From an optimization exercise on the open Yosys and OpenROAD flow, aimed at small area; shortcuts taken in it are not production practice. At most, simulation tests tie the RTL to the original design; equivalence was not proved. The series may have gaps, and a smaller design here may also do less where the tests do not look. No functional check of the RTL was part of runs 3 and 5 to 7.

## design/flow/run.sh

```bash
#!/bin/bash
# synth_recipe.tcl (not shown) runs the flow's synth.tcl, then flattens the netlist and writes it again
# the make line also repeats each setting of config.mk as NAME=value (left out here)
make -C /OpenROAD-flow-scripts/flow DESIGN_CONFIG=/design/flow/config.mk WORK_HOME=/design/flow/orfs CLKGATE_MAP_FILE= SYNTH_SCRIPT=/design/flow/synth_recipe.tcl finish
```

## design/flow/constraint.sdc

```tcl
create_clock -name core_clock -period 20.0 [get_ports {clk}]
set_input_delay 4.0000 -clock core_clock [delete_from_list [all_inputs] [get_ports {clk}]]
set_output_delay 4.0000 -clock core_clock [all_outputs]
set_load 0.01 [all_outputs]
```

## design/flow/config.mk

```make
export PLATFORM = sky130hd
export DESIGN_NAME = VGA
export DESIGN_NICKNAME = VGA
export VERILOG_FILES = /design/flow/design.v
export SDC_FILE = /design/flow/constraint.sdc
export NUM_CORES = 4
export LEC_CHECK = 0
export CAP_MARGIN = 20
export CORE_MARGIN = 2
export CORE_UTILIZATION = 40
export SLEW_MARGIN = 20
```

## design/flow/design.v

```verilog
module VGA(clk, rst, VGA_HS, VGA_VS ,VGA_R, VGA_G, VGA_B,VGA_BLANK_N,VGA_CLOCK, player, result_in, result,  state);
	input 				clk, rst;
	input		[1:0]		state;  
	input 	[1:0]  	player;  
	input 	[1:0] 	result;  
	input 	[17:0] 	result_in;  
	output 				VGA_HS, VGA_VS;
	output 				VGA_BLANK_N, VGA_CLOCK;
	output reg [7:0] 	VGA_R, VGA_G, VGA_B;
	reg 					clk25M;
	reg 					VGA_HS, VGA_VS;
	reg		[10:0] 	counterHS;
	reg		[9:0] 	counterVS;
	reg 		[2:0] 	valid;
	reg 		[12:0] 	X, Y;
	reg 	[23:0]	color[0:5];
	parameter H_FRONT = 16;
	parameter H_SYNC  = 96;
	parameter H_BACK  = 48;
	parameter H_ACT   = 640;
	parameter H_BLANK = H_FRONT + H_SYNC + H_BACK;
	parameter H_TOTAL = H_FRONT + H_SYNC + H_BACK + H_ACT;
	parameter V_FRONT = 11;
	parameter V_SYNC  = 2;
	parameter V_BACK  = 32;
	parameter V_ACT   = 480;
	parameter V_BLANK = V_FRONT + V_SYNC + V_BACK;
	parameter V_TOTAL = V_FRONT + V_SYNC + V_BACK + V_ACT;
	assign VGA_BLANK_N = ~((counterHS<H_BLANK)||(counterVS<V_BLANK));
	assign VGA_CLOCK = ~clk25M;
	always@(posedge clk)
		if(!rst)
			clk25M <= 1'b0;
		else
			clk25M <= ~clk25M;
	wire pix_en = ~clk25M;
	always@(posedge clk)	begin
		if(!rst) begin
			counterHS <= 0;
			VGA_HS <= 1'b1;
			X <= 0;
		end
		else if(pix_en) begin
			if(counterHS == H_TOTAL) 
				counterHS <= 0;
			else 
				counterHS <= counterHS + 1'b1;
			if(counterHS == H_FRONT-1)
				VGA_HS <= 1'b0;
			if(counterHS == H_FRONT + H_SYNC -1)
				VGA_HS <= 1'b1;
			if(counterHS >= H_BLANK)
				X <= counterHS-H_BLANK;
			else
				X <= 0;	
		end
	end
	always@(posedge clk)
	begin
		if(!rst) begin
			counterVS <= 0;
			VGA_VS <= 1'b1;
			Y <= 0;
		end
		else if(pix_en) begin
			if(counterVS == V_TOTAL) 
				counterVS <= 0;
			else if(counterHS == H_TOTAL) 
				counterVS <= counterVS + 1'b1;
			if(counterVS == V_FRONT-1)
				VGA_VS <= 1'b0;
			if(counterVS == V_FRONT + V_SYNC -1)
				VGA_VS <= 1'b1;
			if(counterVS >= V_BLANK)
				Y <= counterVS-V_BLANK;
			else
				Y <= 0;
		end
	end
	always@(posedge clk) begin
		if (!rst) begin
			{VGA_R,VGA_G,VGA_B} <= 0 ;
		end else if(pix_en) begin
			if(state == 0)begin
				{VGA_R,VGA_G,VGA_B} <= 24'h64A682;  
				if( ((X - 270) * (X - 270)  + (Y - 240) * (Y - 240)) <= 1600)
					{VGA_R,VGA_G,VGA_B}<=  color[3]; 
				if( ((X - 270) * (X - 270)  + (Y - 240) * (Y - 240)) <= 400)
					{VGA_R,VGA_G,VGA_B}<=  24'h64A682;
				if( ((X < 413 && X > 323)  && (Y < 280 && Y > 200))	 && ( (X - Y >= 115) && (X - Y <= 145)  ) )
					{VGA_R,VGA_G,VGA_B} <=  color[3];
				if( ((X < 413 && X > 323)  && (Y < 280 && Y > 200))	 && ( (X + Y >= 595) && (X + Y <= 625)  ) )
					{VGA_R,VGA_G,VGA_B} <=  color[3];
			end
			else if(state == 1)begin
				if(( X <= 218 && X >= 208) || (X >= 421 && X <=431))
					{VGA_R,VGA_G,VGA_B} <= color[0];
				else if(( Y >= 155 && Y <= 165) || (Y <= 325 && Y >= 315))
					{VGA_R,VGA_G,VGA_B} <= color[0];
				else
					{VGA_R,VGA_G,VGA_B}<= color[3];
				if(result_in[1:0] == 2'b01)begin
					if( ((X - 107) * (X - 107)  + (Y - 80) * (Y - 80)) <= 1600)
						{VGA_R,VGA_G,VGA_B}<=  color[1];
					if( ((X - 107) * (X - 107)  + (Y - 80) * (Y - 80)) <= 900)
						{VGA_R,VGA_G,VGA_B}<=  color[3];
				end else if(result_in[1:0] == 2'b10)begin
					if( ((X < 150 && X > 60)  && (Y < 120 && Y > 40)) && ( ( (X - Y >= 22) && (X - Y <= 32)  )  || ( (X + Y >= 182) && (X + Y <= 192) )) )
						{VGA_R,VGA_G,VGA_B} <=  color[2];
				end
				if(result_in[3:2] == 2'b01)begin
					if( ((X - 320) * (X - 320)  + (Y - 80) * (Y - 80)) <= 1600)
						{VGA_R,VGA_G,VGA_B}<=  color[1];
					if( ((X - 320) * (X - 320)  + (Y - 80) * (Y - 80)) <= 900)
						{VGA_R,VGA_G,VGA_B}<=  color[3];
				end else if(result_in[3:2] == 2'b10)begin
					if( ((X < 363 && X > 273)  && (Y < 120 && Y > 40))	 && ( ((X - Y >= 235) && (X - Y <= 245) ) ||  ( (X + Y >= 395) && (X + Y <= 405)  ) ) )
						{VGA_R,VGA_G,VGA_B} <=  color[2];
				end
				if(result_in[5:4] == 2'b01)begin
					if( ((X - 533) * (X - 533)  + (Y - 80) * (Y - 80)) <= 1600)
						{VGA_R,VGA_G,VGA_B}<=  color[1];
					if( ((X - 533) * (X - 533)  + (Y - 80) * (Y - 80)) <= 900)
						{VGA_R,VGA_G,VGA_B}<=  color[3];
				end else if(result_in[5:4] == 2'b10)begin
					if( ((X < 576 && X > 486)  && (Y < 120 && Y > 40))	 && ( (X - Y >= 448) && (X - Y <= 458)  ) )
						{VGA_R,VGA_G,VGA_B} <=  color[2];
					if( ((X < 576 && X > 486)  && (Y < 120 && Y > 40))	 && ( (X + Y >= 608) && (X + Y <= 618)  ) )
						{VGA_R,VGA_G,VGA_B} <=  color[2];
				end
				if(result_in[7:6] == 2'b01)begin
					if( ((X - 107) * (X - 107)  + (Y - 240) * (Y - 240)) <= 1600)
						{VGA_R,VGA_G,VGA_B}<=  color[1];
					if( ((X - 107) * (X - 107)  + (Y - 240) * (Y - 240)) <= 900)
						{VGA_R,VGA_G,VGA_B}<=  color[3];
				end else if(result_in[7:6] == 2'b10)begin
					if( ((X < 150 && X > 60)  && (Y < 280 && Y > 200))	 && ( (X - Y >= -138) && (X - Y <= -128)  ) )
						{VGA_R,VGA_G,VGA_B} <=  color[2];
					if( ((X < 150 && X > 60)  && (Y < 280 && Y > 200))	 && ( (X + Y >= 342) && (X + Y <= 352)  ) )
						{VGA_R,VGA_G,VGA_B} <=  color[2];
				end
				if(result_in[9:8] == 2'b01)begin
					if( ((X - 320) * (X - 320)  + (Y - 240) * (Y - 240)) <= 1600)
						{VGA_R,VGA_G,VGA_B}<=  color[1];
					if( ((X - 320) * (X - 320)  + (Y - 240) * (Y - 240)) <= 900)
						{VGA_R,VGA_G,VGA_B}<=  color[3];
				end else if(result_in[9:8] == 2'b10)begin
					if( ((X < 363 && X > 273)  && (Y < 280 && Y > 200))	 && ( (X - Y >= 75) && (X - Y <= 85)  ) )
						{VGA_R,VGA_G,VGA_B} <=  color[2];
					if( ((X < 363 && X > 273)  && (Y < 280 && Y > 200))	 && ( (X + Y >= 555) && (X + Y <= 565)  ) )
						{VGA_R,VGA_G,VGA_B} <=  color[2];
				end
				if(result_in[11:10] == 2'b01)begin
					if( ((X - 533) * (X - 533)  + (Y - 240) * (Y - 240)) <= 1600)
						{VGA_R,VGA_G,VGA_B}<=  color[1];
					if( ((X - 533) * (X - 533)  + (Y - 240) * (Y - 240)) <= 900)
						{VGA_R,VGA_G,VGA_B}<=  color[3];
				end else if(result_in[11:10] == 2'b10)begin
					if( ((X < 576 && X > 486)  && (Y < 280 && Y > 200))	 && ( (X - Y >= 288) && (X - Y <= 298)  ) )
						{VGA_R,VGA_G,VGA_B} <=  color[2];
					if( ((X < 576 && X > 486)  && (Y < 280 && Y > 200))	 && ( (X + Y >= 768) && (X + Y <= 778)  ) )
						{VGA_R,VGA_G,VGA_B} <=  color[2];
				end
				if(result_in[13:12] == 2'b01)begin
					if( ((X - 107) * (X - 107)  + (Y - 400) * (Y - 400)) <= 1600)
						{VGA_R,VGA_G,VGA_B}<=  color[1];
					if( ((X - 107) * (X - 107)  + (Y - 400) * (Y - 400)) <= 900)
						{VGA_R,VGA_G,VGA_B}<=  color[3];
				end else if(result_in[13:12] == 2'b10)begin
					if( ((X < 150 && X > 60)  && (Y < 440 && Y > 360))	 && ( (X - Y >= -298) && (X - Y <= -288)  ) )
						{VGA_R,VGA_G,VGA_B} <=  color[2];
					if( ((X < 150 && X > 60)  && (Y < 440 && Y > 360))	 && ( (X + Y >= 502) && (X + Y <= 512)  ) )
						{VGA_R,VGA_G,VGA_B} <=  color[2];
				end
				if(result_in[15:14] == 2'b01)begin
					if( ((X - 320) * (X - 320)  + (Y - 400) * (Y - 400)) <= 1600)
						{VGA_R,VGA_G,VGA_B}<=  color[1];
					if( ((X - 320) * (X - 320)  + (Y - 400) * (Y - 400)) <= 900)
						{VGA_R,VGA_G,VGA_B}<=  color[3];
				end else if(result_in[15:14] == 2'b10)begin
					if( ((X < 363 && X > 273)  && (Y < 440 && Y > 360))	 && ( (X - Y >= -85) && (X - Y <= -75)  ) )
						{VGA_R,VGA_G,VGA_B} <=  color[2];
					if( ((X < 363 && X > 273)  && (Y < 440 && Y > 360))	 && ( (X + Y >= 715) && (X + Y <= 725)  ) )
						{VGA_R,VGA_G,VGA_B} <=  color[2];
				end
				if(result_in[17:16] == 2'b01)begin
					if( ((X - 533) * (X - 533)  + (Y - 400) * (Y - 400)) <= 1600)
						{VGA_R,VGA_G,VGA_B}<=  color[1];
					if( ((X - 533) * (X - 533)  + (Y - 400) * (Y - 400)) <= 900)
						{VGA_R,VGA_G,VGA_B}<=  color[3];
				end else if(result_in[17:16] == 2'b10)begin
					if( ((X < 576 && X > 486)  && (Y < 440 && Y > 360))	 && ( (X - Y >= 128) && (X - Y <= 138)  ) )
						{VGA_R,VGA_G,VGA_B} <=  color[2];
					if( ((X < 576 && X > 486)  && (Y < 440 && Y > 360))	 && ( (X + Y >= 928) && (X + Y <= 938)  ) )
						{VGA_R,VGA_G,VGA_B} <=  color[2];
				end
			end
			else if(state == 2)begin	
				if(result == 2'b01)
					{VGA_R,VGA_G,VGA_B}<= color[1];
				else if(result == 2'b10)
					{VGA_R,VGA_G,VGA_B}<= color[2];
				else if (result == 2'b00)
					{VGA_R,VGA_G,VGA_B}<= color[0];
			end		
		end
	end
	always@(posedge clk)begin
		if(!rst)begin
			color[0]<=24'h000000;
			color[1]<=24'h000000;
			color[2]<=24'h000000;
			color[3]<=24'h000000;
		end else begin
			color[0]<=24'hCACACA;	 
			color[1]<=24'h2E77AE;  	 
			color[2]<=24'hCA1F3D;	 
			color[3]<=24'hFFFFFF;	 
		end
	end
endmodule
```

==> run_1/clk_routes.png <==
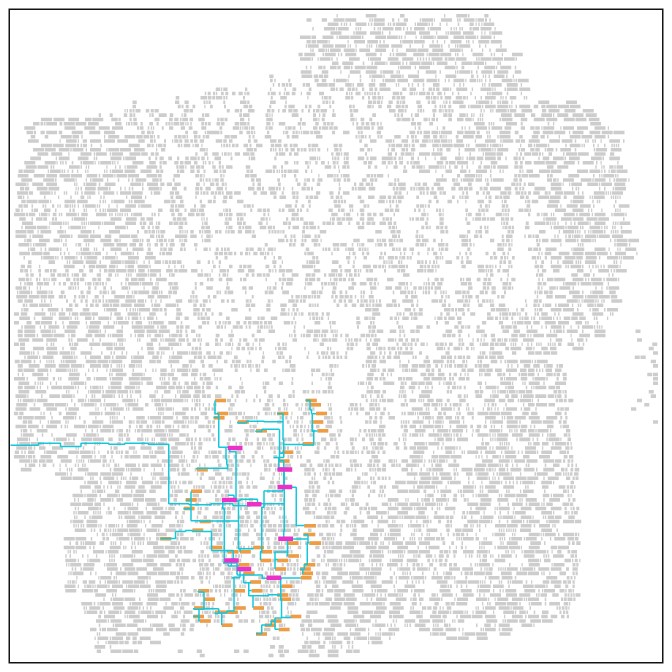
[cyan] clock wires | length: 1300 um
[magenta] clock drivers | count: 9
[orange] flip-flops | count: 61
routed clock nets: 10
Fin Clk Skew: 0.0118 ns
Clock Latency Late Sink: 0.35 ns

==> run_1/flops_by_reg.png <==
Bar = 100 um. Other sequential cells in the stronger gray, the rest of the logic in the fainter gray.
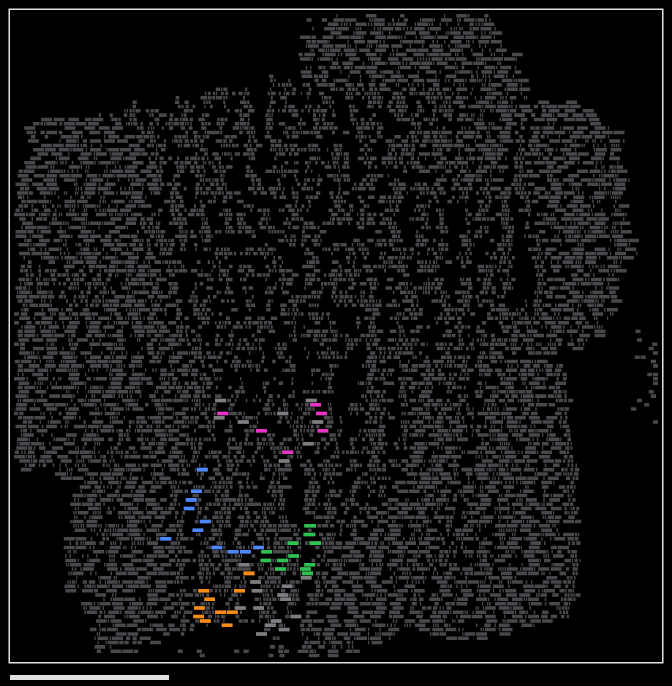
| color | netlist name | placed flops |
|---|---|---|
| blue | Y | 11 |
| orange | counterVS | 10 |
| magenta | VGA_G | 6 |
| green | X | 12 |
final core utilization: 42.6%
fraction of area in registers: 1.75%
Sequential Area: 1220 sq um

==> run_1/power_grid.png <==
Bar = 100 um. Pins as bars on the die edge.
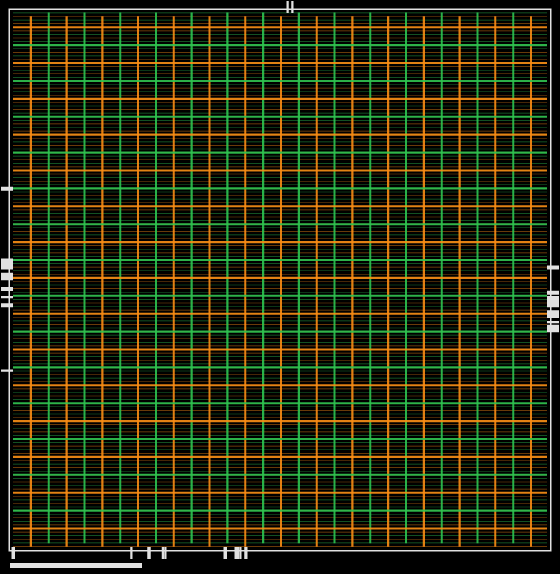
| color | net |
|---|---|
| green | VDD |
| orange | VSS |
met1 rails: 150
signal pins: 54
met5 straps: 29

==> run_1/layer_met1.png <==
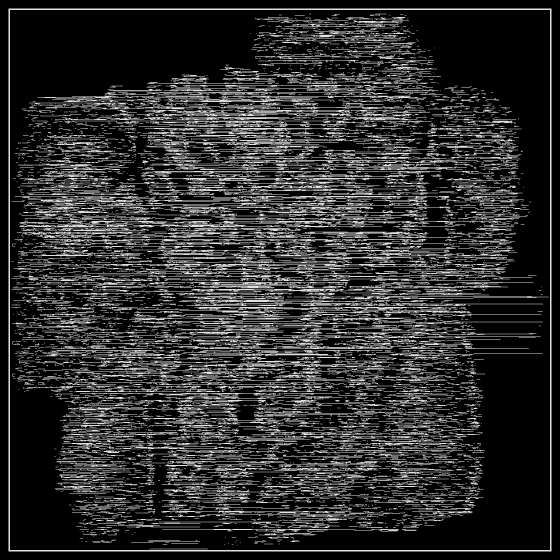
main direction: horizontal
share of all routed wire: 44%
grt met1 use: 35.6%
vias: 55600
WL final: 219000 um

==> impl_metrics.ini, run 1 <==
[placement]
dpl-instance-area_sq_um = 69700
placedCellCount = 10100
dp_slack_ns = 3.91

[cells_and_area]
nFlopsAndLatches = 61
layout_common_cells = 1591 x inv_1, 1269 x fa_1, 708 x ha_1, 698 x nor2_1, 572 x nand2_1
n_all_buffers = 170
inv_count = 1626
num-nets-final = 9911
fillers = 16600
syn_to_final_growth_pct = 6.09

[sta]
tns_ns = 0
hold_violations = 0
period_share_pct = 80.8
slew_headroom_pct = 11.8
maxSlewViolCount = 0
holdWs_ns = 0.537
timing.fmax_mhz = 61.9

[global_route]
use_met2_pct = 42.4
grt_busiest_layer = met2
grt.overflow.total = 0
grt_antenna_before_repair = 11

[floorplan]
rows = 149
start_util_pct = 40.1
die_area_sq_um = 168000
die_x_um = 410

[route]
drc = 0
wl_met1_um = 95200

[setup_path]
arrival_ns = 16.36
regToRegEndpoint = VGA_R[5]
cp-end-kind = flop
r2r_start = Y[7]
endpoint = VGA_R[5]
cpPeakStageDelay_ns = 0.66

[synthesis]
synth_compound_area_share_pct = 14.3
synth.avg_cell_area_sq_um = 8.38
async_reset_ff_share_pct = 0
yosys-top-cells-count = 1591 x inv_1, 1269 x fa_1, 710 x ha_1
syn_area_sq_um = 66000
ys_warn_count = 2
yosysSeqAreaShare_pct = 1.85
synth.distinct_cells = 109
yosys.area.top_type_share_pct = 38.5
synth_adder_area_share_pct = 52.0

[run_status]
status = finished clean

[cts]
clk_pin_slew_ns = 0.07
root_buffer = clkbuf_16
--- run 2 (changed files replaced; the others as in run 1) ---
==> design/flow/design.v <==
module VGA(clk, rst, VGA_HS, VGA_VS ,VGA_R, VGA_G, VGA_B,VGA_BLANK_N,VGA_CLOCK, player, result_in, result,  state);
	input 				clk, rst;
	input		[1:0]		state;
	input 	[1:0]  	player;
	input 	[1:0] 	result;
	input 	[17:0] 	result_in;
	output 				VGA_HS, VGA_VS;
	output 				VGA_BLANK_N, VGA_CLOCK;
	output  [7:0] 	VGA_R, VGA_G, VGA_B;
	localparam [2:0] C_Z = 3'd0, C_BG = 3'd1, C_GR = 3'd2, C_BL = 3'd3, C_RD = 3'd4, C_WH = 3'd5;
	reg			clk25M;
	reg	[9:0]	H;
	reg	[9:0]	V;
	reg			loaded;
	reg	[2:0]	code;
	function [5:0] n40;
		input [5:0] b;
		case (b)
			6'd0: n40 = 6'd41;
			6'd1: n40 = 6'd40;
			6'd2: n40 = 6'd40;
			6'd3: n40 = 6'd40;
			6'd4: n40 = 6'd40;
			6'd5: n40 = 6'd40;
			6'd6: n40 = 6'd40;
			6'd7: n40 = 6'd40;
			6'd8: n40 = 6'd40;
			6'd9: n40 = 6'd39;
			6'd10: n40 = 6'd39;
			6'd11: n40 = 6'd39;
			6'd12: n40 = 6'd39;
			6'd13: n40 = 6'd38;
			6'd14: n40 = 6'd38;
			6'd15: n40 = 6'd38;
			6'd16: n40 = 6'd37;
			6'd17: n40 = 6'd37;
			6'd18: n40 = 6'd36;
			6'd19: n40 = 6'd36;
			6'd20: n40 = 6'd35;
			6'd21: n40 = 6'd35;
			6'd22: n40 = 6'd34;
			6'd23: n40 = 6'd33;
			6'd24: n40 = 6'd33;
			6'd25: n40 = 6'd32;
			6'd26: n40 = 6'd31;
			6'd27: n40 = 6'd30;
			6'd28: n40 = 6'd29;
			6'd29: n40 = 6'd28;
			6'd30: n40 = 6'd27;
			6'd31: n40 = 6'd26;
			6'd32: n40 = 6'd25;
			6'd33: n40 = 6'd23;
			6'd34: n40 = 6'd22;
			6'd35: n40 = 6'd20;
			6'd36: n40 = 6'd18;
			6'd37: n40 = 6'd16;
			6'd38: n40 = 6'd13;
			6'd39: n40 = 6'd9;
			6'd40: n40 = 6'd1;
			default: n40 = 6'd0;
		endcase
	endfunction
	function [5:0] n30;
		input [5:0] b;
		case (b)
			6'd0: n30 = 6'd31;
			6'd1: n30 = 6'd30;
			6'd2: n30 = 6'd30;
			6'd3: n30 = 6'd30;
			6'd4: n30 = 6'd30;
			6'd5: n30 = 6'd30;
			6'd6: n30 = 6'd30;
			6'd7: n30 = 6'd30;
			6'd8: n30 = 6'd29;
			6'd9: n30 = 6'd29;
			6'd10: n30 = 6'd29;
			6'd11: n30 = 6'd28;
			6'd12: n30 = 6'd28;
			6'd13: n30 = 6'd28;
			6'd14: n30 = 6'd27;
			6'd15: n30 = 6'd26;
			6'd16: n30 = 6'd26;
			6'd17: n30 = 6'd25;
			6'd18: n30 = 6'd25;
			6'd19: n30 = 6'd24;
			6'd20: n30 = 6'd23;
			6'd21: n30 = 6'd22;
			6'd22: n30 = 6'd21;
			6'd23: n30 = 6'd20;
			6'd24: n30 = 6'd19;
			6'd25: n30 = 6'd17;
			6'd26: n30 = 6'd15;
			6'd27: n30 = 6'd14;
			6'd28: n30 = 6'd11;
			6'd29: n30 = 6'd8;
			6'd30: n30 = 6'd1;
			default: n30 = 6'd0;
		endcase
	endfunction
	function [5:0] n20;
		input [5:0] b;
		case (b)
			6'd0: n20 = 6'd21;
			6'd1: n20 = 6'd20;
			6'd2: n20 = 6'd20;
			6'd3: n20 = 6'd20;
			6'd4: n20 = 6'd20;
			6'd5: n20 = 6'd20;
			6'd6: n20 = 6'd20;
			6'd7: n20 = 6'd19;
			6'd8: n20 = 6'd19;
			6'd9: n20 = 6'd18;
			6'd10: n20 = 6'd18;
			6'd11: n20 = 6'd17;
			6'd12: n20 = 6'd17;
			6'd13: n20 = 6'd16;
			6'd14: n20 = 6'd15;
			6'd15: n20 = 6'd14;
			6'd16: n20 = 6'd13;
			6'd17: n20 = 6'd11;
			6'd18: n20 = 6'd9;
			6'd19: n20 = 6'd7;
			6'd20: n20 = 6'd1;
			default: n20 = 6'd0;
		endcase
	endfunction
	wire pix_en = ~clk25M;
	wire hend = (H == 10'd800);
	wire h0 = (H == 10'd0);
	always @(posedge clk) begin
		if (!rst) begin
			clk25M <= 1'b0;
			H <= 10'd0;
			V <= 10'd0;
			loaded <= 1'b0;
		end else begin
			clk25M <= ~clk25M;
			loaded <= 1'b1;
			if (pix_en) begin
				H <= hend ? 10'd0 : H + 10'd1;
				if (V == 10'd525) V <= 10'd0;
				else if (hend) V <= V + 10'd1;
			end
		end
	end
	assign VGA_CLOCK = ~clk25M;
	assign VGA_HS = ~(H >= 10'd16 && H <= 10'd111);
	assign VGA_VS = ~((!h0 && (V == 10'd10 || V == 10'd11)) || (h0 && (V == 10'd11 || V == 10'd12)));
	assign VGA_BLANK_N = (H >= 10'd160) && (V >= 10'd45);
	wire vline = (H >= 10'd369 && H <= 10'd379) || (H >= 10'd582 && H <= 10'd592);
	wire hline_n = (V >= 10'd200 && V <= 10'd210) || (V >= 10'd360 && V <= 10'd370);
	wire hline_0 = (V >= 10'd201 && V <= 10'd211) || (V >= 10'd361 && V <= 10'd371);
	wire hline = h0 ? hline_0 : hline_n;
	wire col0 = (H >= 10'd222 && H <= 10'd310);
	wire col1 = (H >= 10'd435 && H <= 10'd523);
	wire col2 = (H >= 10'd648 && H <= 10'd736);
	wire sring = (H >= 10'd391 && H <= 10'd471);
	wire scross = (H >= 10'd485 && H <= 10'd573);
	wire row0 = (V >= 10'd85 && V <= 10'd165);
	wire row1 = (V >= 10'd245 && V <= 10'd325);
	wire row2 = (V >= 10'd405 && V <= 10'd485);
	reg [9:0] hc;
	always @* begin
		if (state[0] == 1'b0) hc = sring ? 10'd431 : 10'd531;
		else hc = col0 ? 10'd268 : col1 ? 10'd481 : 10'd694;
	end
	wire [9:0] vc = row0 ? 10'd125 : row1 ? 10'd285 : 10'd445;
	wire [9:0] ud = H - hc;
	wire [9:0] vd = V - vc;
	wire [7:0] u = ud[7:0];
	wire [7:0] v = vd[7:0];
	wire [7:0] au = u[7] ? -u : u;
	wire [7:0] av = v[7] ? -v : v;
	wire [5:0] a = au[5:0];
	wire [5:0] b = av[5:0];
	wire in_o = (au[7:6] == 2'b00) && (a < n40(b));
	wire in_i30 = (a < n30(b));
	wire in_i20 = (a < n20(b));
	wire [6:0] d = {1'b0, a} - {1'b0, b};
	wire [6:0] ad = d[6] ? -d : d;
	wire vbox = (av <= 8'd39);
	wire ubox = u[7] ? (au <= 8'd46) : (au <= 8'd42);
	wire cr5 = vbox && ubox && (ad <= 7'd5);
	wire cr15 = vbox && ubox && (ad <= 7'd15);
	reg [1:0] cellv;
	always @* begin
		case ({row2, row1, row0, col2, col1, col0})
			6'b001001: cellv = result_in[1:0];
			6'b001010: cellv = result_in[3:2];
			6'b001100: cellv = result_in[5:4];
			6'b010001: cellv = result_in[7:6];
			6'b010010: cellv = result_in[9:8];
			6'b010100: cellv = result_in[11:10];
			6'b100001: cellv = result_in[13:12];
			6'b100010: cellv = result_in[15:14];
			6'b100100: cellv = result_in[17:16];
			default: cellv = 2'b00;
		endcase
	end
	reg [2:0] nxt;
	always @* begin
		nxt = code;
		if (state == 2'd0) begin
			nxt = C_BG;
			if (row1 && sring && in_o && !in_i20) nxt = loaded ? C_WH : C_Z;
			if (row1 && scross && cr15) nxt = loaded ? C_WH : C_Z;
		end else if (state == 2'd1) begin
			if (vline || hline) nxt = loaded ? C_GR : C_Z;
			else nxt = loaded ? C_WH : C_Z;
			if (cellv == 2'b01 && in_o && !in_i30) nxt = loaded ? C_BL : C_Z;
			if (cellv == 2'b10 && cr5) nxt = loaded ? C_RD : C_Z;
		end else if (state == 2'd2) begin
			if (result == 2'b01) nxt = loaded ? C_BL : C_Z;
			else if (result == 2'b10) nxt = loaded ? C_RD : C_Z;
			else if (result == 2'b00) nxt = loaded ? C_GR : C_Z;
		end
	end
	always @(posedge clk) begin
		if (!rst) code <= C_Z;
		else if (pix_en) code <= nxt;
	end
	reg [23:0] rgb;
	always @* begin
		case (code)
			C_BG: rgb = 24'h64A682;
			C_GR: rgb = 24'hCACACA;
			C_BL: rgb = 24'h2E77AE;
			C_RD: rgb = 24'hCA1F3D;
			C_WH: rgb = 24'hFFFFFF;
			default: rgb = 24'h000000;
		endcase
	end
	assign {VGA_R, VGA_G, VGA_B} = rgb;
endmodule
==> impl_metrics.ini, run 2 <==
[run_status]
status = finished clean

[synthesis]
syn_area_sq_um = 4610
synth_adder_area_share_pct = 14.9
ys_warn_count = 1
synth.distinct_cells = 85
yosysSeqAreaShare_pct = 10.9
synth_compound_area_share_pct = 28.1

[setup_path]
endpoint = code[0]
regToRegEndpoint = code[0]
arrival_ns = 9.97
cpPeakStageDelay_ns = 0.68

[sta]
timing.fmax_mhz = 102
holdWs_ns = 0.528
hold_violations = 0
slew_headroom_pct = 43.6
period_share_pct = 49.2
skew_ns = 0.00830
maxSlewViolCount = 0
tns_ns = 0

[cts]
clkLatencyLatePin_ns = 0.26
root_buffer = clkbuf_16

[cells_and_area]
layout_common_cells = 76 x nand2_1, 63 x nor2_1, 51 x ha_1, 51 x clkdlybuf4s50_1, 44 x o21ai_0
syn_to_final_growth_pct = 12.1
inv_count = 35
utilization_pct = 45.6
n_all_buffers = 53

[route]
num_vias = 4963
drt-total-wl_um = 13400
wl_met1_um = 5920

[floorplan]
die_x_um = 111
rows = 39
die_area_sq_um = 12400

[placement]
placedCellCount = 810

[global_route]
grt_busiest_layer = met2
==> run_2/layer_met1.png <==
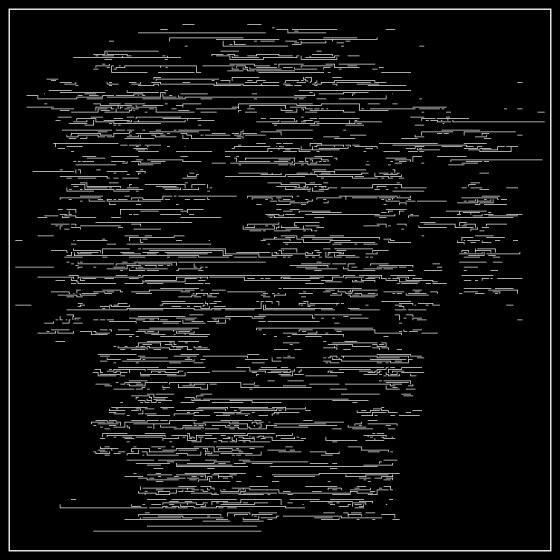
wire length on this layer: 5920 um
nets with wire on the layer: 664
share of all routed wire: 44%

==> run_2/clk_routes.png <==
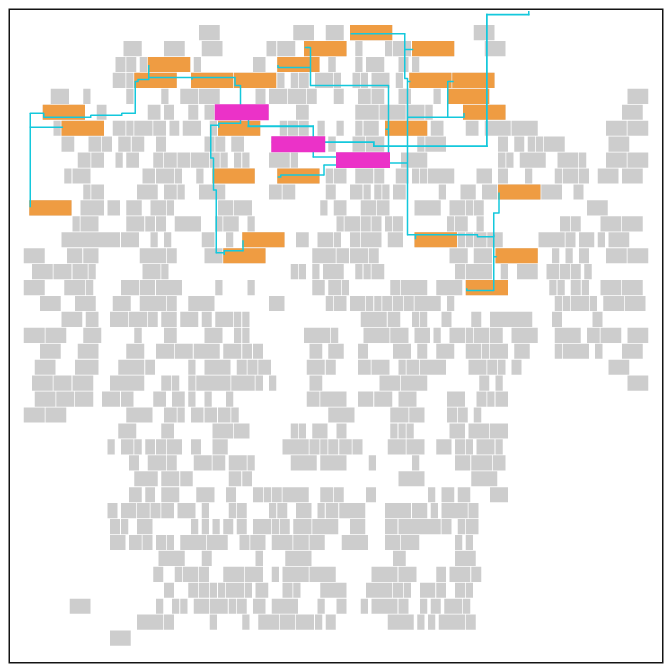
[orange] flip-flops | count: 25
[magenta] clock drivers | count: 3
[cyan] clock wires | length: 375 um
routed clock nets: 4

## Run 3: files that changed since run 2, shown whole
removed: design/flow/run.sh
==> design/flow/design.v <==
module VGA(clk, rst, VGA_HS, VGA_VS ,VGA_R, VGA_G, VGA_B,VGA_BLANK_N,VGA_CLOCK, player, result_in, result,  state);
	input 				clk, rst;
	input		[1:0]		state;
	input 	[1:0]  	player;
	input 	[1:0] 	result;
	input 	[17:0] 	result_in;
	output 				VGA_HS, VGA_VS;
	output 				VGA_BLANK_N, VGA_CLOCK;
	output  [7:0] 	VGA_R, VGA_G, VGA_B;
	localparam [2:0] C_Z = 3'd0, C_BG = 3'd1, C_GR = 3'd2, C_BL = 3'd3, C_RD = 3'd4, C_WH = 3'd5;
	reg			clk25M;
	reg	[1:0]	hs;		 
	reg	[7:0]	ho;		 
	reg	[1:0]	vs;		 
	reg	[7:0]	vo;		 
	reg			loaded;
	reg	[2:0]	code;
	function [5:0] n40;
		input [5:0] b;
		case (b)
			6'd0: n40 = 6'd41;
			6'd1: n40 = 6'd40;
			6'd2: n40 = 6'd40;
			6'd3: n40 = 6'd40;
			6'd4: n40 = 6'd40;
			6'd5: n40 = 6'd40;
			6'd6: n40 = 6'd40;
			6'd7: n40 = 6'd40;
			6'd8: n40 = 6'd40;
			6'd9: n40 = 6'd39;
			6'd10: n40 = 6'd39;
			6'd11: n40 = 6'd39;
			6'd12: n40 = 6'd39;
			6'd13: n40 = 6'd38;
			6'd14: n40 = 6'd38;
			6'd15: n40 = 6'd38;
			6'd16: n40 = 6'd37;
			6'd17: n40 = 6'd37;
			6'd18: n40 = 6'd36;
			6'd19: n40 = 6'd36;
			6'd20: n40 = 6'd35;
			6'd21: n40 = 6'd35;
			6'd22: n40 = 6'd34;
			6'd23: n40 = 6'd33;
			6'd24: n40 = 6'd33;
			6'd25: n40 = 6'd32;
			6'd26: n40 = 6'd31;
			6'd27: n40 = 6'd30;
			6'd28: n40 = 6'd29;
			6'd29: n40 = 6'd28;
			6'd30: n40 = 6'd27;
			6'd31: n40 = 6'd26;
			6'd32: n40 = 6'd25;
			6'd33: n40 = 6'd23;
			6'd34: n40 = 6'd22;
			6'd35: n40 = 6'd20;
			6'd36: n40 = 6'd18;
			6'd37: n40 = 6'd16;
			6'd38: n40 = 6'd13;
			6'd39: n40 = 6'd9;
			6'd40: n40 = 6'd1;
			default: n40 = 6'd0;
		endcase
	endfunction
	function [5:0] n30;
		input [5:0] b;
		case (b)
			6'd0: n30 = 6'd31;
			6'd1: n30 = 6'd30;
			6'd2: n30 = 6'd30;
			6'd3: n30 = 6'd30;
			6'd4: n30 = 6'd30;
			6'd5: n30 = 6'd30;
			6'd6: n30 = 6'd30;
			6'd7: n30 = 6'd30;
			6'd8: n30 = 6'd29;
			6'd9: n30 = 6'd29;
			6'd10: n30 = 6'd29;
			6'd11: n30 = 6'd28;
			6'd12: n30 = 6'd28;
			6'd13: n30 = 6'd28;
			6'd14: n30 = 6'd27;
			6'd15: n30 = 6'd26;
			6'd16: n30 = 6'd26;
			6'd17: n30 = 6'd25;
			6'd18: n30 = 6'd25;
			6'd19: n30 = 6'd24;
			6'd20: n30 = 6'd23;
			6'd21: n30 = 6'd22;
			6'd22: n30 = 6'd21;
			6'd23: n30 = 6'd20;
			6'd24: n30 = 6'd19;
			6'd25: n30 = 6'd17;
			6'd26: n30 = 6'd15;
			6'd27: n30 = 6'd14;
			6'd28: n30 = 6'd11;
			6'd29: n30 = 6'd8;
			6'd30: n30 = 6'd1;
			default: n30 = 6'd0;
		endcase
	endfunction
	function [5:0] n20;
		input [5:0] b;
		case (b)
			6'd0: n20 = 6'd21;
			6'd1: n20 = 6'd20;
			6'd2: n20 = 6'd20;
			6'd3: n20 = 6'd20;
			6'd4: n20 = 6'd20;
			6'd5: n20 = 6'd20;
			6'd6: n20 = 6'd20;
			6'd7: n20 = 6'd19;
			6'd8: n20 = 6'd19;
			6'd9: n20 = 6'd18;
			6'd10: n20 = 6'd18;
			6'd11: n20 = 6'd17;
			6'd12: n20 = 6'd17;
			6'd13: n20 = 6'd16;
			6'd14: n20 = 6'd15;
			6'd15: n20 = 6'd14;
			6'd16: n20 = 6'd13;
			6'd17: n20 = 6'd11;
			6'd18: n20 = 6'd9;
			6'd19: n20 = 6'd7;
			6'd20: n20 = 6'd1;
			default: n20 = 6'd0;
		endcase
	endfunction
	wire pix_en = ~clk25M;
	wire hend = (hs == 2'd0) ? (ho == 8'd195) : (hs == 2'd3) ? (ho == 8'd234) : (ho == 8'd240);
	wire lend = (hs == 2'd3) && (ho == 8'd234);
	wire vend = (vs == 2'd0) ? (vo == 8'd126) : (vo == 8'd224);
	wire vwrap = (vs == 2'd3) && (vo == 8'd208);
	wire h0 = (hs == 2'd0) && (ho == 8'd28);
	always @(posedge clk) begin
		if (!rst) begin
			clk25M <= 1'b0;
			hs <= 2'd0;
			ho <= 8'd28;
			vs <= 2'd0;
			vo <= 8'd65;
			loaded <= 1'b0;
		end else begin
			clk25M <= ~clk25M;
			loaded <= 1'b1;
			if (pix_en) begin
				if (hend) begin
					hs <= hs + 2'd1;
					ho <= 8'd28;
				end else
					ho <= ho + 8'd1;
				if (vwrap) begin
					vs <= 2'd0;
					vo <= 8'd65;
				end else if (lend) begin
					if (vend) begin
						vs <= vs + 2'd1;
						vo <= 8'd65;
					end else
						vo <= vo + 8'd1;
				end
			end
		end
	end
	assign VGA_CLOCK = ~clk25M;
	assign VGA_HS = ~((hs == 2'd0) && ho >= 8'd44 && ho <= 8'd139);
	assign VGA_VS = ~((vs == 2'd0) && (h0 ? (vo == 8'd76 || vo == 8'd77) : (vo == 8'd75 || vo == 8'd76)));
	assign VGA_BLANK_N = (hs != 2'd0 || ho >= 8'd188) && (vs != 2'd0 || vo >= 8'd110);
	wire hmid = (hs == 2'd1) || (hs == 2'd2);
	wire vmid = (vs == 2'd1) || (vs == 2'd2);
	wire vline = hmid && ho >= 8'd229 && ho <= 8'd239;
	wire hline = vmid && (h0 ? (vo >= 8'd204 && vo <= 8'd214) : (vo >= 8'd203 && vo <= 8'd213));
	wire colr = (hs != 2'd0) && ho >= 8'd82 && ho <= 8'd170;
	wire rowr = (vs != 2'd0) && vo >= 8'd88 && vo <= 8'd168;
	wire vbox = (vs != 2'd0) && vo >= 8'd89 && vo <= 8'd167;
	wire sring = (hs == 2'd2) && (vs == 2'd2) && rowr && ho >= 8'd38 && ho <= 8'd118;
	wire scross = (hs == 2'd2) && ho >= 8'd132 && ho <= 8'd220;
	wire [7:0] un = 8'd128 - ho;
	wire [7:0] vn = 8'd128 - vo;
	wire [6:0] a = ho[7] ? ho[6:0] : un[6:0];
	wire [6:0] b = vo[7] ? vo[6:0] : vn[6:0];
	wire [6:0] g = a - 7'd50;
	wire [6:0] gn = 7'd50 - a;
	wire [5:0] h = g[6] ? gn[5:0] : g[5:0];
	wire st0 = (state == 2'd0);
	wire [5:0] m = st0 ? h : a[5:0];
	wire r_out = m < n40(b[5:0]);
	wire r_in = m < (st0 ? n20(b[5:0]) : n30(b[5:0]));
	wire ring = r_out && !r_in;
	wire [6:0] df = {1'b0, m} - {1'b0, b[5:0]};
	wire crs = st0 ? ($signed(df) >= -7'sd15 && $signed(df) <= 7'sd15) : ($signed(df) >= -7'sd5 && $signed(df) <= 7'sd5);
	reg [1:0] cellv;
	always @* begin
		case ({vs, hs})
			4'b0101: cellv = result_in[1:0];
			4'b0110: cellv = result_in[3:2];
			4'b0111: cellv = result_in[5:4];
			4'b1001: cellv = result_in[7:6];
			4'b1010: cellv = result_in[9:8];
			4'b1011: cellv = result_in[11:10];
			4'b1101: cellv = result_in[13:12];
			4'b1110: cellv = result_in[15:14];
			4'b1111: cellv = result_in[17:16];
			default: cellv = 2'b00;
		endcase
	end
	reg [2:0] nxt;
	always @* begin
		nxt = code;
		if (state == 2'd0) begin
			nxt = C_BG;
			if (sring && ring) nxt = loaded ? C_WH : C_Z;
			if ((vs == 2'd2) && scross && vbox && crs) nxt = loaded ? C_WH : C_Z;
		end else if (state == 2'd1) begin
			if (vline || hline) nxt = loaded ? C_GR : C_Z;
			else nxt = loaded ? C_WH : C_Z;
			if (cellv == 2'b01 && colr && rowr && ring) nxt = loaded ? C_BL : C_Z;
			if (cellv == 2'b10 && colr && vbox && crs) nxt = loaded ? C_RD : C_Z;
		end else if (state == 2'd2) begin
			if (result == 2'b01) nxt = loaded ? C_BL : C_Z;
			else if (result == 2'b10) nxt = loaded ? C_RD : C_Z;
			else if (result == 2'b00) nxt = loaded ? C_GR : C_Z;
		end
	end
	always @(posedge clk) begin
		if (!rst) code <= C_Z;
		else if (pix_en) code <= nxt;
	end
	reg [23:0] rgb;
	always @* begin
		case (code)
			C_BG: rgb = 24'h64A682;
			C_GR: rgb = 24'hCACACA;
			C_BL: rgb = 24'h2E77AE;
			C_RD: rgb = 24'hCA1F3D;
			C_WH: rgb = 24'hFFFFFF;
			default: rgb = 24'h000000;
		endcase
	end
	assign {VGA_R, VGA_G, VGA_B} = rgb;
endmodule
==> design/flow/flow/run.sh <==
#!/bin/bash
# Layout flow: the standard synthesis, then the combinational cells of its netlist are
# re-optimised for area with ABC (flip-flops kept as they are, same cells and names), then
# the standard layout from floorplan on, with minimum-size port buffers.
set -euo pipefail
W=$(pwd)
R=$W/orfs/results/$FLOW_PLATFORM/VGA/base
LIB=$FLOW_HOME/platforms/$FLOW_PLATFORM/lib/sky130_fd_sc_hd__tt_025C_1v80.lib
YOSYS=$FLOW_HOME/../tools/install/yosys/bin/yosys
[ -x "$YOSYS" ] || YOSYS=yosys

bash standard.sh synth > $W/1_standard_synth.log 2>&1
cp $R/1_2_yosys.v $W/standard_synth.v

cat > $W/resynth.abc <<EOC
strash
&get -n
&deepsyn -T 60
&put
dch -f
map -a
topo
EOC
cat > $W/resynth.ys <<EOC
read_liberty -ignore_miss_func $LIB
read_verilog $W/standard_synth.v
hierarchy -top $FLOW_TOP
setattr -mod -set blackbox 1 sky130_fd_sc_hd__dfxtp_1
flatten
delete t:\\\$scopeinfo
opt_clean -purge
abc -script $W/resynth.abc -liberty $LIB -dont_use *probe* -dont_use *lpflow* -dont_use *clkbuf* -dont_use *dly* -dont_use *clkinv*
opt_clean -purge
hilomap -singleton -hicell sky130_fd_sc_hd__conb_1 HI -locell sky130_fd_sc_hd__conb_1 LO
stat -liberty $LIB
write_verilog -noattr -nohex -nodec $W/resynth.v
EOC
$YOSYS -l $W/2_resynth.log $W/resynth.ys > /dev/null 2>&1
cp $W/resynth.v $R/1_2_yosys.v
rm -f $R/1_synth.odb $R/1_synth.sdc

bash standard.sh "BUFFER_PORTS_ARGS=-buffer_cell sky130_fd_sc_hd__buf_1" finish > $W/3_standard_layout.log 2>&1
==> design/flow/standard.sh <==
#!/bin/bash
# synth_recipe.tcl (not shown) runs the flow's synth.tcl, then flattens the netlist and writes it again
# the make line also repeats each setting of config.mk as NAME=value (left out here)
make -C /OpenROAD-flow-scripts/flow DESIGN_CONFIG=/design/flow/config.mk WORK_HOME=/design/flow/orfs CLKGATE_MAP_FILE= SYNTH_SCRIPT=/design/flow/synth_recipe.tcl "${@:-finish}"
==> design/flow/config.mk <==
export PLATFORM = sky130hd
export DESIGN_NAME = VGA
export DESIGN_NICKNAME = VGA
export VERILOG_FILES = /design/flow/design.v
export SDC_FILE = /design/flow/constraint.sdc
export NUM_CORES = 4
export LEC_CHECK = 0
export ABC_AREA = 1
export CAP_MARGIN = 20
export CORE_MARGIN = 2
export CORE_UTILIZATION = 40
export CTS_BUF_LIST = sky130_fd_sc_hd__clkbuf_4 sky130_fd_sc_hd__clkbuf_8
export SLEW_MARGIN = 20
==> impl_metrics.ini, run 3 <==
[setup_path]
endpoint = code[2]
r2r_start = ho[0]
arrival_ns = 8.00
regToRegEndpoint = code[2]
cp-end-kind = flop
cpPeakStageDelay_ns = 0.60

[sta]
tns_ns = 0
holdWs_ns = 0.453
maxSlewViolCount = 0
slew_headroom_pct = 52.3
hold_violations = 0
timing.fmax_mhz = 128

[floorplan]
die_x_um = 85.8

[placement]
dp_slack_ns = 11.96
dpl-instance-area_sq_um = 2970
placedCellCount = 616

[cells_and_area]
nFlopsAndLatches = 25
utilization_pct = 46.9
syn_to_final_growth_pct = 12.5
num-nets-final = 570
layout_common_cells = 98 x nor2_1, 87 x nand2_1, 84 x inv_1, 51 x buf_1, 45 x o21ai_0
fillers = 680
seq_area_sq_um = 500

[global_route]
use_met2_pct = 36.2
grt_antenna_before_repair = 0

[run_status]
status = finished clean

[cts]
clk_pin_slew_ns = 0.10

[route]
drc = 0
wl_met1_um = 3820

[synthesis]
syn_area_sq_um = 2680
==> run_3/layer_met1.png <==
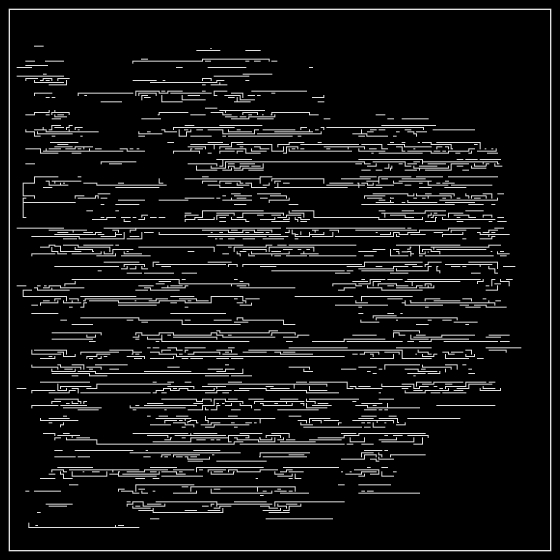
longest straight run: 28.1 um
wire length on this layer: 3820 um
share of all routed wire: 48%
nets with wire on the layer: 509
main direction: horizontal
WL final: 7980 um
vias: 3428
grt met1 use: 30.6%

==> run_3/clk_routes.png <==
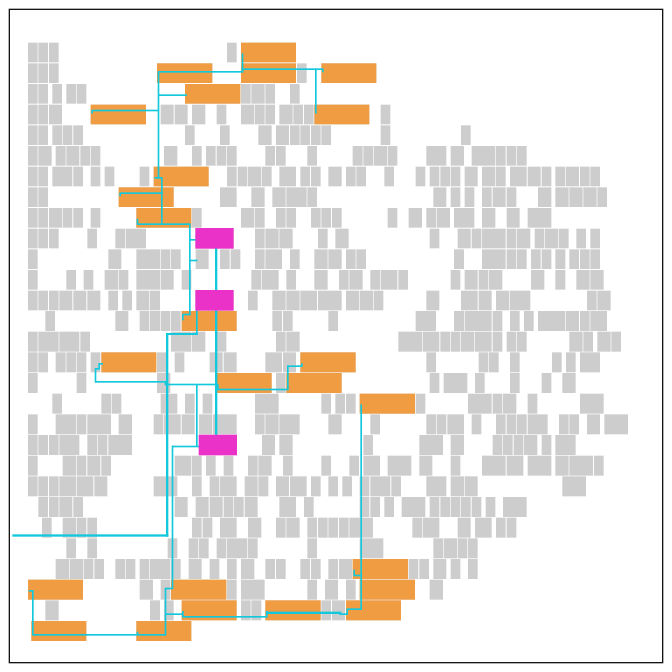
[magenta] clock drivers | count: 3
[cyan] clock wires | length: 343 um
[orange] flip-flops | count: 25
routed clock nets: 4
Clock Latency Late Sink: 0.28 ns

## Run 4: files that changed since run 3, shown whole
==> design/flow/design.v <==
module VGA(clk, rst, VGA_HS, VGA_VS ,VGA_R, VGA_G, VGA_B,VGA_BLANK_N,VGA_CLOCK, player, result_in, result,  state);
	input 				clk, rst;
	input		[1:0]		state;
	input 	[1:0]  	player;
	input 	[1:0] 	result;
	input 	[17:0] 	result_in;
	output 				VGA_HS, VGA_VS;
	output 				VGA_BLANK_N, VGA_CLOCK;
	output  [7:0] 	VGA_R, VGA_G, VGA_B;
	localparam [2:0] C_Z = 3'd0, C_BG = 3'd1, C_GR = 3'd2, C_BL = 3'd3, C_RD = 3'd4, C_WH = 3'd5;
	reg			clk25M;
	reg	[1:0]	hs;		 
	reg	[7:0]	ho;		 
	reg	[1:0]	vs;		 
	reg	[7:0]	vo;		 
	reg			loaded;
	reg	[2:0]	code;
	function [5:0] t40;
		input [5:0] p;
		case (p)
			6'd0: t40 = 6'd63;
			6'd1: t40 = 6'd63;
			6'd2: t40 = 6'd63;
			6'd3: t40 = 6'd63;
			6'd4: t40 = 6'd63;
			6'd5: t40 = 6'd63;
			6'd6: t40 = 6'd63;
			6'd7: t40 = 6'd63;
			6'd8: t40 = 6'd63;
			6'd9: t40 = 6'd63;
			6'd10: t40 = 6'd63;
			6'd11: t40 = 6'd63;
			6'd12: t40 = 6'd63;
			6'd13: t40 = 6'd63;
			6'd14: t40 = 6'd63;
			6'd15: t40 = 6'd63;
			6'd16: t40 = 6'd63;
			6'd17: t40 = 6'd63;
			6'd18: t40 = 6'd63;
			6'd19: t40 = 6'd63;
			6'd20: t40 = 6'd63;
			6'd21: t40 = 6'd63;
			6'd22: t40 = 6'd63;
			6'd23: t40 = 6'd63;
			6'd24: t40 = 6'd63;
			6'd25: t40 = 6'd63;
			6'd26: t40 = 6'd63;
			6'd27: t40 = 6'd63;
			6'd28: t40 = 6'd63;
			6'd29: t40 = 6'd28;
			6'd30: t40 = 6'd27;
			6'd31: t40 = 6'd26;
			6'd32: t40 = 6'd25;
			6'd33: t40 = 6'd23;
			6'd34: t40 = 6'd22;
			6'd35: t40 = 6'd20;
			6'd36: t40 = 6'd18;
			6'd37: t40 = 6'd16;
			6'd38: t40 = 6'd13;
			6'd39: t40 = 6'd9;
			6'd40: t40 = 6'd1;
			default: t40 = 6'd0;
		endcase
	endfunction
	function [5:0] t30;
		input [5:0] p;
		case (p)
			6'd0: t30 = 6'd63;
			6'd1: t30 = 6'd63;
			6'd2: t30 = 6'd63;
			6'd3: t30 = 6'd63;
			6'd4: t30 = 6'd63;
			6'd5: t30 = 6'd63;
			6'd6: t30 = 6'd63;
			6'd7: t30 = 6'd63;
			6'd8: t30 = 6'd63;
			6'd9: t30 = 6'd63;
			6'd10: t30 = 6'd63;
			6'd11: t30 = 6'd63;
			6'd12: t30 = 6'd63;
			6'd13: t30 = 6'd63;
			6'd14: t30 = 6'd63;
			6'd15: t30 = 6'd63;
			6'd16: t30 = 6'd63;
			6'd17: t30 = 6'd63;
			6'd18: t30 = 6'd63;
			6'd19: t30 = 6'd63;
			6'd20: t30 = 6'd63;
			6'd21: t30 = 6'd63;
			6'd22: t30 = 6'd21;
			6'd23: t30 = 6'd20;
			6'd24: t30 = 6'd19;
			6'd25: t30 = 6'd17;
			6'd26: t30 = 6'd15;
			6'd27: t30 = 6'd14;
			6'd28: t30 = 6'd11;
			6'd29: t30 = 6'd8;
			6'd30: t30 = 6'd1;
			default: t30 = 6'd0;
		endcase
	endfunction
	function [5:0] t20;
		input [5:0] p;
		case (p)
			6'd0: t20 = 6'd63;
			6'd1: t20 = 6'd63;
			6'd2: t20 = 6'd63;
			6'd3: t20 = 6'd63;
			6'd4: t20 = 6'd63;
			6'd5: t20 = 6'd63;
			6'd6: t20 = 6'd63;
			6'd7: t20 = 6'd63;
			6'd8: t20 = 6'd63;
			6'd9: t20 = 6'd63;
			6'd10: t20 = 6'd63;
			6'd11: t20 = 6'd63;
			6'd12: t20 = 6'd63;
			6'd13: t20 = 6'd63;
			6'd14: t20 = 6'd63;
			6'd15: t20 = 6'd14;
			6'd16: t20 = 6'd13;
			6'd17: t20 = 6'd11;
			6'd18: t20 = 6'd9;
			6'd19: t20 = 6'd7;
			6'd20: t20 = 6'd1;
			default: t20 = 6'd0;
		endcase
	endfunction
	wire pix_en = ~clk25M;
	wire hend = (hs == 2'd0) ? (ho == 8'd195) : (hs == 2'd3) ? (ho == 8'd234) : (ho == 8'd240);
	wire lend = (hs == 2'd3) && (ho == 8'd234);
	wire vend = (vs == 2'd0) ? (vo == 8'd126) : (vo == 8'd224);
	wire vwrap = (vs == 2'd3) && (vo == 8'd208);
	wire h0 = (hs == 2'd0) && (ho == 8'd28);
	always @(posedge clk) begin
		if (!rst) begin
			clk25M <= 1'b0;
			hs <= 2'd0;
			ho <= 8'd28;
			vs <= 2'd0;
			vo <= 8'd65;
			loaded <= 1'b0;
		end else begin
			clk25M <= ~clk25M;
			loaded <= 1'b1;
			if (pix_en) begin
				if (hend) begin
					hs <= hs + 2'd1;
					ho <= 8'd28;
				end else
					ho <= ho + 8'd1;
				if (vwrap) begin
					vs <= 2'd0;
					vo <= 8'd65;
				end else if (lend) begin
					if (vend) begin
						vs <= vs + 2'd1;
						vo <= 8'd65;
					end else
						vo <= vo + 8'd1;
				end
			end
		end
	end
	assign VGA_CLOCK = ~clk25M;
	assign VGA_HS = ~((hs == 2'd0) && ho >= 8'd44 && ho <= 8'd139);
	assign VGA_VS = ~((vs == 2'd0) && (h0 ? (vo == 8'd76 || vo == 8'd77) : (vo == 8'd75 || vo == 8'd76)));
	assign VGA_BLANK_N = (hs != 2'd0 || ho >= 8'd188) && (vs != 2'd0 || vo >= 8'd110);
	wire hmid = (hs == 2'd1) || (hs == 2'd2);
	wire vmid = (vs == 2'd1) || (vs == 2'd2);
	wire vline = hmid && ho >= 8'd229 && ho <= 8'd239;
	wire hline = vmid && (h0 ? (vo >= 8'd204 && vo <= 8'd214) : (vo >= 8'd203 && vo <= 8'd213));
	wire colr = (hs != 2'd0) && ho >= 8'd82 && ho <= 8'd170;
	wire rowr = (vs != 2'd0) && vo >= 8'd88 && vo <= 8'd168;
	wire vbox = (vs != 2'd0) && vo >= 8'd89 && vo <= 8'd167;
	wire sring = (hs == 2'd2) && (vs == 2'd2) && rowr && ho >= 8'd38 && ho <= 8'd118;
	wire scross = (hs == 2'd2) && ho >= 8'd132 && ho <= 8'd220;
	wire st0 = (state == 2'd0);
	wire [7:0] hc = st0 ? (ho[7] ? 8'd178 : 8'd78) : 8'd128;
	wire [7:0] du = ho - hc;
	wire [7:0] dn = hc - ho;
	wire [6:0] a = du[7] ? dn[6:0] : du[6:0];
	wire [7:0] vn = 8'd128 - vo;
	wire [6:0] b = vo[7] ? vo[6:0] : vn[6:0];
	wire [5:0] m = a[5:0];
	wire [6:0] df = {1'b0, m} - {1'b0, b[5:0]};
	wire [5:0] p = df[6] ? b[5:0] : m;
	wire [5:0] q = df[6] ? m : b[5:0];
	wire r_out = q < t40(p);
	wire r_in = q < (st0 ? t20(p) : t30(p));
	wire ring = r_out && !r_in;
	wire crs = df[6] ? (df >= (st0 ? 7'd113 : 7'd123)) : (df <= (st0 ? 7'd15 : 7'd5));
	reg [1:0] cellv;
	always @* begin
		case ({vs, hs})
			4'b0101: cellv = result_in[1:0];
			4'b0110: cellv = result_in[3:2];
			4'b0111: cellv = result_in[5:4];
			4'b1001: cellv = result_in[7:6];
			4'b1010: cellv = result_in[9:8];
			4'b1011: cellv = result_in[11:10];
			4'b1101: cellv = result_in[13:12];
			4'b1110: cellv = result_in[15:14];
			4'b1111: cellv = result_in[17:16];
			default: cellv = 2'b00;
		endcase
	end
	reg [2:0] nxt;
	always @* begin
		nxt = code;
		if (state == 2'd0) begin
			nxt = C_BG;
			if (sring && ring) nxt = loaded ? C_WH : C_Z;
			if ((vs == 2'd2) && scross && vbox && crs) nxt = loaded ? C_WH : C_Z;
		end else if (state == 2'd1) begin
			if (vline || hline) nxt = loaded ? C_GR : C_Z;
			else nxt = loaded ? C_WH : C_Z;
			if (cellv == 2'b01 && colr && rowr && ring) nxt = loaded ? C_BL : C_Z;
			if (cellv == 2'b10 && colr && vbox && crs) nxt = loaded ? C_RD : C_Z;
		end else if (state == 2'd2) begin
			if (result == 2'b01) nxt = loaded ? C_BL : C_Z;
			else if (result == 2'b10) nxt = loaded ? C_RD : C_Z;
			else if (result == 2'b00) nxt = loaded ? C_GR : C_Z;
		end
	end
	always @(posedge clk) begin
		if (!rst) code <= C_Z;
		else if (pix_en) code <= nxt;
	end
	reg [23:0] rgb;
	always @* begin
		case (code)
			C_BG: rgb = 24'h64A682;
			C_GR: rgb = 24'hCACACA;
			C_BL: rgb = 24'h2E77AE;
			C_RD: rgb = 24'hCA1F3D;
			C_WH: rgb = 24'hFFFFFF;
			default: rgb = 24'h000000;
		endcase
	end
	assign {VGA_R, VGA_G, VGA_B} = rgb;
endmodule
==> design/flow/flow/run.sh <==
#!/bin/bash
# Layout flow: the standard synthesis, then the combinational cells of its netlist are
# re-optimised for area with ABC (flip-flops kept as they are, same cells and names), then
# the standard layout from floorplan on, with minimum-size port buffers.
set -euo pipefail
W=$(pwd)
R=$W/orfs/results/$FLOW_PLATFORM/VGA/base
LIB=$FLOW_HOME/platforms/$FLOW_PLATFORM/lib/sky130_fd_sc_hd__tt_025C_1v80.lib
YOSYS=$FLOW_HOME/../tools/install/yosys/bin/yosys
[ -x "$YOSYS" ] || YOSYS=yosys

bash standard.sh synth > $W/1_standard_synth.log 2>&1
cp $R/1_2_yosys.v $W/standard_synth.v

cat > $W/resynth.abc <<EOC
strash
&get -n
&deepsyn -T 30
&put
dch -f
amap
topo
EOC
cat > $W/resynth.ys <<EOC
read_liberty -ignore_miss_func $LIB
read_verilog $W/standard_synth.v
hierarchy -top $FLOW_TOP
setattr -mod -set blackbox 1 sky130_fd_sc_hd__dfxtp_1
flatten
delete t:\\\$scopeinfo
opt_clean -purge
abc -script $W/resynth.abc -liberty $LIB -dont_use *probe* -dont_use *lpflow* -dont_use *clkbuf* -dont_use *dly* -dont_use *clkinv*
opt_clean -purge
hilomap -singleton -hicell sky130_fd_sc_hd__conb_1 HI -locell sky130_fd_sc_hd__conb_1 LO
stat -liberty $LIB
write_verilog -noattr -nohex -nodec $W/resynth.v
EOC
$YOSYS -l $W/2_resynth.log $W/resynth.ys > /dev/null 2>&1
cp $W/resynth.v $R/1_2_yosys.v
rm -f $R/1_synth.odb $R/1_synth.sdc

bash standard.sh "BUFFER_PORTS_ARGS=-buffer_cell sky130_fd_sc_hd__buf_1" finish > $W/3_standard_layout.log 2>&1
==> impl_metrics.ini, run 4 <==
[synthesis]
synth.avg_cell_area_sq_um = 5.80
syn_area_sq_um = 2470
ys_warn_count = 1

[route]
wl_met1_um = 3530
num_vias = 3267
drt-total-wl_um = 7610
avgViaCountPerCell = 5.87

[cells_and_area]
syn_to_final_growth_pct = 13.8
nFlopsAndLatches = 25
layout_common_cells = 101 x nor2_1, 66 x inv_1, 55 x nand2_1, 51 x buf_1, 39 x o21ai_0
n_all_buffers = 52
inv_count = 66
utilization_pct = 47.2
num-nets-final = 509
seq_share_pct = 17.8
seq_area_sq_um = 500

[placement]
dpl-instance-area_sq_um = 2760
dp_slack_ns = 9.27
placedCellCount = 553

[global_route]
grt_antenna_before_repair = 0
grt.overflow.total = 0
use_met1_pct = 29.9
grt_busiest_layer = met2
use_met2_pct = 35.0

[cts]
root_buffer = clkbuf_8
clk_pin_slew_ns = 0.09

[sta]
timing.fmax_mhz = 94.4
maxSlewViolCount = 0
holdWs_ns = 0.479
hold_violations = 0
slew_headroom_pct = 46.2
period_share_pct = 53.0

[setup_path]
cp-end-kind = flop
regToRegEndpoint = code[0]
endpoint = code[0]
cpPeakStageDelay_ns = 0.73
crit_path_frequent_cell = nor2_1
r2r_start = ho[7]
arrival_ns = 10.74
worst-path-stages = 37

[job]
cap_violations = 0

[run_status]
status = finished clean

[floorplan]
rows = 28
taps = 75
die_area_sq_um = 6820
die_x_um = 82.6
==> run_4/flops_by_reg.png <==
Bar = 20 um. Other sequential cells in the stronger gray, the rest of the logic in the fainter gray.
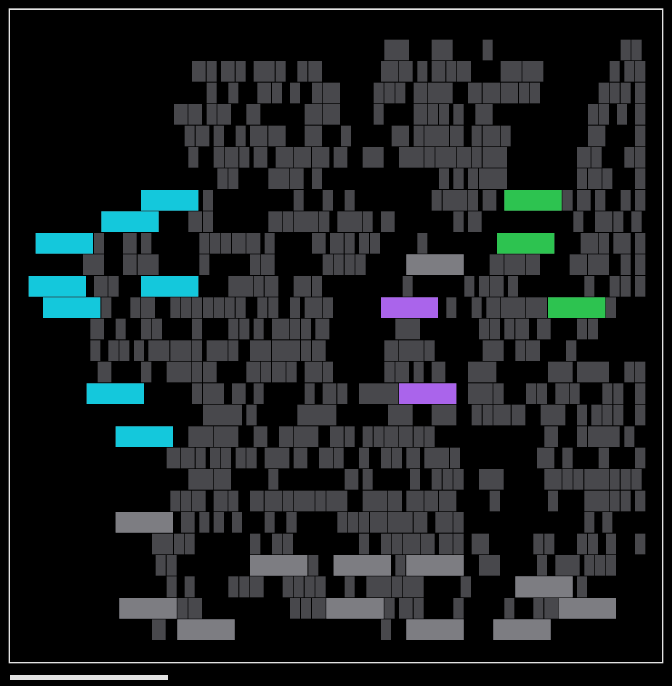
| color | netlist name | placed flops |
|---|---|---|
| cyan | vo | 8 |
| purple | vs | 2 |
| green | code | 3 |
not colored: 12

==> run_4/clk_routes.png <==
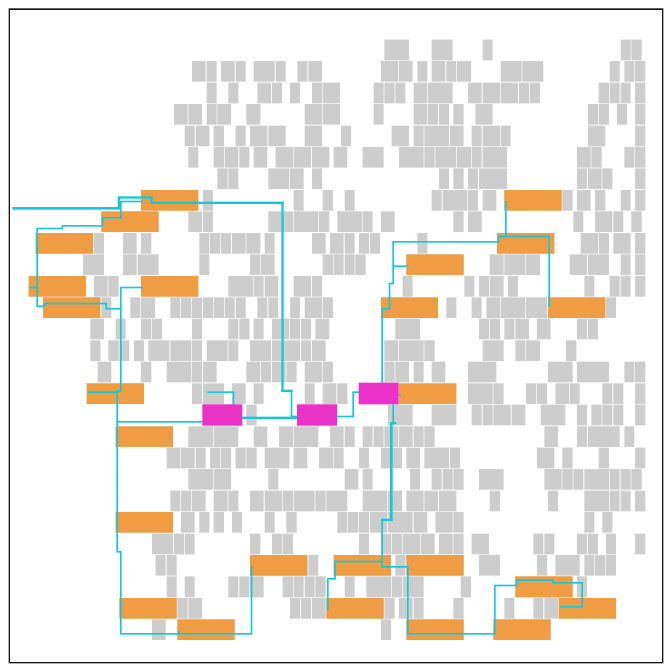
[cyan] clock wires | length: 367 um
[magenta] clock drivers | count: 3
[orange] flip-flops | count: 25
routed clock nets: 4
Clock Latency Late Sink: 0.27 ns

--- run 5 (diff from run 4) ---
--- a/design/flow/design.v
+++ b/design/flow/design.v
@@ -170,11 +170,6 @@
 	wire vmid = (vs == 2'd1) || (vs == 2'd2);
 	wire vline = hmid && ho >= 8'd229 && ho <= 8'd239;
 	wire hline = vmid && (h0 ? (vo >= 8'd204 && vo <= 8'd214) : (vo >= 8'd203 && vo <= 8'd213));
-	wire colr = (hs != 2'd0) && ho >= 8'd82 && ho <= 8'd170;
-	wire rowr = (vs != 2'd0) && vo >= 8'd88 && vo <= 8'd168;
-	wire vbox = (vs != 2'd0) && vo >= 8'd89 && vo <= 8'd167;
-	wire sring = (hs == 2'd2) && (vs == 2'd2) && rowr && ho >= 8'd38 && ho <= 8'd118;
-	wire scross = (hs == 2'd2) && ho >= 8'd132 && ho <= 8'd220;
 	wire st0 = (state == 2'd0);
 	wire [7:0] hc = st0 ? (ho[7] ? 8'd178 : 8'd78) : 8'd128;
 	wire [7:0] du = ho - hc;
@@ -189,6 +184,9 @@
 	wire r_out = q < t40(p);
 	wire r_in = q < (st0 ? t20(p) : t30(p));
 	wire ring = r_out && !r_in;
+	wire inr = !a[6] && !b[6];
+	wire ubox = du[7] ? (m <= 6'd46) : (m <= 6'd42);
+	wire vbox = (b[5:0] <= 6'd39);
 	wire crs = df[6] ? (df >= (st0 ? 7'd113 : 7'd123)) : (df <= (st0 ? 7'd15 : 7'd5));
 	reg [1:0] cellv;
 	always @* begin
@@ -210,13 +208,12 @@
 		nxt = code;
 		if (state == 2'd0) begin
 			nxt = C_BG;
-			if (sring && ring) nxt = loaded ? C_WH : C_Z;
-			if ((vs == 2'd2) && scross && vbox && crs) nxt = loaded ? C_WH : C_Z;
+			if ((hs == 2'd2) && (vs == 2'd2) && inr && (ho[7] ? (ubox && vbox && crs) : ring)) nxt = loaded ? C_WH : C_Z;
 		end else if (state == 2'd1) begin
 			if (vline || hline) nxt = loaded ? C_GR : C_Z;
 			else nxt = loaded ? C_WH : C_Z;
-			if (cellv == 2'b01 && colr && rowr && ring) nxt = loaded ? C_BL : C_Z;
-			if (cellv == 2'b10 && colr && vbox && crs) nxt = loaded ? C_RD : C_Z;
+			if (cellv == 2'b01 && inr && ring) nxt = loaded ? C_BL : C_Z;
+			if (cellv == 2'b10 && inr && ubox && vbox && crs) nxt = loaded ? C_RD : C_Z;
 		end else if (state == 2'd2) begin
 			if (result == 2'b01) nxt = loaded ? C_BL : C_Z;
 			else if (result == 2'b10) nxt = loaded ? C_RD : C_Z;
==> design/flow/flow/run.sh (replaced) <==
#!/bin/bash
# Layout flow: the standard synthesis; then the combinational cells of its netlist are
# re-optimised for area with ABC (several seeds, the smallest result kept), leaving the
# flip-flops as they are (same cells, same names); then the standard layout from
# floorplan on, with minimum-size port buffers.
set -euo pipefail
W=$(pwd)
R=$W/orfs/results/$FLOW_PLATFORM/VGA/base
LIB=$FLOW_HOME/platforms/$FLOW_PLATFORM/lib/sky130_fd_sc_hd__tt_025C_1v80.lib
YOSYS=$FLOW_HOME/../tools/install/yosys/bin/yosys
[ -x "$YOSYS" ] || YOSYS=yosys
NJ=${NUM_CORES:-4}

bash standard.sh synth > $W/1_standard_synth.log 2>&1
cp $R/1_2_yosys.v $W/standard_synth.v

mkdir -p $W/resynth
run_one() {
  local tag=$1 opt=$2 map=$3
  local d=$W/resynth/$tag
  mkdir -p $d
  printf 'strash\n&get -n\n&deepsyn %s\n&put\n%s\ntopo\n' "$opt" "$map" > $d/script.abc
  cat > $d/resynth.ys <<EOC
read_liberty -ignore_miss_func $LIB
read_verilog $W/standard_synth.v
hierarchy -top $FLOW_TOP
setattr -mod -set blackbox 1 sky130_fd_sc_hd__dfxtp_1
flatten
delete t:\\\$scopeinfo
opt_clean -purge
abc -script $d/script.abc -liberty $LIB -dont_use *probe* -dont_use *lpflow* -dont_use *clkbuf* -dont_use *dly* -dont_use *clkinv*
opt_clean -purge
hilomap -singleton -hicell sky130_fd_sc_hd__conb_1 HI -locell sky130_fd_sc_hd__conb_1 LO
tee -o $d/stat.txt stat -liberty $LIB
write_verilog -noattr -nohex -nodec $d/out.v
EOC
  timeout 900 $YOSYS -l $d/yosys.log $d/resynth.ys > /dev/null 2>&1 || true
}
i=0
for s in 0 7 13 21; do
  for map in "dch -f; amap" "dch -f; map -a; amap"; do
    run_one r$i "-S $s -T 15" "$map" &
    i=$((i+1))
    if (( i % NJ == 0 )); then wait; fi
  done
done
wait
best=""; bestA=""
for d in $W/resynth/r*; do
  [ -s $d/out.v ] || continue
  a=$(awk '/Chip area/ {print $NF}' $d/stat.txt | tail -1)
  [ -n "$a" ] || continue
  echo "$(basename $d) $a" >> $W/2_resynth_areas.txt
  if [ -z "$best" ] || awk -v a=$a -v b=$bestA 'BEGIN{exit !(a<b)}'; then best=$d; bestA=$a; fi
done
echo "kept $best ($bestA)" >> $W/2_resynth_areas.txt
cp $best/out.v $R/1_2_yosys.v
rm -f $R/1_synth.odb $R/1_synth.sdc

bash standard.sh "BUFFER_PORTS_ARGS=-buffer_cell sky130_fd_sc_hd__buf_1" finish > $W/3_standard_layout.log 2>&1
--- a/design/flow/config.mk
+++ b/design/flow/config.mk
@@ -9,5 +9,5 @@
 export CAP_MARGIN = 20
 export CORE_MARGIN = 2
 export CORE_UTILIZATION = 40
-export CTS_BUF_LIST = sky130_fd_sc_hd__clkbuf_4 sky130_fd_sc_hd__clkbuf_8
+export CTS_BUF_LIST = sky130_fd_sc_hd__clkbuf_8
 export SLEW_MARGIN = 20
==> impl_metrics.ini, run 5 <==
[sta]
hold_violations = 0
holdWs_ns = 0.545
skew_ns = 0.0156
timing.fmax_mhz = 76.3
slew_headroom_pct = 31.8
tns_ns = 0

[setup_path]
endpoint = code[2]
cpPeakStageDelay_ns = 0.81
arrival_ns = 13.28
worst-path-stages = 37
regToRegEndpoint = code[2]
crit_path_frequent_cell = o21ai_0

[placement]
dp_slack_ns = 6.80
dpl-instance-area_sq_um = 2740
placedCellCount = 541

[global_route]
grt_busiest_layer = met2
grt.overflow.total = 0
use_met1_pct = 30.2
grt_antenna_before_repair = 0

[cells_and_area]
utilization_pct = 47.0
seq_area_sq_um = 500
n_all_buffers = 51
nFlopsAndLatches = 25
fillers = 630
syn_to_final_growth_pct = 13.7

[floorplan]
taps = 75
die_x_um = 82.3
rows = 28

[cts]
root_buffer = clkbuf_8
clkLatencyLatePin_ns = 0.28
clk_pin_slew_ns = 0.11

[route]
drc = 0
drt-total-wl_um = 7470
avgViaCountPerCell = 5.61

[job]
cap_violations = 0

[run_status]
status = finished clean
==> run_5/power_grid.png <==
Bar = 20 um. Pins as bars on the die edge.
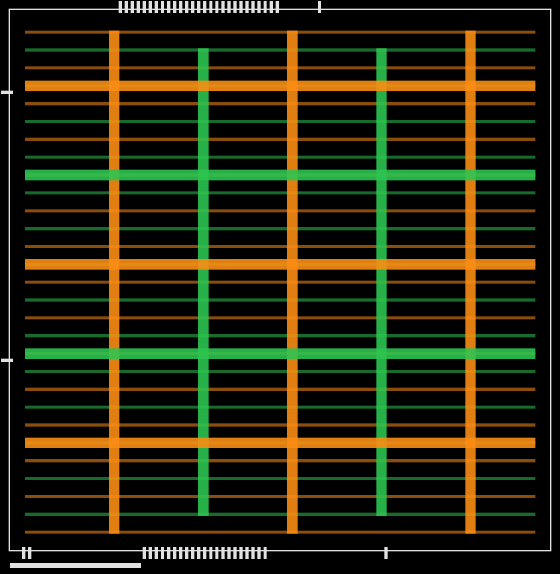
| color | net |
|---|---|
| green | VDD |
| orange | VSS |
signal pins: 54
met5 straps: 5
met4 straps: 5
rows: 28

==> run_5/flops_by_reg.png <==
Bar = 20 um. Other sequential cells in the stronger gray, the rest of the logic in the fainter gray.
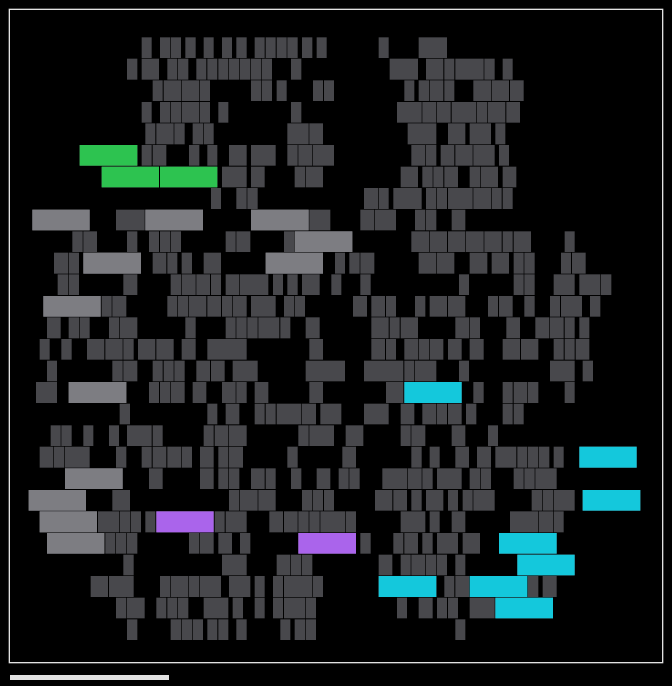
| color | netlist name | placed flops |
|---|---|---|
| green | code | 3 |
| cyan | vo | 8 |
| purple | vs | 2 |
not colored: 12

--- run 6 (diff from run 5) ---
--- a/design/flow/design.v
+++ b/design/flow/design.v
@@ -127,18 +127,18 @@
 		endcase
 	endfunction
 	wire pix_en = ~clk25M;
-	wire hend = (hs == 2'd0) ? (ho == 8'd195) : (hs == 2'd3) ? (ho == 8'd234) : (ho == 8'd240);
-	wire lend = (hs == 2'd3) && (ho == 8'd234);
-	wire vend = (vs == 2'd0) ? (vo == 8'd126) : (vo == 8'd224);
-	wire vwrap = (vs == 2'd3) && (vo == 8'd208);
-	wire h0 = (hs == 2'd0) && (ho == 8'd28);
+	wire hend = (hs == 2'd0) ? (&{ho[7], ho[5], ho[3:0]}) : (hs == 2'd3) ? (&{ho[7:5], ho[3], ho[1]}) : (&ho[7:4]);
+	wire lend = (hs == 2'd3) && (&{ho[7:5], ho[3], ho[1]});
+	wire vend = (vs == 2'd0) ? (&{vo[5], vo[3:2]}) : (&vo[7:5]);
+	wire vwrap = (vs == 2'd3) && (&{vo[7:6], vo[4]});
+	wire h0 = (hs == 2'd0) && (ho[7:5] == 3'd0) && (ho[3:0] == 4'd0);
 	always @(posedge clk) begin
 		if (!rst) begin
 			clk25M <= 1'b0;
 			hs <= 2'd0;
-			ho <= 8'd28;
+			ho <= 8'd16;
 			vs <= 2'd0;
-			vo <= 8'd65;
+			vo <= 8'd0;
 			loaded <= 1'b0;
 		end else begin
 			clk25M <= ~clk25M;
@@ -146,16 +146,16 @@
 			if (pix_en) begin
 				if (hend) begin
 					hs <= hs + 2'd1;
-					ho <= 8'd28;
+					ho <= (hs == 2'd3) ? 8'd16 : (hs == 2'd0) ? 8'd20 : 8'd28;
 				end else
 					ho <= ho + 8'd1;
 				if (vwrap) begin
 					vs <= 2'd0;
-					vo <= 8'd65;
+					vo <= 8'd0;
 				end else if (lend) begin
 					if (vend) begin
 						vs <= vs + 2'd1;
-						vo <= 8'd65;
+						vo <= (vs == 2'd0) ? 8'd48 : 8'd65;
 					end else
 						vo <= vo + 8'd1;
 				end
@@ -163,20 +163,20 @@
 		end
 	end
 	assign VGA_CLOCK = ~clk25M;
-	assign VGA_HS = ~((hs == 2'd0) && ho >= 8'd44 && ho <= 8'd139);
-	assign VGA_VS = ~((vs == 2'd0) && (h0 ? (vo == 8'd76 || vo == 8'd77) : (vo == 8'd75 || vo == 8'd76)));
-	assign VGA_BLANK_N = (hs != 2'd0 || ho >= 8'd188) && (vs != 2'd0 || vo >= 8'd110);
+	assign VGA_HS = ~((hs == 2'd0) && !ho[7] && (ho[6:5] != 2'd0));
+	assign VGA_VS = ~((vs == 2'd0) && (h0 ? (vo == 8'd11 || vo == 8'd12) : (vo == 8'd10 || vo == 8'd11)));
+	assign VGA_BLANK_N = (hs != 2'd0) && (vs != 2'd0);
 	wire hmid = (hs == 2'd1) || (hs == 2'd2);
 	wire vmid = (vs == 2'd1) || (vs == 2'd2);
-	wire vline = hmid && ho >= 8'd229 && ho <= 8'd239;
+	wire vline = hmid && ho >= 8'd229 && !(&ho[7:4]);
 	wire hline = vmid && (h0 ? (vo >= 8'd204 && vo <= 8'd214) : (vo >= 8'd203 && vo <= 8'd213));
 	wire st0 = (state == 2'd0);
 	wire [7:0] hc = st0 ? (ho[7] ? 8'd178 : 8'd78) : 8'd128;
 	wire [7:0] du = ho - hc;
-	wire [7:0] dn = hc - ho;
-	wire [6:0] a = du[7] ? dn[6:0] : du[6:0];
-	wire [7:0] vn = 8'd128 - vo;
-	wire [6:0] b = vo[7] ? vo[6:0] : vn[6:0];
+	wire [7:0] dx = du ^ {8{du[7]}};
+	wire [6:0] a = dx[6:0] + du[7];
+	wire [6:0] vx = vo[6:0] ^ {7{~vo[7]}};
+	wire [6:0] b = vx + !vo[7];
 	wire [5:0] m = a[5:0];
 	wire [6:0] df = {1'b0, m} - {1'b0, b[5:0]};
 	wire [5:0] p = df[6] ? b[5:0] : m;
==> impl_metrics.ini, run 6 <==
[sta]
timing.fmax_mhz = 90.4
maxSlewViolCount = 0
hold_violations = 0
skew_ns = 0.00344
period_share_pct = 55.3

[cells_and_area]
n_all_buffers = 52
layout_common_cells = 102 x nor2_1, 68 x inv_1, 51 x buf_1, 42 x nand2_1
syn_to_final_growth_pct = 14.3
fillers = 637
seq_area_sq_um = 500

[floorplan]
die_x_um = 81.4
die_area_sq_um = 6620
taps = 75

[setup_path]
endpoint = code[0]
crit_path_frequent_cell = nor2_1
r2r_start = ho[7]
arrival_ns = 11.23

[run_status]
status = finished clean

[route]
wl_met1_um = 3450
drt-total-wl_um = 6950
num_vias = 2985
avgViaCountPerCell = 5.44

[placement]
dpl-instance-area_sq_um = 2690
dp_slack_ns = 8.76
placedCellCount = 545

[global_route]
grt_antenna_before_repair = 0
use_met2_pct = 36.5
use_met1_pct = 29.5
grt.overflow.total = 0

[job]
cap_violations = 0

[cts]
clkLatencyLatePin_ns = 0.28

[synthesis]
synth.avg_cell_area_sq_um = 5.73
syn_area_sq_um = 2390
==> run_6/flops_by_reg.png <==
Bar = 20 um. Other sequential cells in the stronger gray, the rest of the logic in the fainter gray.
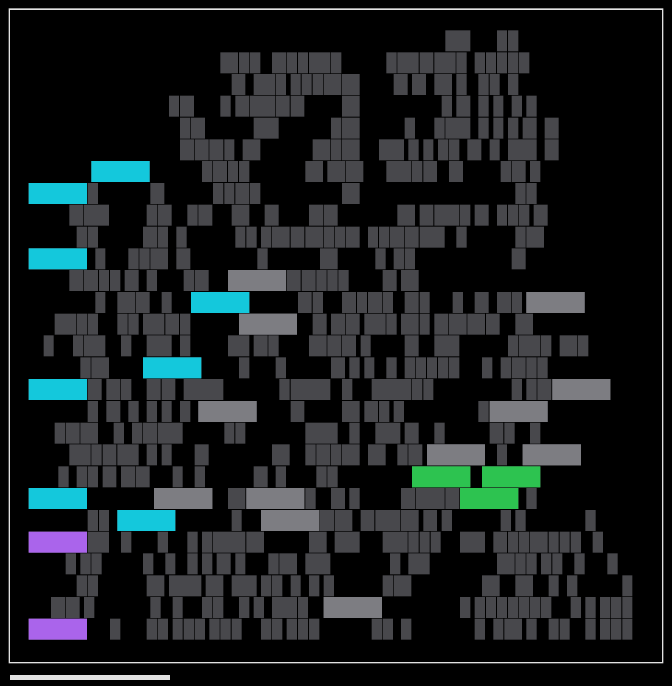
| color | netlist name | placed flops |
|---|---|---|
| purple | vs | 2 |
| green | code | 3 |
| cyan | vo | 8 |
not colored: 12
final core utilization: 46.8%
fraction of area in registers: 18.3%

==> run_6/layer_met1.png <==
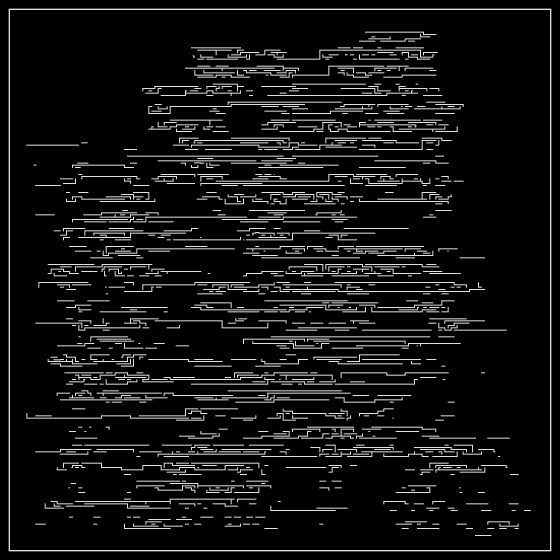
wire length on this layer: 3450 um
share of all routed wire: 50%

--- run 7 (diff from run 6) ---
--- a/design/flow/flow/run.sh
+++ b/design/flow/flow/run.sh
@@ -57,4 +57,4 @@
 cp $best/out.v $R/1_2_yosys.v
 rm -f $R/1_synth.odb $R/1_synth.sdc
 
-bash standard.sh "BUFFER_PORTS_ARGS=-buffer_cell sky130_fd_sc_hd__buf_1" finish > $W/3_standard_layout.log 2>&1
+bash standard.sh "BUFFER_PORTS_ARGS=-buffer_cell sky130_fd_sc_hd__buf_1" "CTS_ARGS=-repair_clock_nets -buf_list sky130_fd_sc_hd__clkbuf_8 -dont_use_dummy_load" finish > $W/3_standard_layout.log 2>&1
==> impl_metrics.ini, run 7 <==
[run_status]
status = finished clean

[global_route]
grt_busiest_layer = met2
use_met2_pct = 36.5
grt.overflow.total = 0

[floorplan]
rows = 28
taps = 75
start_util_pct = 40.9

[placement]
placedCellCount = 545

[route]
drt-total-wl_um = 6970
avgViaCountPerCell = 5.43
num_vias = 2976
drc = 0

[cells_and_area]
layout_common_cells = 102 x nor2_1, 68 x inv_1, 51 x buf_1, 42 x nand2_1
syn_to_final_growth_pct = 13.9
fillers = 637
n_all_buffers = 52

[cts]
root_buffer = clkbuf_8
clk_pin_slew_ns = 0.10

[sta]
period_share_pct = 55.7
holdWs_ns = 0.497
slew_headroom_pct = 47.6

[setup_path]
worst-path-stages = 39
arrival_ns = 11.28
endpoint = code[0]
cp-end-kind = flop
==> run_7/clocks.png <==
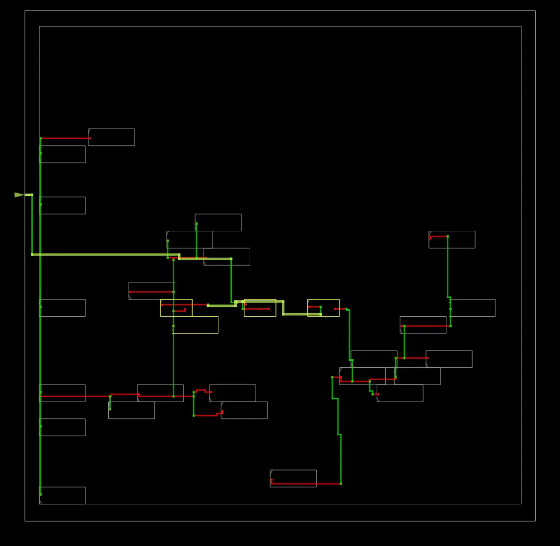
CTS sink cnt: 25
number of CTS-inserted buffers: 3
Clock Latency Late Sink: 0.28 ns
Fin Clk Skew: 0.0223 ns
# clk buffers: 3

==> run_7/flops_by_reg.png <==
Bar = 20 um. Other sequential cells in the stronger gray, the rest of the logic in the fainter gray.
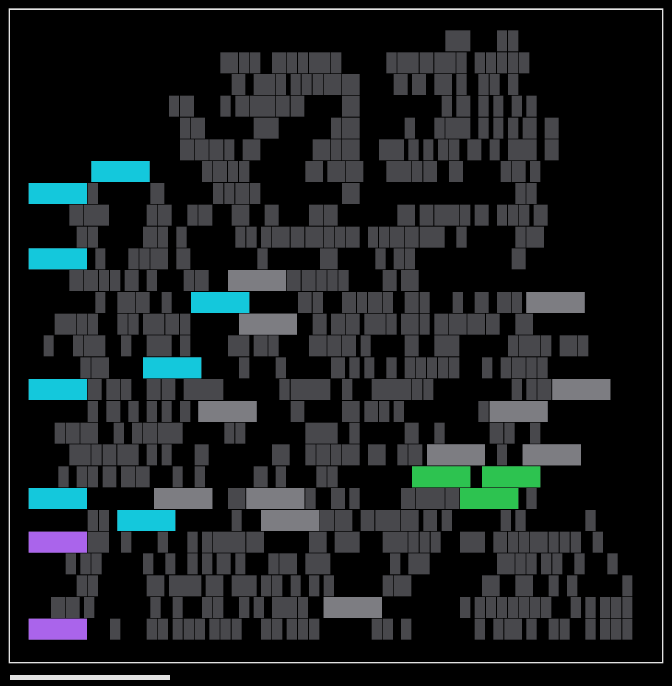
| color | netlist name | placed flops |
|---|---|---|
| green | code | 3 |
| purple | vs | 2 |
| cyan | vo | 8 |
final core utilization: 46.6%
Sequential Area: 500 sq um

--- run 8 (diff from run 7) ---
--- a/design/flow/design.v
+++ b/design/flow/design.v
@@ -8,7 +8,7 @@
 	output 				VGA_BLANK_N, VGA_CLOCK;
 	output  [7:0] 	VGA_R, VGA_G, VGA_B;
 	localparam [2:0] C_Z = 3'd0, C_BG = 3'd1, C_GR = 3'd2, C_BL = 3'd3, C_RD = 3'd4, C_WH = 3'd5;
-	reg			clk25M;
+	reg			pclk;		 
 	reg	[1:0]	hs;		 
 	reg	[7:0]	ho;		 
 	reg	[1:0]	vs;		 
@@ -126,7 +126,7 @@
 			default: t20 = 6'd0;
 		endcase
 	endfunction
-	wire pix_en = ~clk25M;
+	wire pix_en = pclk;
 	wire hend = (hs == 2'd0) ? (&{ho[7], ho[5], ho[3:0]}) : (hs == 2'd3) ? (&{ho[7:5], ho[3], ho[1]}) : (&ho[7:4]);
 	wire lend = (hs == 2'd3) && (&{ho[7:5], ho[3], ho[1]});
 	wire vend = (vs == 2'd0) ? (&{vo[5], vo[3:2]}) : (&vo[7:5]);
@@ -134,14 +134,14 @@
 	wire h0 = (hs == 2'd0) && (ho[7:5] == 3'd0) && (ho[3:0] == 4'd0);
 	always @(posedge clk) begin
 		if (!rst) begin
-			clk25M <= 1'b0;
+			pclk <= 1'b1;
 			hs <= 2'd0;
 			ho <= 8'd16;
 			vs <= 2'd0;
 			vo <= 8'd0;
 			loaded <= 1'b0;
 		end else begin
-			clk25M <= ~clk25M;
+			pclk <= ~pclk;
 			loaded <= 1'b1;
 			if (pix_en) begin
 				if (hend) begin
@@ -162,7 +162,7 @@
 			end
 		end
 	end
-	assign VGA_CLOCK = ~clk25M;
+	assign VGA_CLOCK = pclk;
 	assign VGA_HS = ~((hs == 2'd0) && !ho[7] && (ho[6:5] != 2'd0));
 	assign VGA_VS = ~((vs == 2'd0) && (h0 ? (vo == 8'd11 || vo == 8'd12) : (vo == 8'd10 || vo == 8'd11)));
 	assign VGA_BLANK_N = (hs != 2'd0) && (vs != 2'd0);
==> design/flow/flow/run.sh (replaced) <==
#!/bin/bash
# Layout flow: the standard synthesis; then the combinational cells of its netlist are
# re-optimised for area with ABC (a few seeds in parallel, the smallest result kept), leaving the
# flip-flops as they are (same cells, same names); then the standard layout from floorplan
# on, with minimum-size port buffers and no dummy clock load.
set -euo pipefail
W=$(pwd)
R=$W/orfs/results/$FLOW_PLATFORM/VGA/base
LIB=$FLOW_HOME/platforms/$FLOW_PLATFORM/lib/sky130_fd_sc_hd__tt_025C_1v80.lib
YOSYS=$FLOW_HOME/../tools/install/yosys/bin/yosys
[ -x "$YOSYS" ] || YOSYS=yosys

bash standard.sh synth > $W/1_standard_synth.log 2>&1
cp $R/1_2_yosys.v $W/standard_synth.v

mkdir -p $W/resynth
run_one() {
  local tag=$1 opt=$2
  local d=$W/resynth/$tag
  mkdir -p $d
  printf 'strash\n&get -n\n&deepsyn %s\n&put\ndch -f\namap\ntopo\n' "$opt" > $d/script.abc
  cat > $d/resynth.ys <<EOC
read_liberty -ignore_miss_func $LIB
read_verilog $W/standard_synth.v
hierarchy -top $FLOW_TOP
setattr -mod -set blackbox 1 sky130_fd_sc_hd__dfxtp_1
flatten
delete t:\\\$scopeinfo
opt_clean -purge
abc -script $d/script.abc -liberty $LIB -dont_use *probe* -dont_use *lpflow* -dont_use *clkbuf* -dont_use *dly* -dont_use *clkinv*
opt_clean -purge
hilomap -singleton -hicell sky130_fd_sc_hd__conb_1 HI -locell sky130_fd_sc_hd__conb_1 LO
tee -o $d/stat.txt stat -liberty $LIB
write_verilog -noattr -nohex -nodec $d/out.v
EOC
  timeout 1200 $YOSYS -l $W/2_resynth_$tag.log $d/resynth.ys > /dev/null 2>&1 || true
}
run_one r0 "-T 10 -S 0" &
run_one r1 "-T 10 -S 7" &
run_one r2 "-T 10 -S 13" &
run_one r3 "-T 10 -S 21" &
wait
best=""; bestA=""
for d in $W/resynth/r*; do
  [ -s $d/out.v ] || continue
  a=$(awk '/Chip area/ {print $NF}' $d/stat.txt | tail -1)
  [ -n "$a" ] || continue
  echo "$(basename $d) $a" >> $W/2_resynth_areas.txt
  if [ -z "$best" ] || awk -v a=$a -v b=$bestA 'BEGIN{exit !(a<b)}'; then best=$d; bestA=$a; fi
done
echo "kept $best ($bestA)" >> $W/2_resynth_areas.txt
cp $best/out.v $R/1_2_yosys.v
rm -f $R/1_synth.odb $R/1_synth.sdc

bash standard.sh "BUFFER_PORTS_ARGS=-buffer_cell sky130_fd_sc_hd__buf_1" \
  "CTS_ARGS=-sink_clustering_enable -sink_clustering_size 30 -sink_clustering_max_diameter 500 -repair_clock_nets -buf_list sky130_fd_sc_hd__clkbuf_8 -dont_use_dummy_load" \
  finish > $W/3_standard_layout.log 2>&1
==> impl_metrics.ini, run 8 <==
[cts]
clk_pin_slew_ns = 0.09
cts.sinks = 25

[cells_and_area]
inv_count = 66
n_all_buffers = 52
fillers = 655
seq_area_sq_um = 500
clkbuf_count = 3
syn_to_final_growth_pct = 14.1
layout_common_cells = 81 x nor2_1, 66 x inv_1, 51 x buf_1, 49 x nand2_1, 43 x o21ai_0
seq_share_pct = 18.5

[floorplan]
taps = 75
rows = 28
start_util_pct = 40.9
die_x_um = 81.1
die_area_sq_um = 6570

[setup_path]
r2r_start = ho[7]
cpPeakStageDelay_ns = 0.58
regToRegEndpoint = code[2]
cp-end-kind = flop
arrival_ns = 11.56
endpoint = code[2]

[route]
drt-total-wl_um = 6730
num_vias = 2901
drc = 0

[placement]
placedCellCount = 536
dpl-instance-area_sq_um = 2670

[job]
cap_violations = 0

[global_route]
grt_busiest_layer = met2
use_met1_pct = 29.7
grt_antenna_before_repair = 0

[sta]
slew_headroom_pct = 54.4
maxSlewViolCount = 0
period_share_pct = 56.9

[run_status]
status = finished clean
==> run_8/clocks.png <==
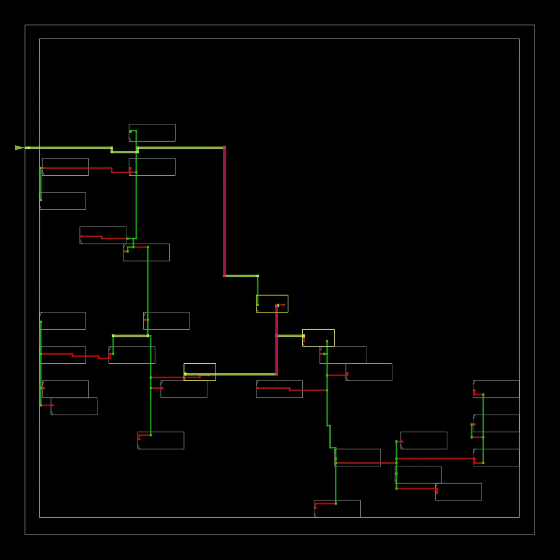
Fin Clk Skew: 0.0149 ns
Seq Cell Count: 25
Clock Latency Late Sink: 0.27 ns

==> run_8/power_grid.png <==
Bar = 20 um. Pins as bars on the die edge.
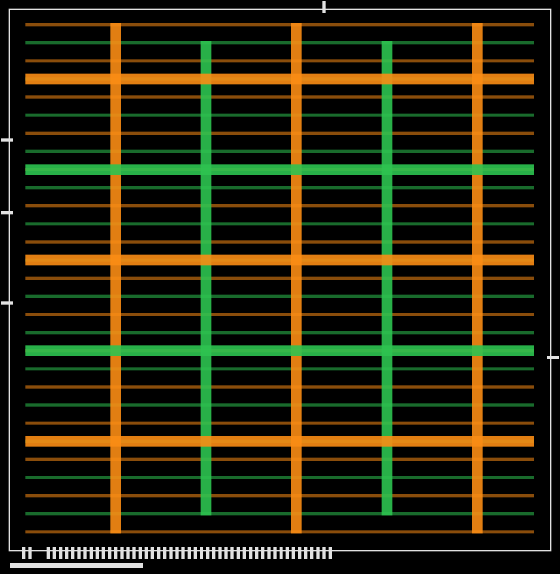
| color | net |
|---|---|
| orange | VSS |
| green | VDD |
rows: 28
met5 straps: 5
signal pins: 54
met1 rails: 29

--- run 9 (diff from run 8) ---
--- a/design/flow/flow/run.sh
+++ b/design/flow/flow/run.sh
@@ -53,5 +53,5 @@
 rm -f $R/1_synth.odb $R/1_synth.sdc
 
 bash standard.sh "BUFFER_PORTS_ARGS=-buffer_cell sky130_fd_sc_hd__buf_1" \
-  "CTS_ARGS=-sink_clustering_enable -sink_clustering_size 30 -sink_clustering_max_diameter 500 -repair_clock_nets -buf_list sky130_fd_sc_hd__clkbuf_8 -dont_use_dummy_load" \
+  "CTS_ARGS=-repair_clock_nets -buf_list sky130_fd_sc_hd__clkbuf_16 -root_buf sky130_fd_sc_hd__clkbuf_16 -dont_use_dummy_load" \
   finish > $W/3_standard_layout.log 2>&1
==> impl_metrics.ini, run 9 <==
[run_status]
status = finished clean

[sta]
setup_slack_ns = 8.62
timing.fmax_mhz = 87.9
maxSlewViolCount = 0
slew_headroom_pct = 56.0
holdWs_ns = 0.452
hold_violations = 0
period_share_pct = 56.9
tns_ns = 0

[floorplan]
die_x_um = 81.1
die_area_sq_um = 6570
rows = 28
taps = 75

[global_route]
grt_antenna_before_repair = 0
use_met2_pct = 36.2
grt.overflow.total = 0
grt_busiest_layer = met2

[setup_path]
crit_buf_inv = 8
cpPeakStageDelay_ns = 0.56
slowest_stage = nor2_1
arrival_ns = 11.55
regToRegEndpoint = code[2]
endpoint = code[2]
r2r_start = ho[7]

[route]
avgViaCountPerCell = 5.40
drc = 0
firstDrtPassIters = 5
wl_met1_um = 3330
num_vias = 2911

[cells_and_area]
clkbuf_count = 3
utilization_pct = 47.2
inv_count = 66
fillers = 655
n_all_buffers = 52
syn_to_final_growth_pct = 15.5
seq_area_sq_um = 500
nFlopsAndLatches = 25
seq_share_pct = 18.2

[synthesis]
synth.avg_cell_area_sq_um = 5.81
syn_area_sq_um = 2380

[cts]
cts_buffers = 3
clk_pin_slew_ns = 0.07
cts.sinks = 25
root_buffer = clkbuf_16

[job]
cap_violations = 0

[placement]
dpl-instance-area_sq_um = 2670
placedCellCount = 536
==> run_9/layer_met1.png <==
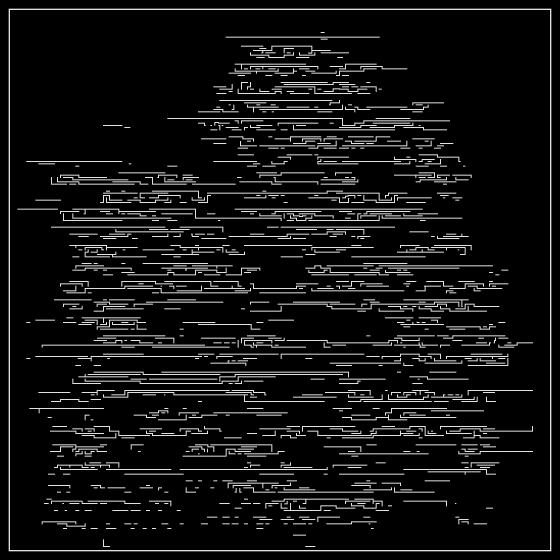
main direction: horizontal
nets with wire on the layer: 470
longest straight run: 28.1 um

==> run_9/clocks.png <==
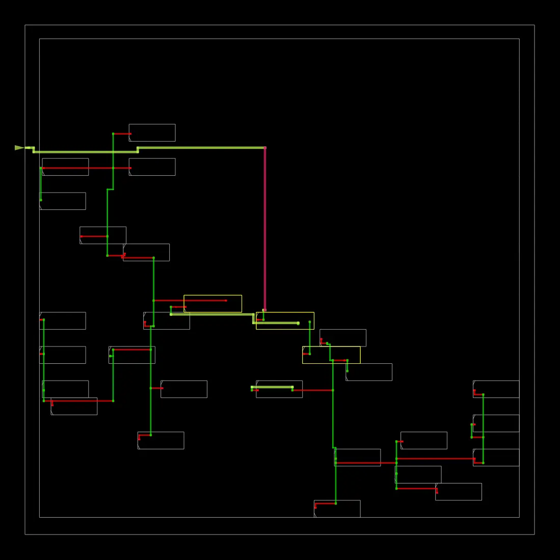
Clock Latency Late Sink: 0.26 ns
Fin Clk Skew: 0.00835 ns

--- run 10 (diff from run 9) ---
--- a/design/flow/flow/run.sh
+++ b/design/flow/flow/run.sh
@@ -35,10 +35,10 @@
 EOC
   timeout 1200 $YOSYS -l $W/2_resynth_$tag.log $d/resynth.ys > /dev/null 2>&1 || true
 }
-run_one r0 "-T 10 -S 0" &
-run_one r1 "-T 10 -S 7" &
-run_one r2 "-T 10 -S 13" &
-run_one r3 "-T 10 -S 21" &
+run_one r0 "-I 4 -T 60 -S 0" &
+run_one r1 "-I 4 -T 60 -S 7" &
+run_one r2 "-I 4 -T 60 -S 13" &
+run_one r3 "-I 4 -T 60 -S 21" &
 wait
 best=""; bestA=""
 for d in $W/resynth/r*; do
@@ -53,5 +53,5 @@
 rm -f $R/1_synth.odb $R/1_synth.sdc
 
 bash standard.sh "BUFFER_PORTS_ARGS=-buffer_cell sky130_fd_sc_hd__buf_1" \
-  "CTS_ARGS=-repair_clock_nets -buf_list sky130_fd_sc_hd__clkbuf_16 -root_buf sky130_fd_sc_hd__clkbuf_16 -dont_use_dummy_load" \
+  "CTS_ARGS=-sink_clustering_enable -repair_clock_nets -buf_list sky130_fd_sc_hd__clkbuf_8 -dont_use_dummy_load" \
   finish > $W/3_standard_layout.log 2>&1
==> impl_metrics.ini, run 10 <==
[cells_and_area]
num-nets-final = 481
seq_area_sq_um = 500
syn_to_final_growth_pct = 13.8
inv_count = 69
nFlopsAndLatches = 25

[global_route]
use_met1_pct = 29.7

[job]
cap_violations = 0

[cts]
cts.sinks = 25
cts_buffers = 3
clk_pin_slew_ns = 0.09

[sta]
slew_headroom_pct = 46.5
timing.fmax_mhz = 89.1
period_share_pct = 56.1

[run_status]
status = finished clean

[synthesis]
syn_area_sq_um = 2330
ys_warn_count = 1

[placement]
dpl-instance-area_sq_um = 2620
dp_slack_ns = 8.73

[setup_path]
r2r_start = ho[2]

[route]
avgViaCountPerCell = 5.52

[floorplan]
die_area_sq_um = 6460
start_util_pct = 41.9
taps = 72
==> run_10/clk_routes.png <==
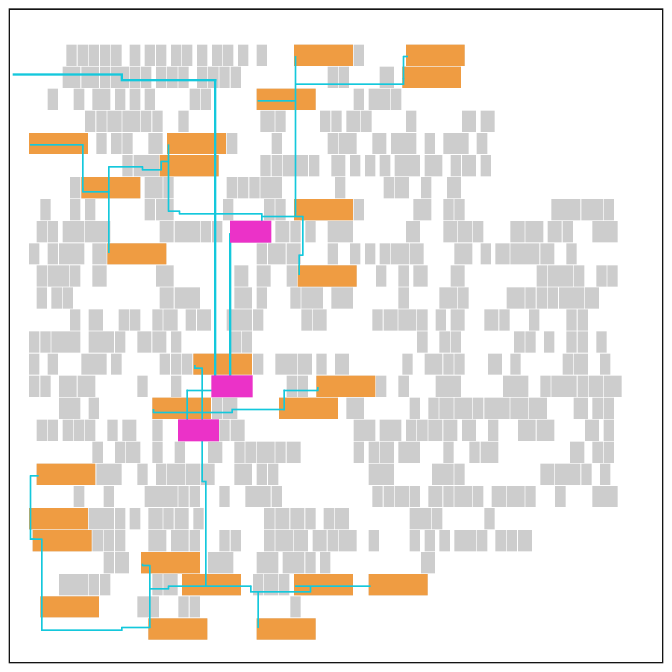
[cyan] clock wires | length: 343 um
[orange] flip-flops | count: 25
[magenta] clock drivers | count: 3
routed clock nets: 4
Fin Clk Skew: 0.00963 ns
Clock Latency Late Sink: 0.27 ns

==> run_10/power_grid.png <==
Bar = 20 um. Pins as bars on the die edge.
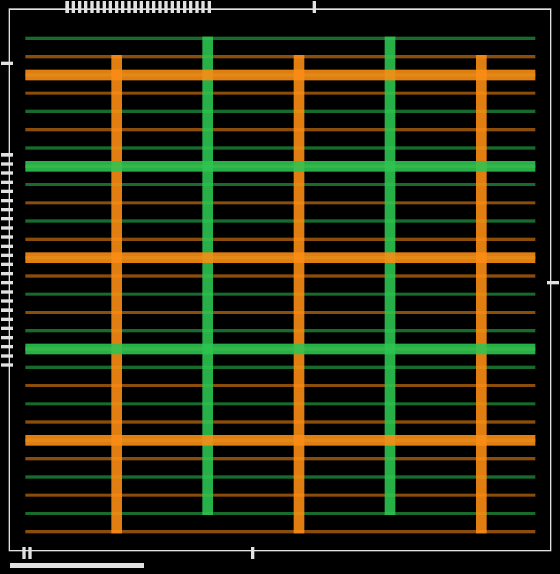
| color | net |
|---|---|
| orange | VSS |
| green | VDD |
met4 straps: 5
met1 rails: 28
core area: 5570 sq um
DIE WIDTH: 80.4 um
Die H: 80.4 um

--- run 11 (diff from run 10) ---
--- a/design/flow/design.v
+++ b/design/flow/design.v
@@ -129,8 +129,8 @@
 	wire pix_en = pclk;
 	wire hend = (hs == 2'd0) ? (&{ho[7], ho[5], ho[3:0]}) : (hs == 2'd3) ? (&{ho[7:5], ho[3], ho[1]}) : (&ho[7:4]);
 	wire lend = (hs == 2'd3) && (&{ho[7:5], ho[3], ho[1]});
-	wire vend = (vs == 2'd0) ? (&{vo[5], vo[3:2]}) : (&vo[7:5]);
-	wire vwrap = (vs == 2'd3) && (&{vo[7:6], vo[4]});
+	wire vend = (vs == 2'd0) ? (&vo[5:2]) : (&{vo[7], vo[4:0]});
+	wire vwrap = (vs == 2'd3) && (&{vo[7], vo[4]});
 	wire h0 = (hs == 2'd0) && (ho[7:5] == 3'd0) && (ho[3:0] == 4'd0);
 	always @(posedge clk) begin
 		if (!rst) begin
@@ -155,7 +155,7 @@
 				end else if (lend) begin
 					if (vend) begin
 						vs <= vs + 2'd1;
-						vo <= (vs == 2'd0) ? 8'd48 : 8'd65;
+						vo <= 8'd0;
 					end else
 						vo <= vo + 8'd1;
 				end
@@ -165,18 +165,19 @@
 	assign VGA_CLOCK = pclk;
 	assign VGA_HS = ~((hs == 2'd0) && !ho[7] && (ho[6:5] != 2'd0));
 	assign VGA_VS = ~((vs == 2'd0) && (h0 ? (vo == 8'd11 || vo == 8'd12) : (vo == 8'd10 || vo == 8'd11)));
-	assign VGA_BLANK_N = (hs != 2'd0) && (vs != 2'd0);
+	assign VGA_BLANK_N = (hs != 2'd0) && (vs != 2'd0 || vo >= 8'd45);
 	wire hmid = (hs == 2'd1) || (hs == 2'd2);
 	wire vmid = (vs == 2'd1) || (vs == 2'd2);
 	wire vline = hmid && ho >= 8'd229 && !(&ho[7:4]);
-	wire hline = vmid && (h0 ? (vo >= 8'd204 && vo <= 8'd214) : (vo >= 8'd203 && vo <= 8'd213));
+	wire hline = vmid && (h0 ? (vo >= 8'd140 && vo <= 8'd150) : (vo >= 8'd139 && vo <= 8'd149));
 	wire st0 = (state == 2'd0);
 	wire [7:0] hc = st0 ? (ho[7] ? 8'd178 : 8'd78) : 8'd128;
 	wire [7:0] du = ho - hc;
 	wire [7:0] dx = du ^ {8{du[7]}};
 	wire [6:0] a = dx[6:0] + du[7];
-	wire [6:0] vx = vo[6:0] ^ {7{~vo[7]}};
-	wire [6:0] b = vx + !vo[7];
+	wire vneg = (vo[7:6] == 2'b00);
+	wire [6:0] vx = {1'b0, vo[5:0] ^ {6{vneg}}} + vneg;
+	wire [6:0] b = {vx[6] | vo[7], vx[5:0]};
 	wire [5:0] m = a[5:0];
 	wire [6:0] df = {1'b0, m} - {1'b0, b[5:0]};
 	wire [5:0] p = df[6] ? b[5:0] : m;
--- a/design/flow/flow/run.sh
+++ b/design/flow/flow/run.sh
@@ -15,10 +15,10 @@
 
 mkdir -p $W/resynth
 run_one() {
-  local tag=$1 opt=$2
+  local tag=$1 pre=$2 opt=$3
   local d=$W/resynth/$tag
   mkdir -p $d
-  printf 'strash\n&get -n\n&deepsyn %s\n&put\ndch -f\namap\ntopo\n' "$opt" > $d/script.abc
+  printf 'strash\n%s\n&get -n\n&deepsyn %s\n&put\ndch -f\namap\ntopo\n' "$pre" "$opt" > $d/script.abc
   cat > $d/resynth.ys <<EOC
 read_liberty -ignore_miss_func $LIB
 read_verilog $W/standard_synth.v
@@ -35,10 +35,16 @@
 EOC
   timeout 1200 $YOSYS -l $W/2_resynth_$tag.log $d/resynth.ys > /dev/null 2>&1 || true
 }
-run_one r0 "-I 4 -T 60 -S 0" &
-run_one r1 "-I 4 -T 60 -S 7" &
-run_one r2 "-I 4 -T 60 -S 13" &
-run_one r3 "-I 4 -T 60 -S 21" &
+# two rounds of four ABC runs (different seeds and starting structures)
+run_one r0 "balance" "-I 4 -T 60 -S 0" &
+run_one r1 "balance" "-I 4 -T 60 -S 7" &
+run_one r2 "balance" "-I 4 -T 60 -S 13" &
+run_one r3 "balance" "-I 4 -T 60 -S 21" &
+wait
+run_one r4 "dc2" "-I 4 -T 60 -S 0" &
+run_one r5 "dc2" "-I 4 -T 60 -S 7" &
+run_one r6 "dc2" "-I 4 -T 60 -S 13" &
+run_one r7 "dc2" "-I 4 -T 60 -S 21" &
 wait
 best=""; bestA=""
 for d in $W/resynth/r*; do
==> impl_metrics.ini, run 11 <==
[run_status]
status = finished clean

[sta]
period_share_pct = 54.4
hold_violations = 0
slew_headroom_pct = 50.5
maxSlewViolCount = 0
tns_ns = 0

[global_route]
grt.overflow.total = 0
grt_busiest_layer = met2
use_met2_pct = 36.7

[cells_and_area]
clkbuf_count = 3
layout_common_cells = 99 x nor2_1, 61 x inv_1, 51 x buf_1, 35 x o21ai_0, 34 x nand2_1
seq_area_sq_um = 500
n_all_buffers = 51
utilization_pct = 47.6
syn_to_final_growth_pct = 13.9
seq_share_pct = 18.9

[route]
firstDrtPassIters = 5
avgViaCountPerCell = 5.73

[setup_path]
arrival_ns = 11.03
endpoint = code[0]
cpPeakStageDelay_ns = 0.60

[cts]
clkLatencyLatePin_ns = 0.27
root_buffer = clkbuf_8

[floorplan]
die_area_sq_um = 6450
die_height_um = 80.3

[placement]
placedCellCount = 518
==> run_11/clk_routes.png <==
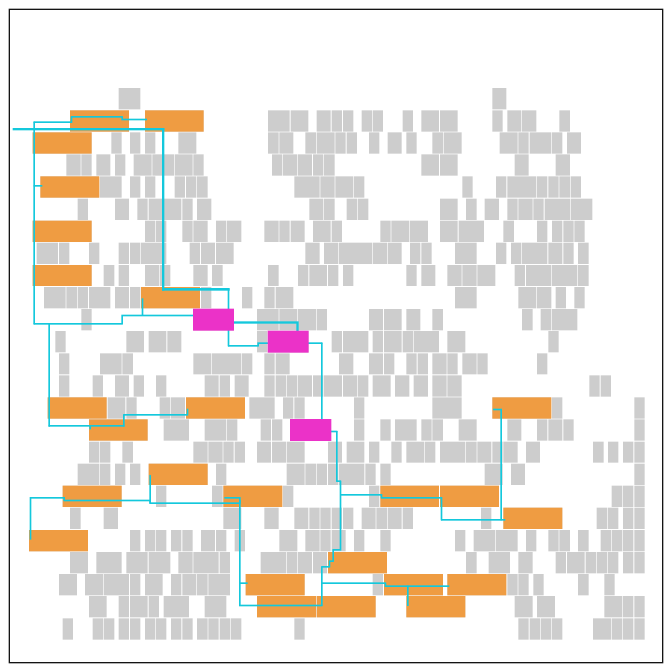
[magenta] clock drivers | count: 3
[orange] flip-flops | count: 25
[cyan] clock wires | length: 334 um
routed clock nets: 4
Fin Clk Skew: 0.0237 ns

==> run_11/power_grid.png <==
Bar = 20 um. Pins as bars on the die edge.
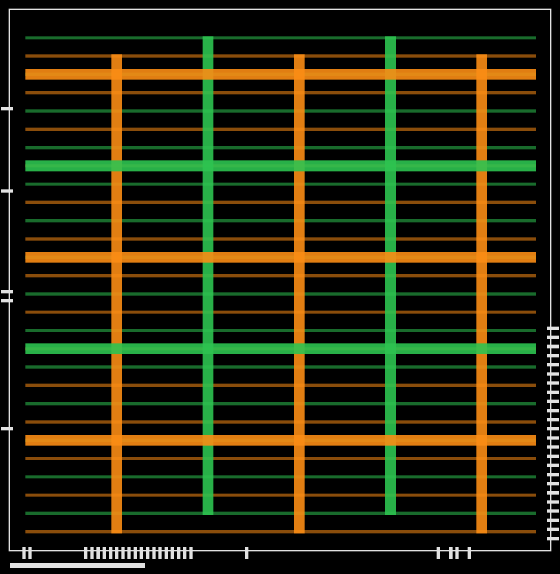
| color | net |
|---|---|
| orange | VSS |
| green | VDD |
met4 straps: 5
signal pins: 54

--- run 12 (diff from run 11) ---
--- a/design/flow/flow/run.sh
+++ b/design/flow/flow/run.sh
@@ -18,7 +18,7 @@
   local tag=$1 pre=$2 opt=$3
   local d=$W/resynth/$tag
   mkdir -p $d
-  printf 'strash\n%s\n&get -n\n&deepsyn %s\n&put\ndch -f\namap\ntopo\n' "$pre" "$opt" > $d/script.abc
+  printf 'strash\n%s\n&get -n\n&deepsyn %s\n&put\ndch -f\namap -F 100\ntopo\n' "$pre" "$opt" > $d/script.abc
   cat > $d/resynth.ys <<EOC
 read_liberty -ignore_miss_func $LIB
 read_verilog $W/standard_synth.v
==> impl_metrics.ini, run 12 <==
[run_status]
status = finished clean

[floorplan]
rows = 27
taps = 72
die_area_sq_um = 6320

[placement]
dp_slack_ns = 8.56

[cells_and_area]
utilization_pct = 47.3
clkbuf_count = 3
layout_common_cells = 69 x nor2_1, 62 x inv_1, 51 x buf_1, 34 x o21ai_0, 32 x a21oi_1
n_all_buffers = 51
fillers = 600
nFlopsAndLatches = 25
inv_count = 62
num-nets-final = 448

[sta]
maxSlewViolCount = 0
holdWs_ns = 0.522
skew_ns = 0.0157
timing.fmax_mhz = 87.3
slew_headroom_pct = 29.5
hold_violations = 0

[setup_path]
crit_path_frequent_cell = nor2_1
arrival_ns = 11.62
endpoint = code[2]
r2r_start = ho[7]
worst-path-stages = 39

[global_route]
grt_busiest_layer = met2
use_met2_pct = 35.8
grt.overflow.total = 0

[route]
avgViaCountPerCell = 5.93
firstDrtPassIters = 5
drc = 0
wl_met1_um = 3350

[cts]
root_buffer = clkbuf_8
==> run_12/layer_met1.png <==
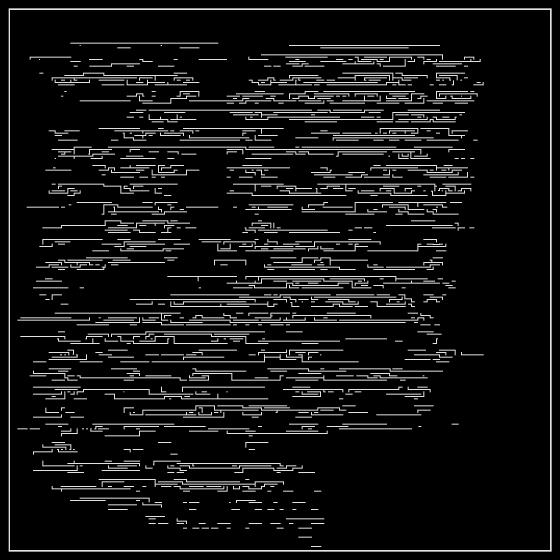
wire length on this layer: 3350 um
main direction: horizontal
longest straight run: 26.7 um
nets with wire on the layer: 414
share of all routed wire: 48%
grt met1 use: 31.5%
vias: 2916
WL final: 6960 um

==> run_12/power_grid.png <==
Bar = 20 um. Pins as bars on the die edge.
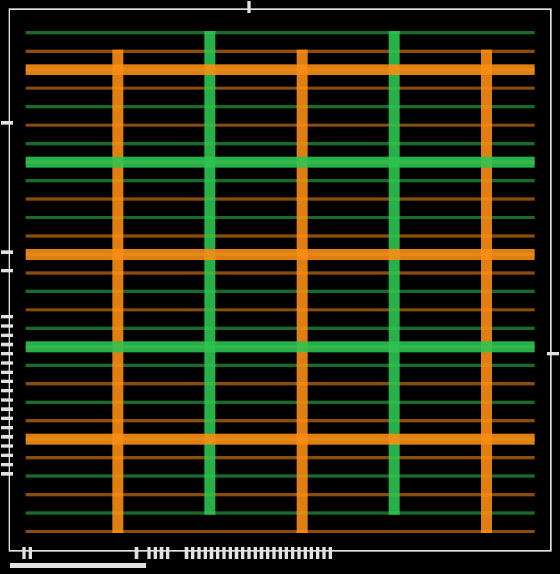
| color | net |
|---|---|
| orange | VSS |
| green | VDD |
met5 straps: 5
met4 straps: 5
DIE WIDTH: 79.5 um
core area: 5510 sq um
Die H: 79.5 um

--- run 13 (diff from run 12) ---
--- a/design/flow/design.v
+++ b/design/flow/design.v
@@ -209,17 +209,18 @@
 		nxt = code;
 		if (state == 2'd0) begin
 			nxt = C_BG;
-			if ((hs == 2'd2) && (vs == 2'd2) && inr && (ho[7] ? (ubox && vbox && crs) : ring)) nxt = loaded ? C_WH : C_Z;
+			if ((hs == 2'd2) && (vs == 2'd2) && inr && (ho[7] ? (ubox && vbox && crs) : ring)) nxt = C_WH;
 		end else if (state == 2'd1) begin
-			if (vline || hline) nxt = loaded ? C_GR : C_Z;
-			else nxt = loaded ? C_WH : C_Z;
-			if (cellv == 2'b01 && inr && ring) nxt = loaded ? C_BL : C_Z;
-			if (cellv == 2'b10 && inr && ubox && vbox && crs) nxt = loaded ? C_RD : C_Z;
+			if (vline || hline) nxt = C_GR;
+			else nxt = C_WH;
+			if (cellv == 2'b01 && inr && ring) nxt = C_BL;
+			if (cellv == 2'b10 && inr && ubox && vbox && crs) nxt = C_RD;
 		end else if (state == 2'd2) begin
-			if (result == 2'b01) nxt = loaded ? C_BL : C_Z;
-			else if (result == 2'b10) nxt = loaded ? C_RD : C_Z;
-			else if (result == 2'b00) nxt = loaded ? C_GR : C_Z;
+			if (result == 2'b01) nxt = C_BL;
+			else if (result == 2'b10) nxt = C_RD;
+			else if (result == 2'b00) nxt = C_GR;
 		end
+		if (!loaded) nxt = (state == 2'd0) ? C_BG : C_Z;
 	end
 	always @(posedge clk) begin
 		if (!rst) code <= C_Z;
==> impl_metrics.ini, run 13 <==
[sta]
maxSlewViolCount = 0
timing.fmax_mhz = 85.3
hold_violations = 0
skew_ns = 0.00217
holdWs_ns = 0.508
tns_ns = 0
slew_headroom_pct = 46.4

[setup_path]
crit_buf_inv = 6
cp-end-kind = flop
r2r_start = ho[3]
endpoint = code[2]
regToRegEndpoint = code[2]
arrival_ns = 11.93
cpPeakStageDelay_ns = 0.65
worst-path-stages = 31
slowest_stage = a31oi_1

[floorplan]
rows = 27
start_util_pct = 41.3
die_height_um = 79.4
die_x_um = 79.4
taps = 72

[placement]
dp_slack_ns = 8.12
dpl-instance-area_sq_um = 2550

[cts]
clkLatencyLatePin_ns = 0.27
cts.sinks = 25
root_buffer = clkbuf_8
clk_pin_slew_ns = 0.09
cts_buffers = 3

[synthesis]
synth.avg_cell_area_sq_um = 6.14
syn_area_sq_um = 2270

[cells_and_area]
nFlopsAndLatches = 25
layout_common_cells = 82 x nor2_1, 58 x inv_1, 51 x buf_1, 44 x o21ai_0, 26 x a21oi_1
syn_to_final_growth_pct = 14.2
clkbuf_count = 3
fillers = 600
n_all_buffers = 51
seq_area_sq_um = 500
buf_share_pct = 7.38

[run_status]
status = finished clean

[route]
drc = 0
firstDrtPassIters = 5
wl_met1_um = 3180
avgViaCountPerCell = 5.78

[global_route]
grt_antenna_before_repair = 0
use_met1_pct = 30.2
grt_busiest_layer = met2
use_met2_pct = 36.2

[job]
cap_violations = 0
==> run_13/flops_by_reg.png <==
Bar = 20 um. Other sequential cells in the stronger gray, the rest of the logic in the fainter gray.
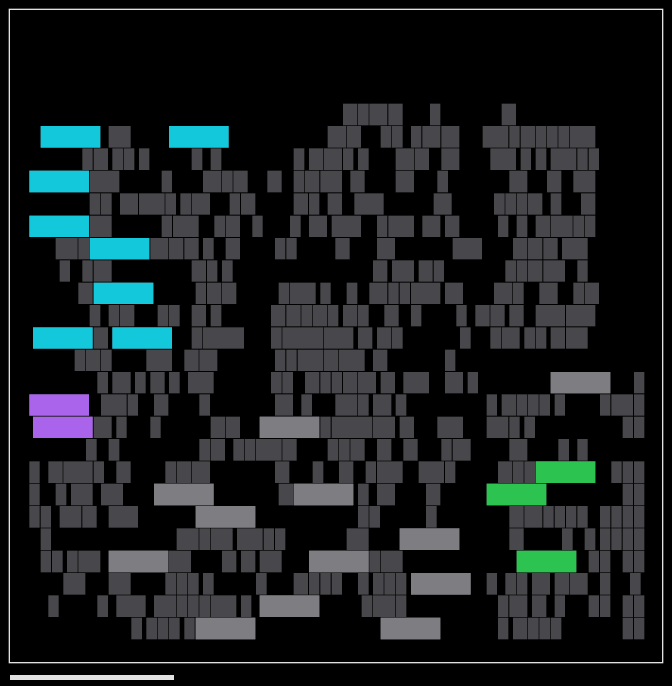
| color | netlist name | placed flops |
|---|---|---|
| green | code | 3 |
| purple | vs | 2 |
| cyan | vo | 8 |
not colored: 12
final core utilization: 47.1%

==> run_13/clk_routes.png <==
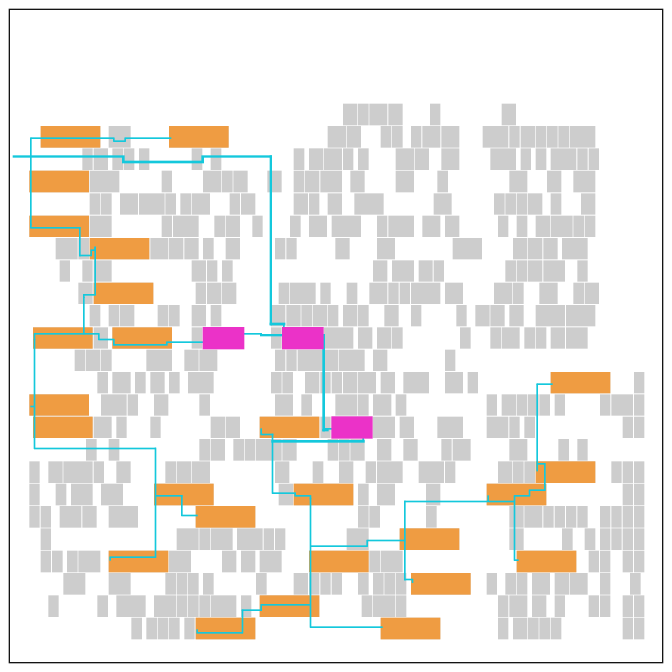
[magenta] clock drivers | count: 3
[cyan] clock wires | length: 354 um
[orange] flip-flops | count: 25
flops lie: all over the die


==> layout pictures side by side <==
Sequential cells colored by netlist name.
Bar = 20 um. Other sequential cells in the stronger gray, the rest of the logic in the fainter gray.
picture 1
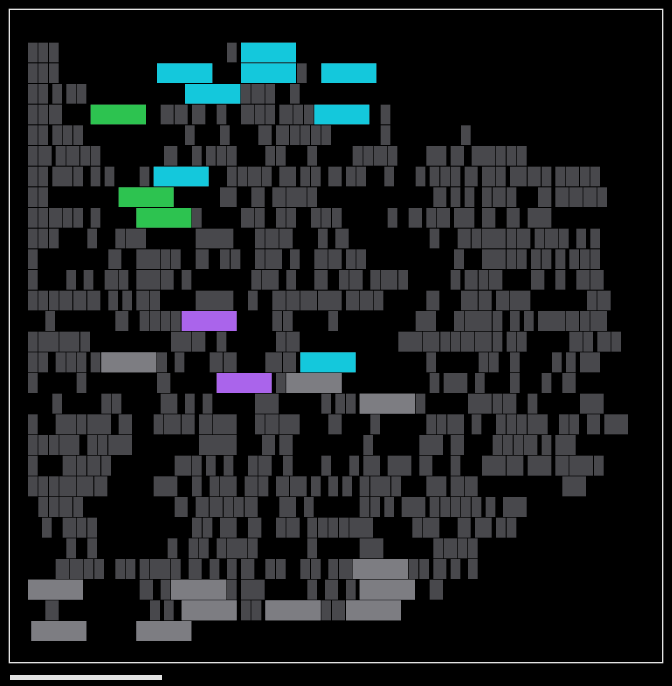
picture 2
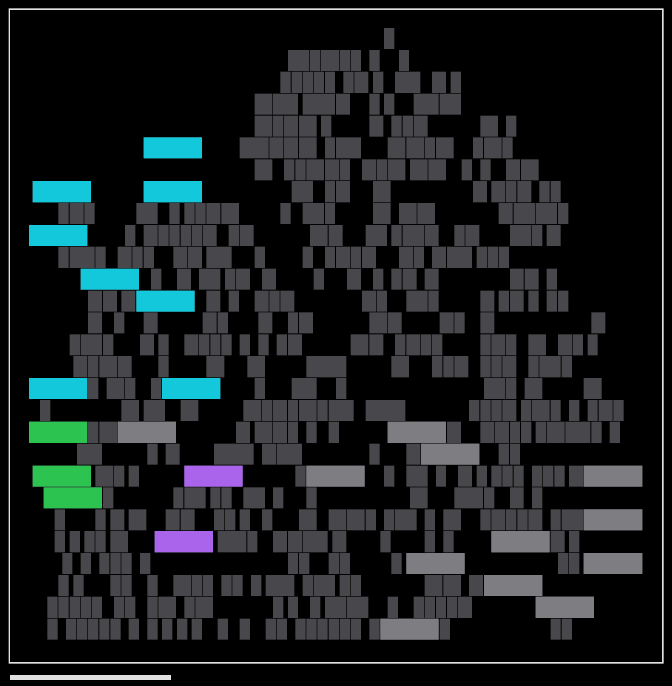
picture 3
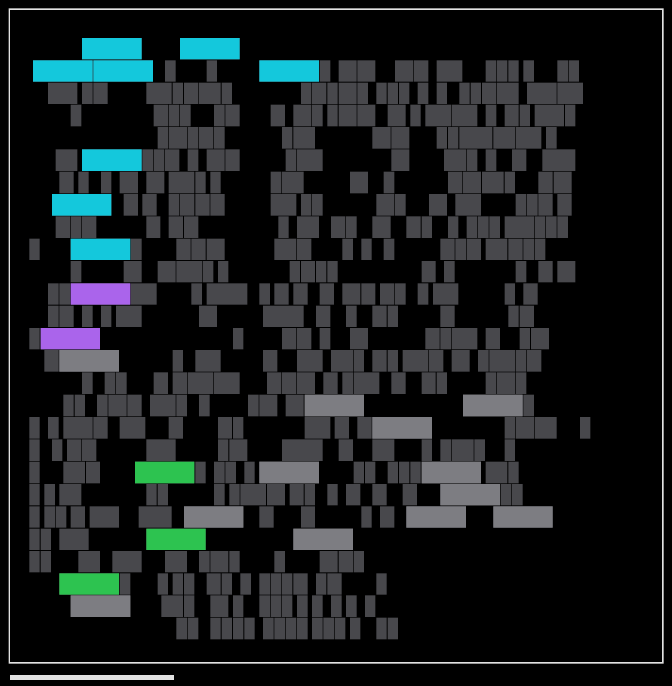
picture 4
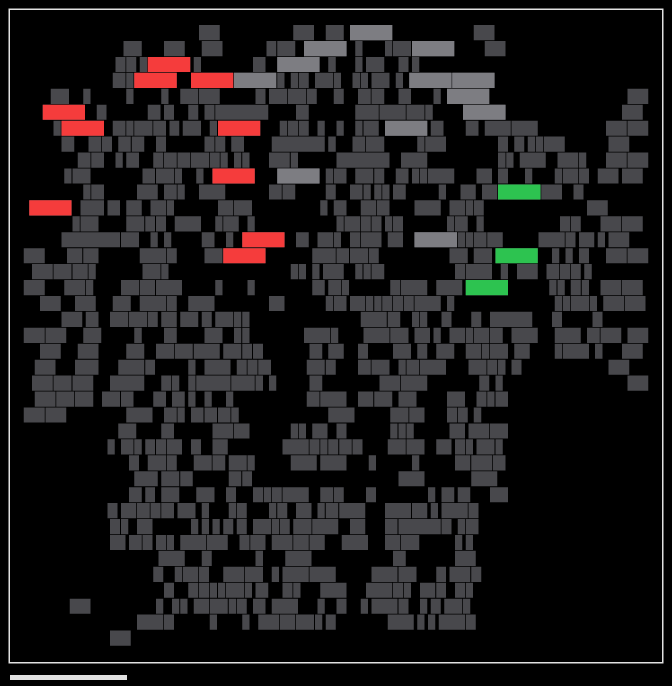
picture 5
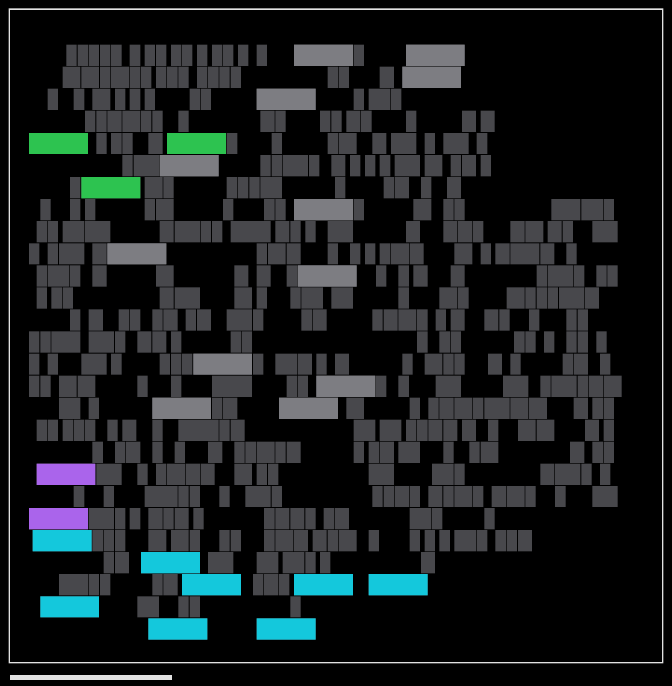
picture 6
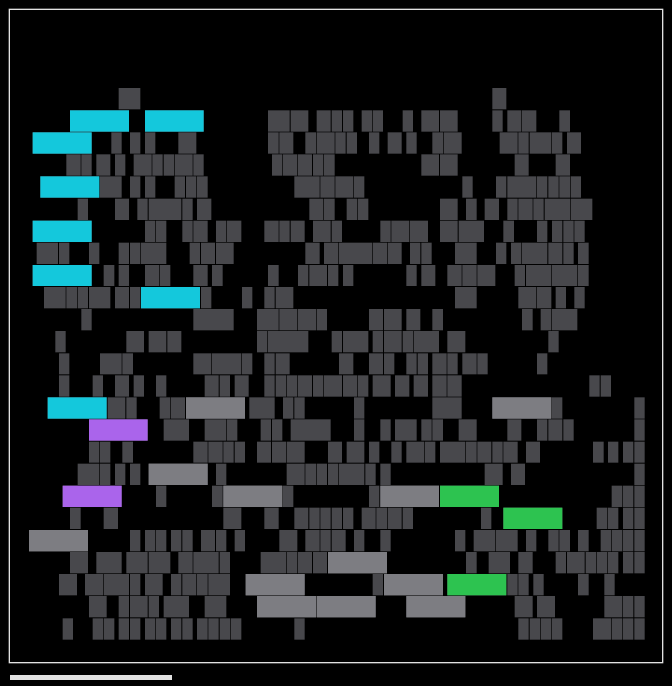
run 10: picture 5
run 3: picture 1
run 8: picture 2
run 11: picture 6
run 2: picture 4
run 12: picture 3
- most cells: picture 4
- largest die: picture 4

afterwards: timing with drivers on the ports:
No port has a modelled driver above. Below, the same layouts with a new extraction and two added sets of constraints.
Step 1 (the two cells are an assumption about what drives the block):
set clk [get_ports {clk}]
set_driving_cell -lib_cell sky130_fd_sc_hd__clkbuf_16 $clk
set_driving_cell -lib_cell sky130_fd_sc_hd__buf_2 [delete_from_list [all_inputs] $clk]
Step 2, shift: input delay + t, output delay - t, t = (earliest + latest rising clock arrival at the registers) / 2. This alone moves slack from input paths to output paths.
a / b / c = no drivers / after step 1 / after step 2; a / b = the first two.
| run | t (ns) | setup WS [ns] | latest minus earliest clock arrival (ns) | slew at the worst register clock pin (ns) |
|---|---|---|---|---|
| run 1 | 0.402 | 3.846 / 3.846 / 3.846 | 0.012 / 0.012 | 0.07 / 0.07 |
| run 2 | 0.290 | 10.168 / 10.154 / 9.864 | 0.008 / 0.008 | 0.07 / 0.07 |
| run 3 | 0.297 | 12.173 / 12.182 / 11.884 | 0.015 / 0.015 | 0.10 / 0.10 |
| run 4 | 0.292 | 9.403 / 9.404 / 9.112 | 0.005 / 0.004 | 0.09 / 0.09 |
| run 5 | 0.300 | 6.891 / 6.901 / 6.601 | 0.016 / 0.015 | 0.11 / 0.11 |
| run 6 | 0.300 | 8.940 / 8.945 / 8.645 | 0.003 / 0.004 | 0.10 / 0.10 |
| run 7 | 0.290 | 8.865 / 8.869 / 8.579 | 0.022 / 0.022 | 0.10 / 0.10 |
| run 8 | 0.292 | 8.629 / 8.636 / 8.344 | 0.015 / 0.015 | 0.09 / 0.09 |
| run 9 | 0.286 | 8.619 / 8.631 / 8.345 | 0.008 / 0.008 | 0.07 / 0.07 |
| run 10 | 0.293 | 8.772 / 8.778 / 8.485 | 0.010 / 0.010 | 0.09 / 0.09 |
| run 11 | 0.290 | 9.120 / 9.122 / 8.832 | 0.024 / 0.024 | 0.10 / 0.10 |
| run 12 | 0.291 | 8.552 / 8.553 / 8.262 | 0.016 / 0.016 | 0.09 / 0.09 |
| run 13 | 0.293 | 8.271 / 8.274 / 7.981 | 0.003 / 0.002 | 0.09 / 0.09 |
After both steps setup and hold are still met in every run listed. The setup slack of run 2, which loses most, moves by -0.014 ns with the drivers and by -0.304 ns with both steps.
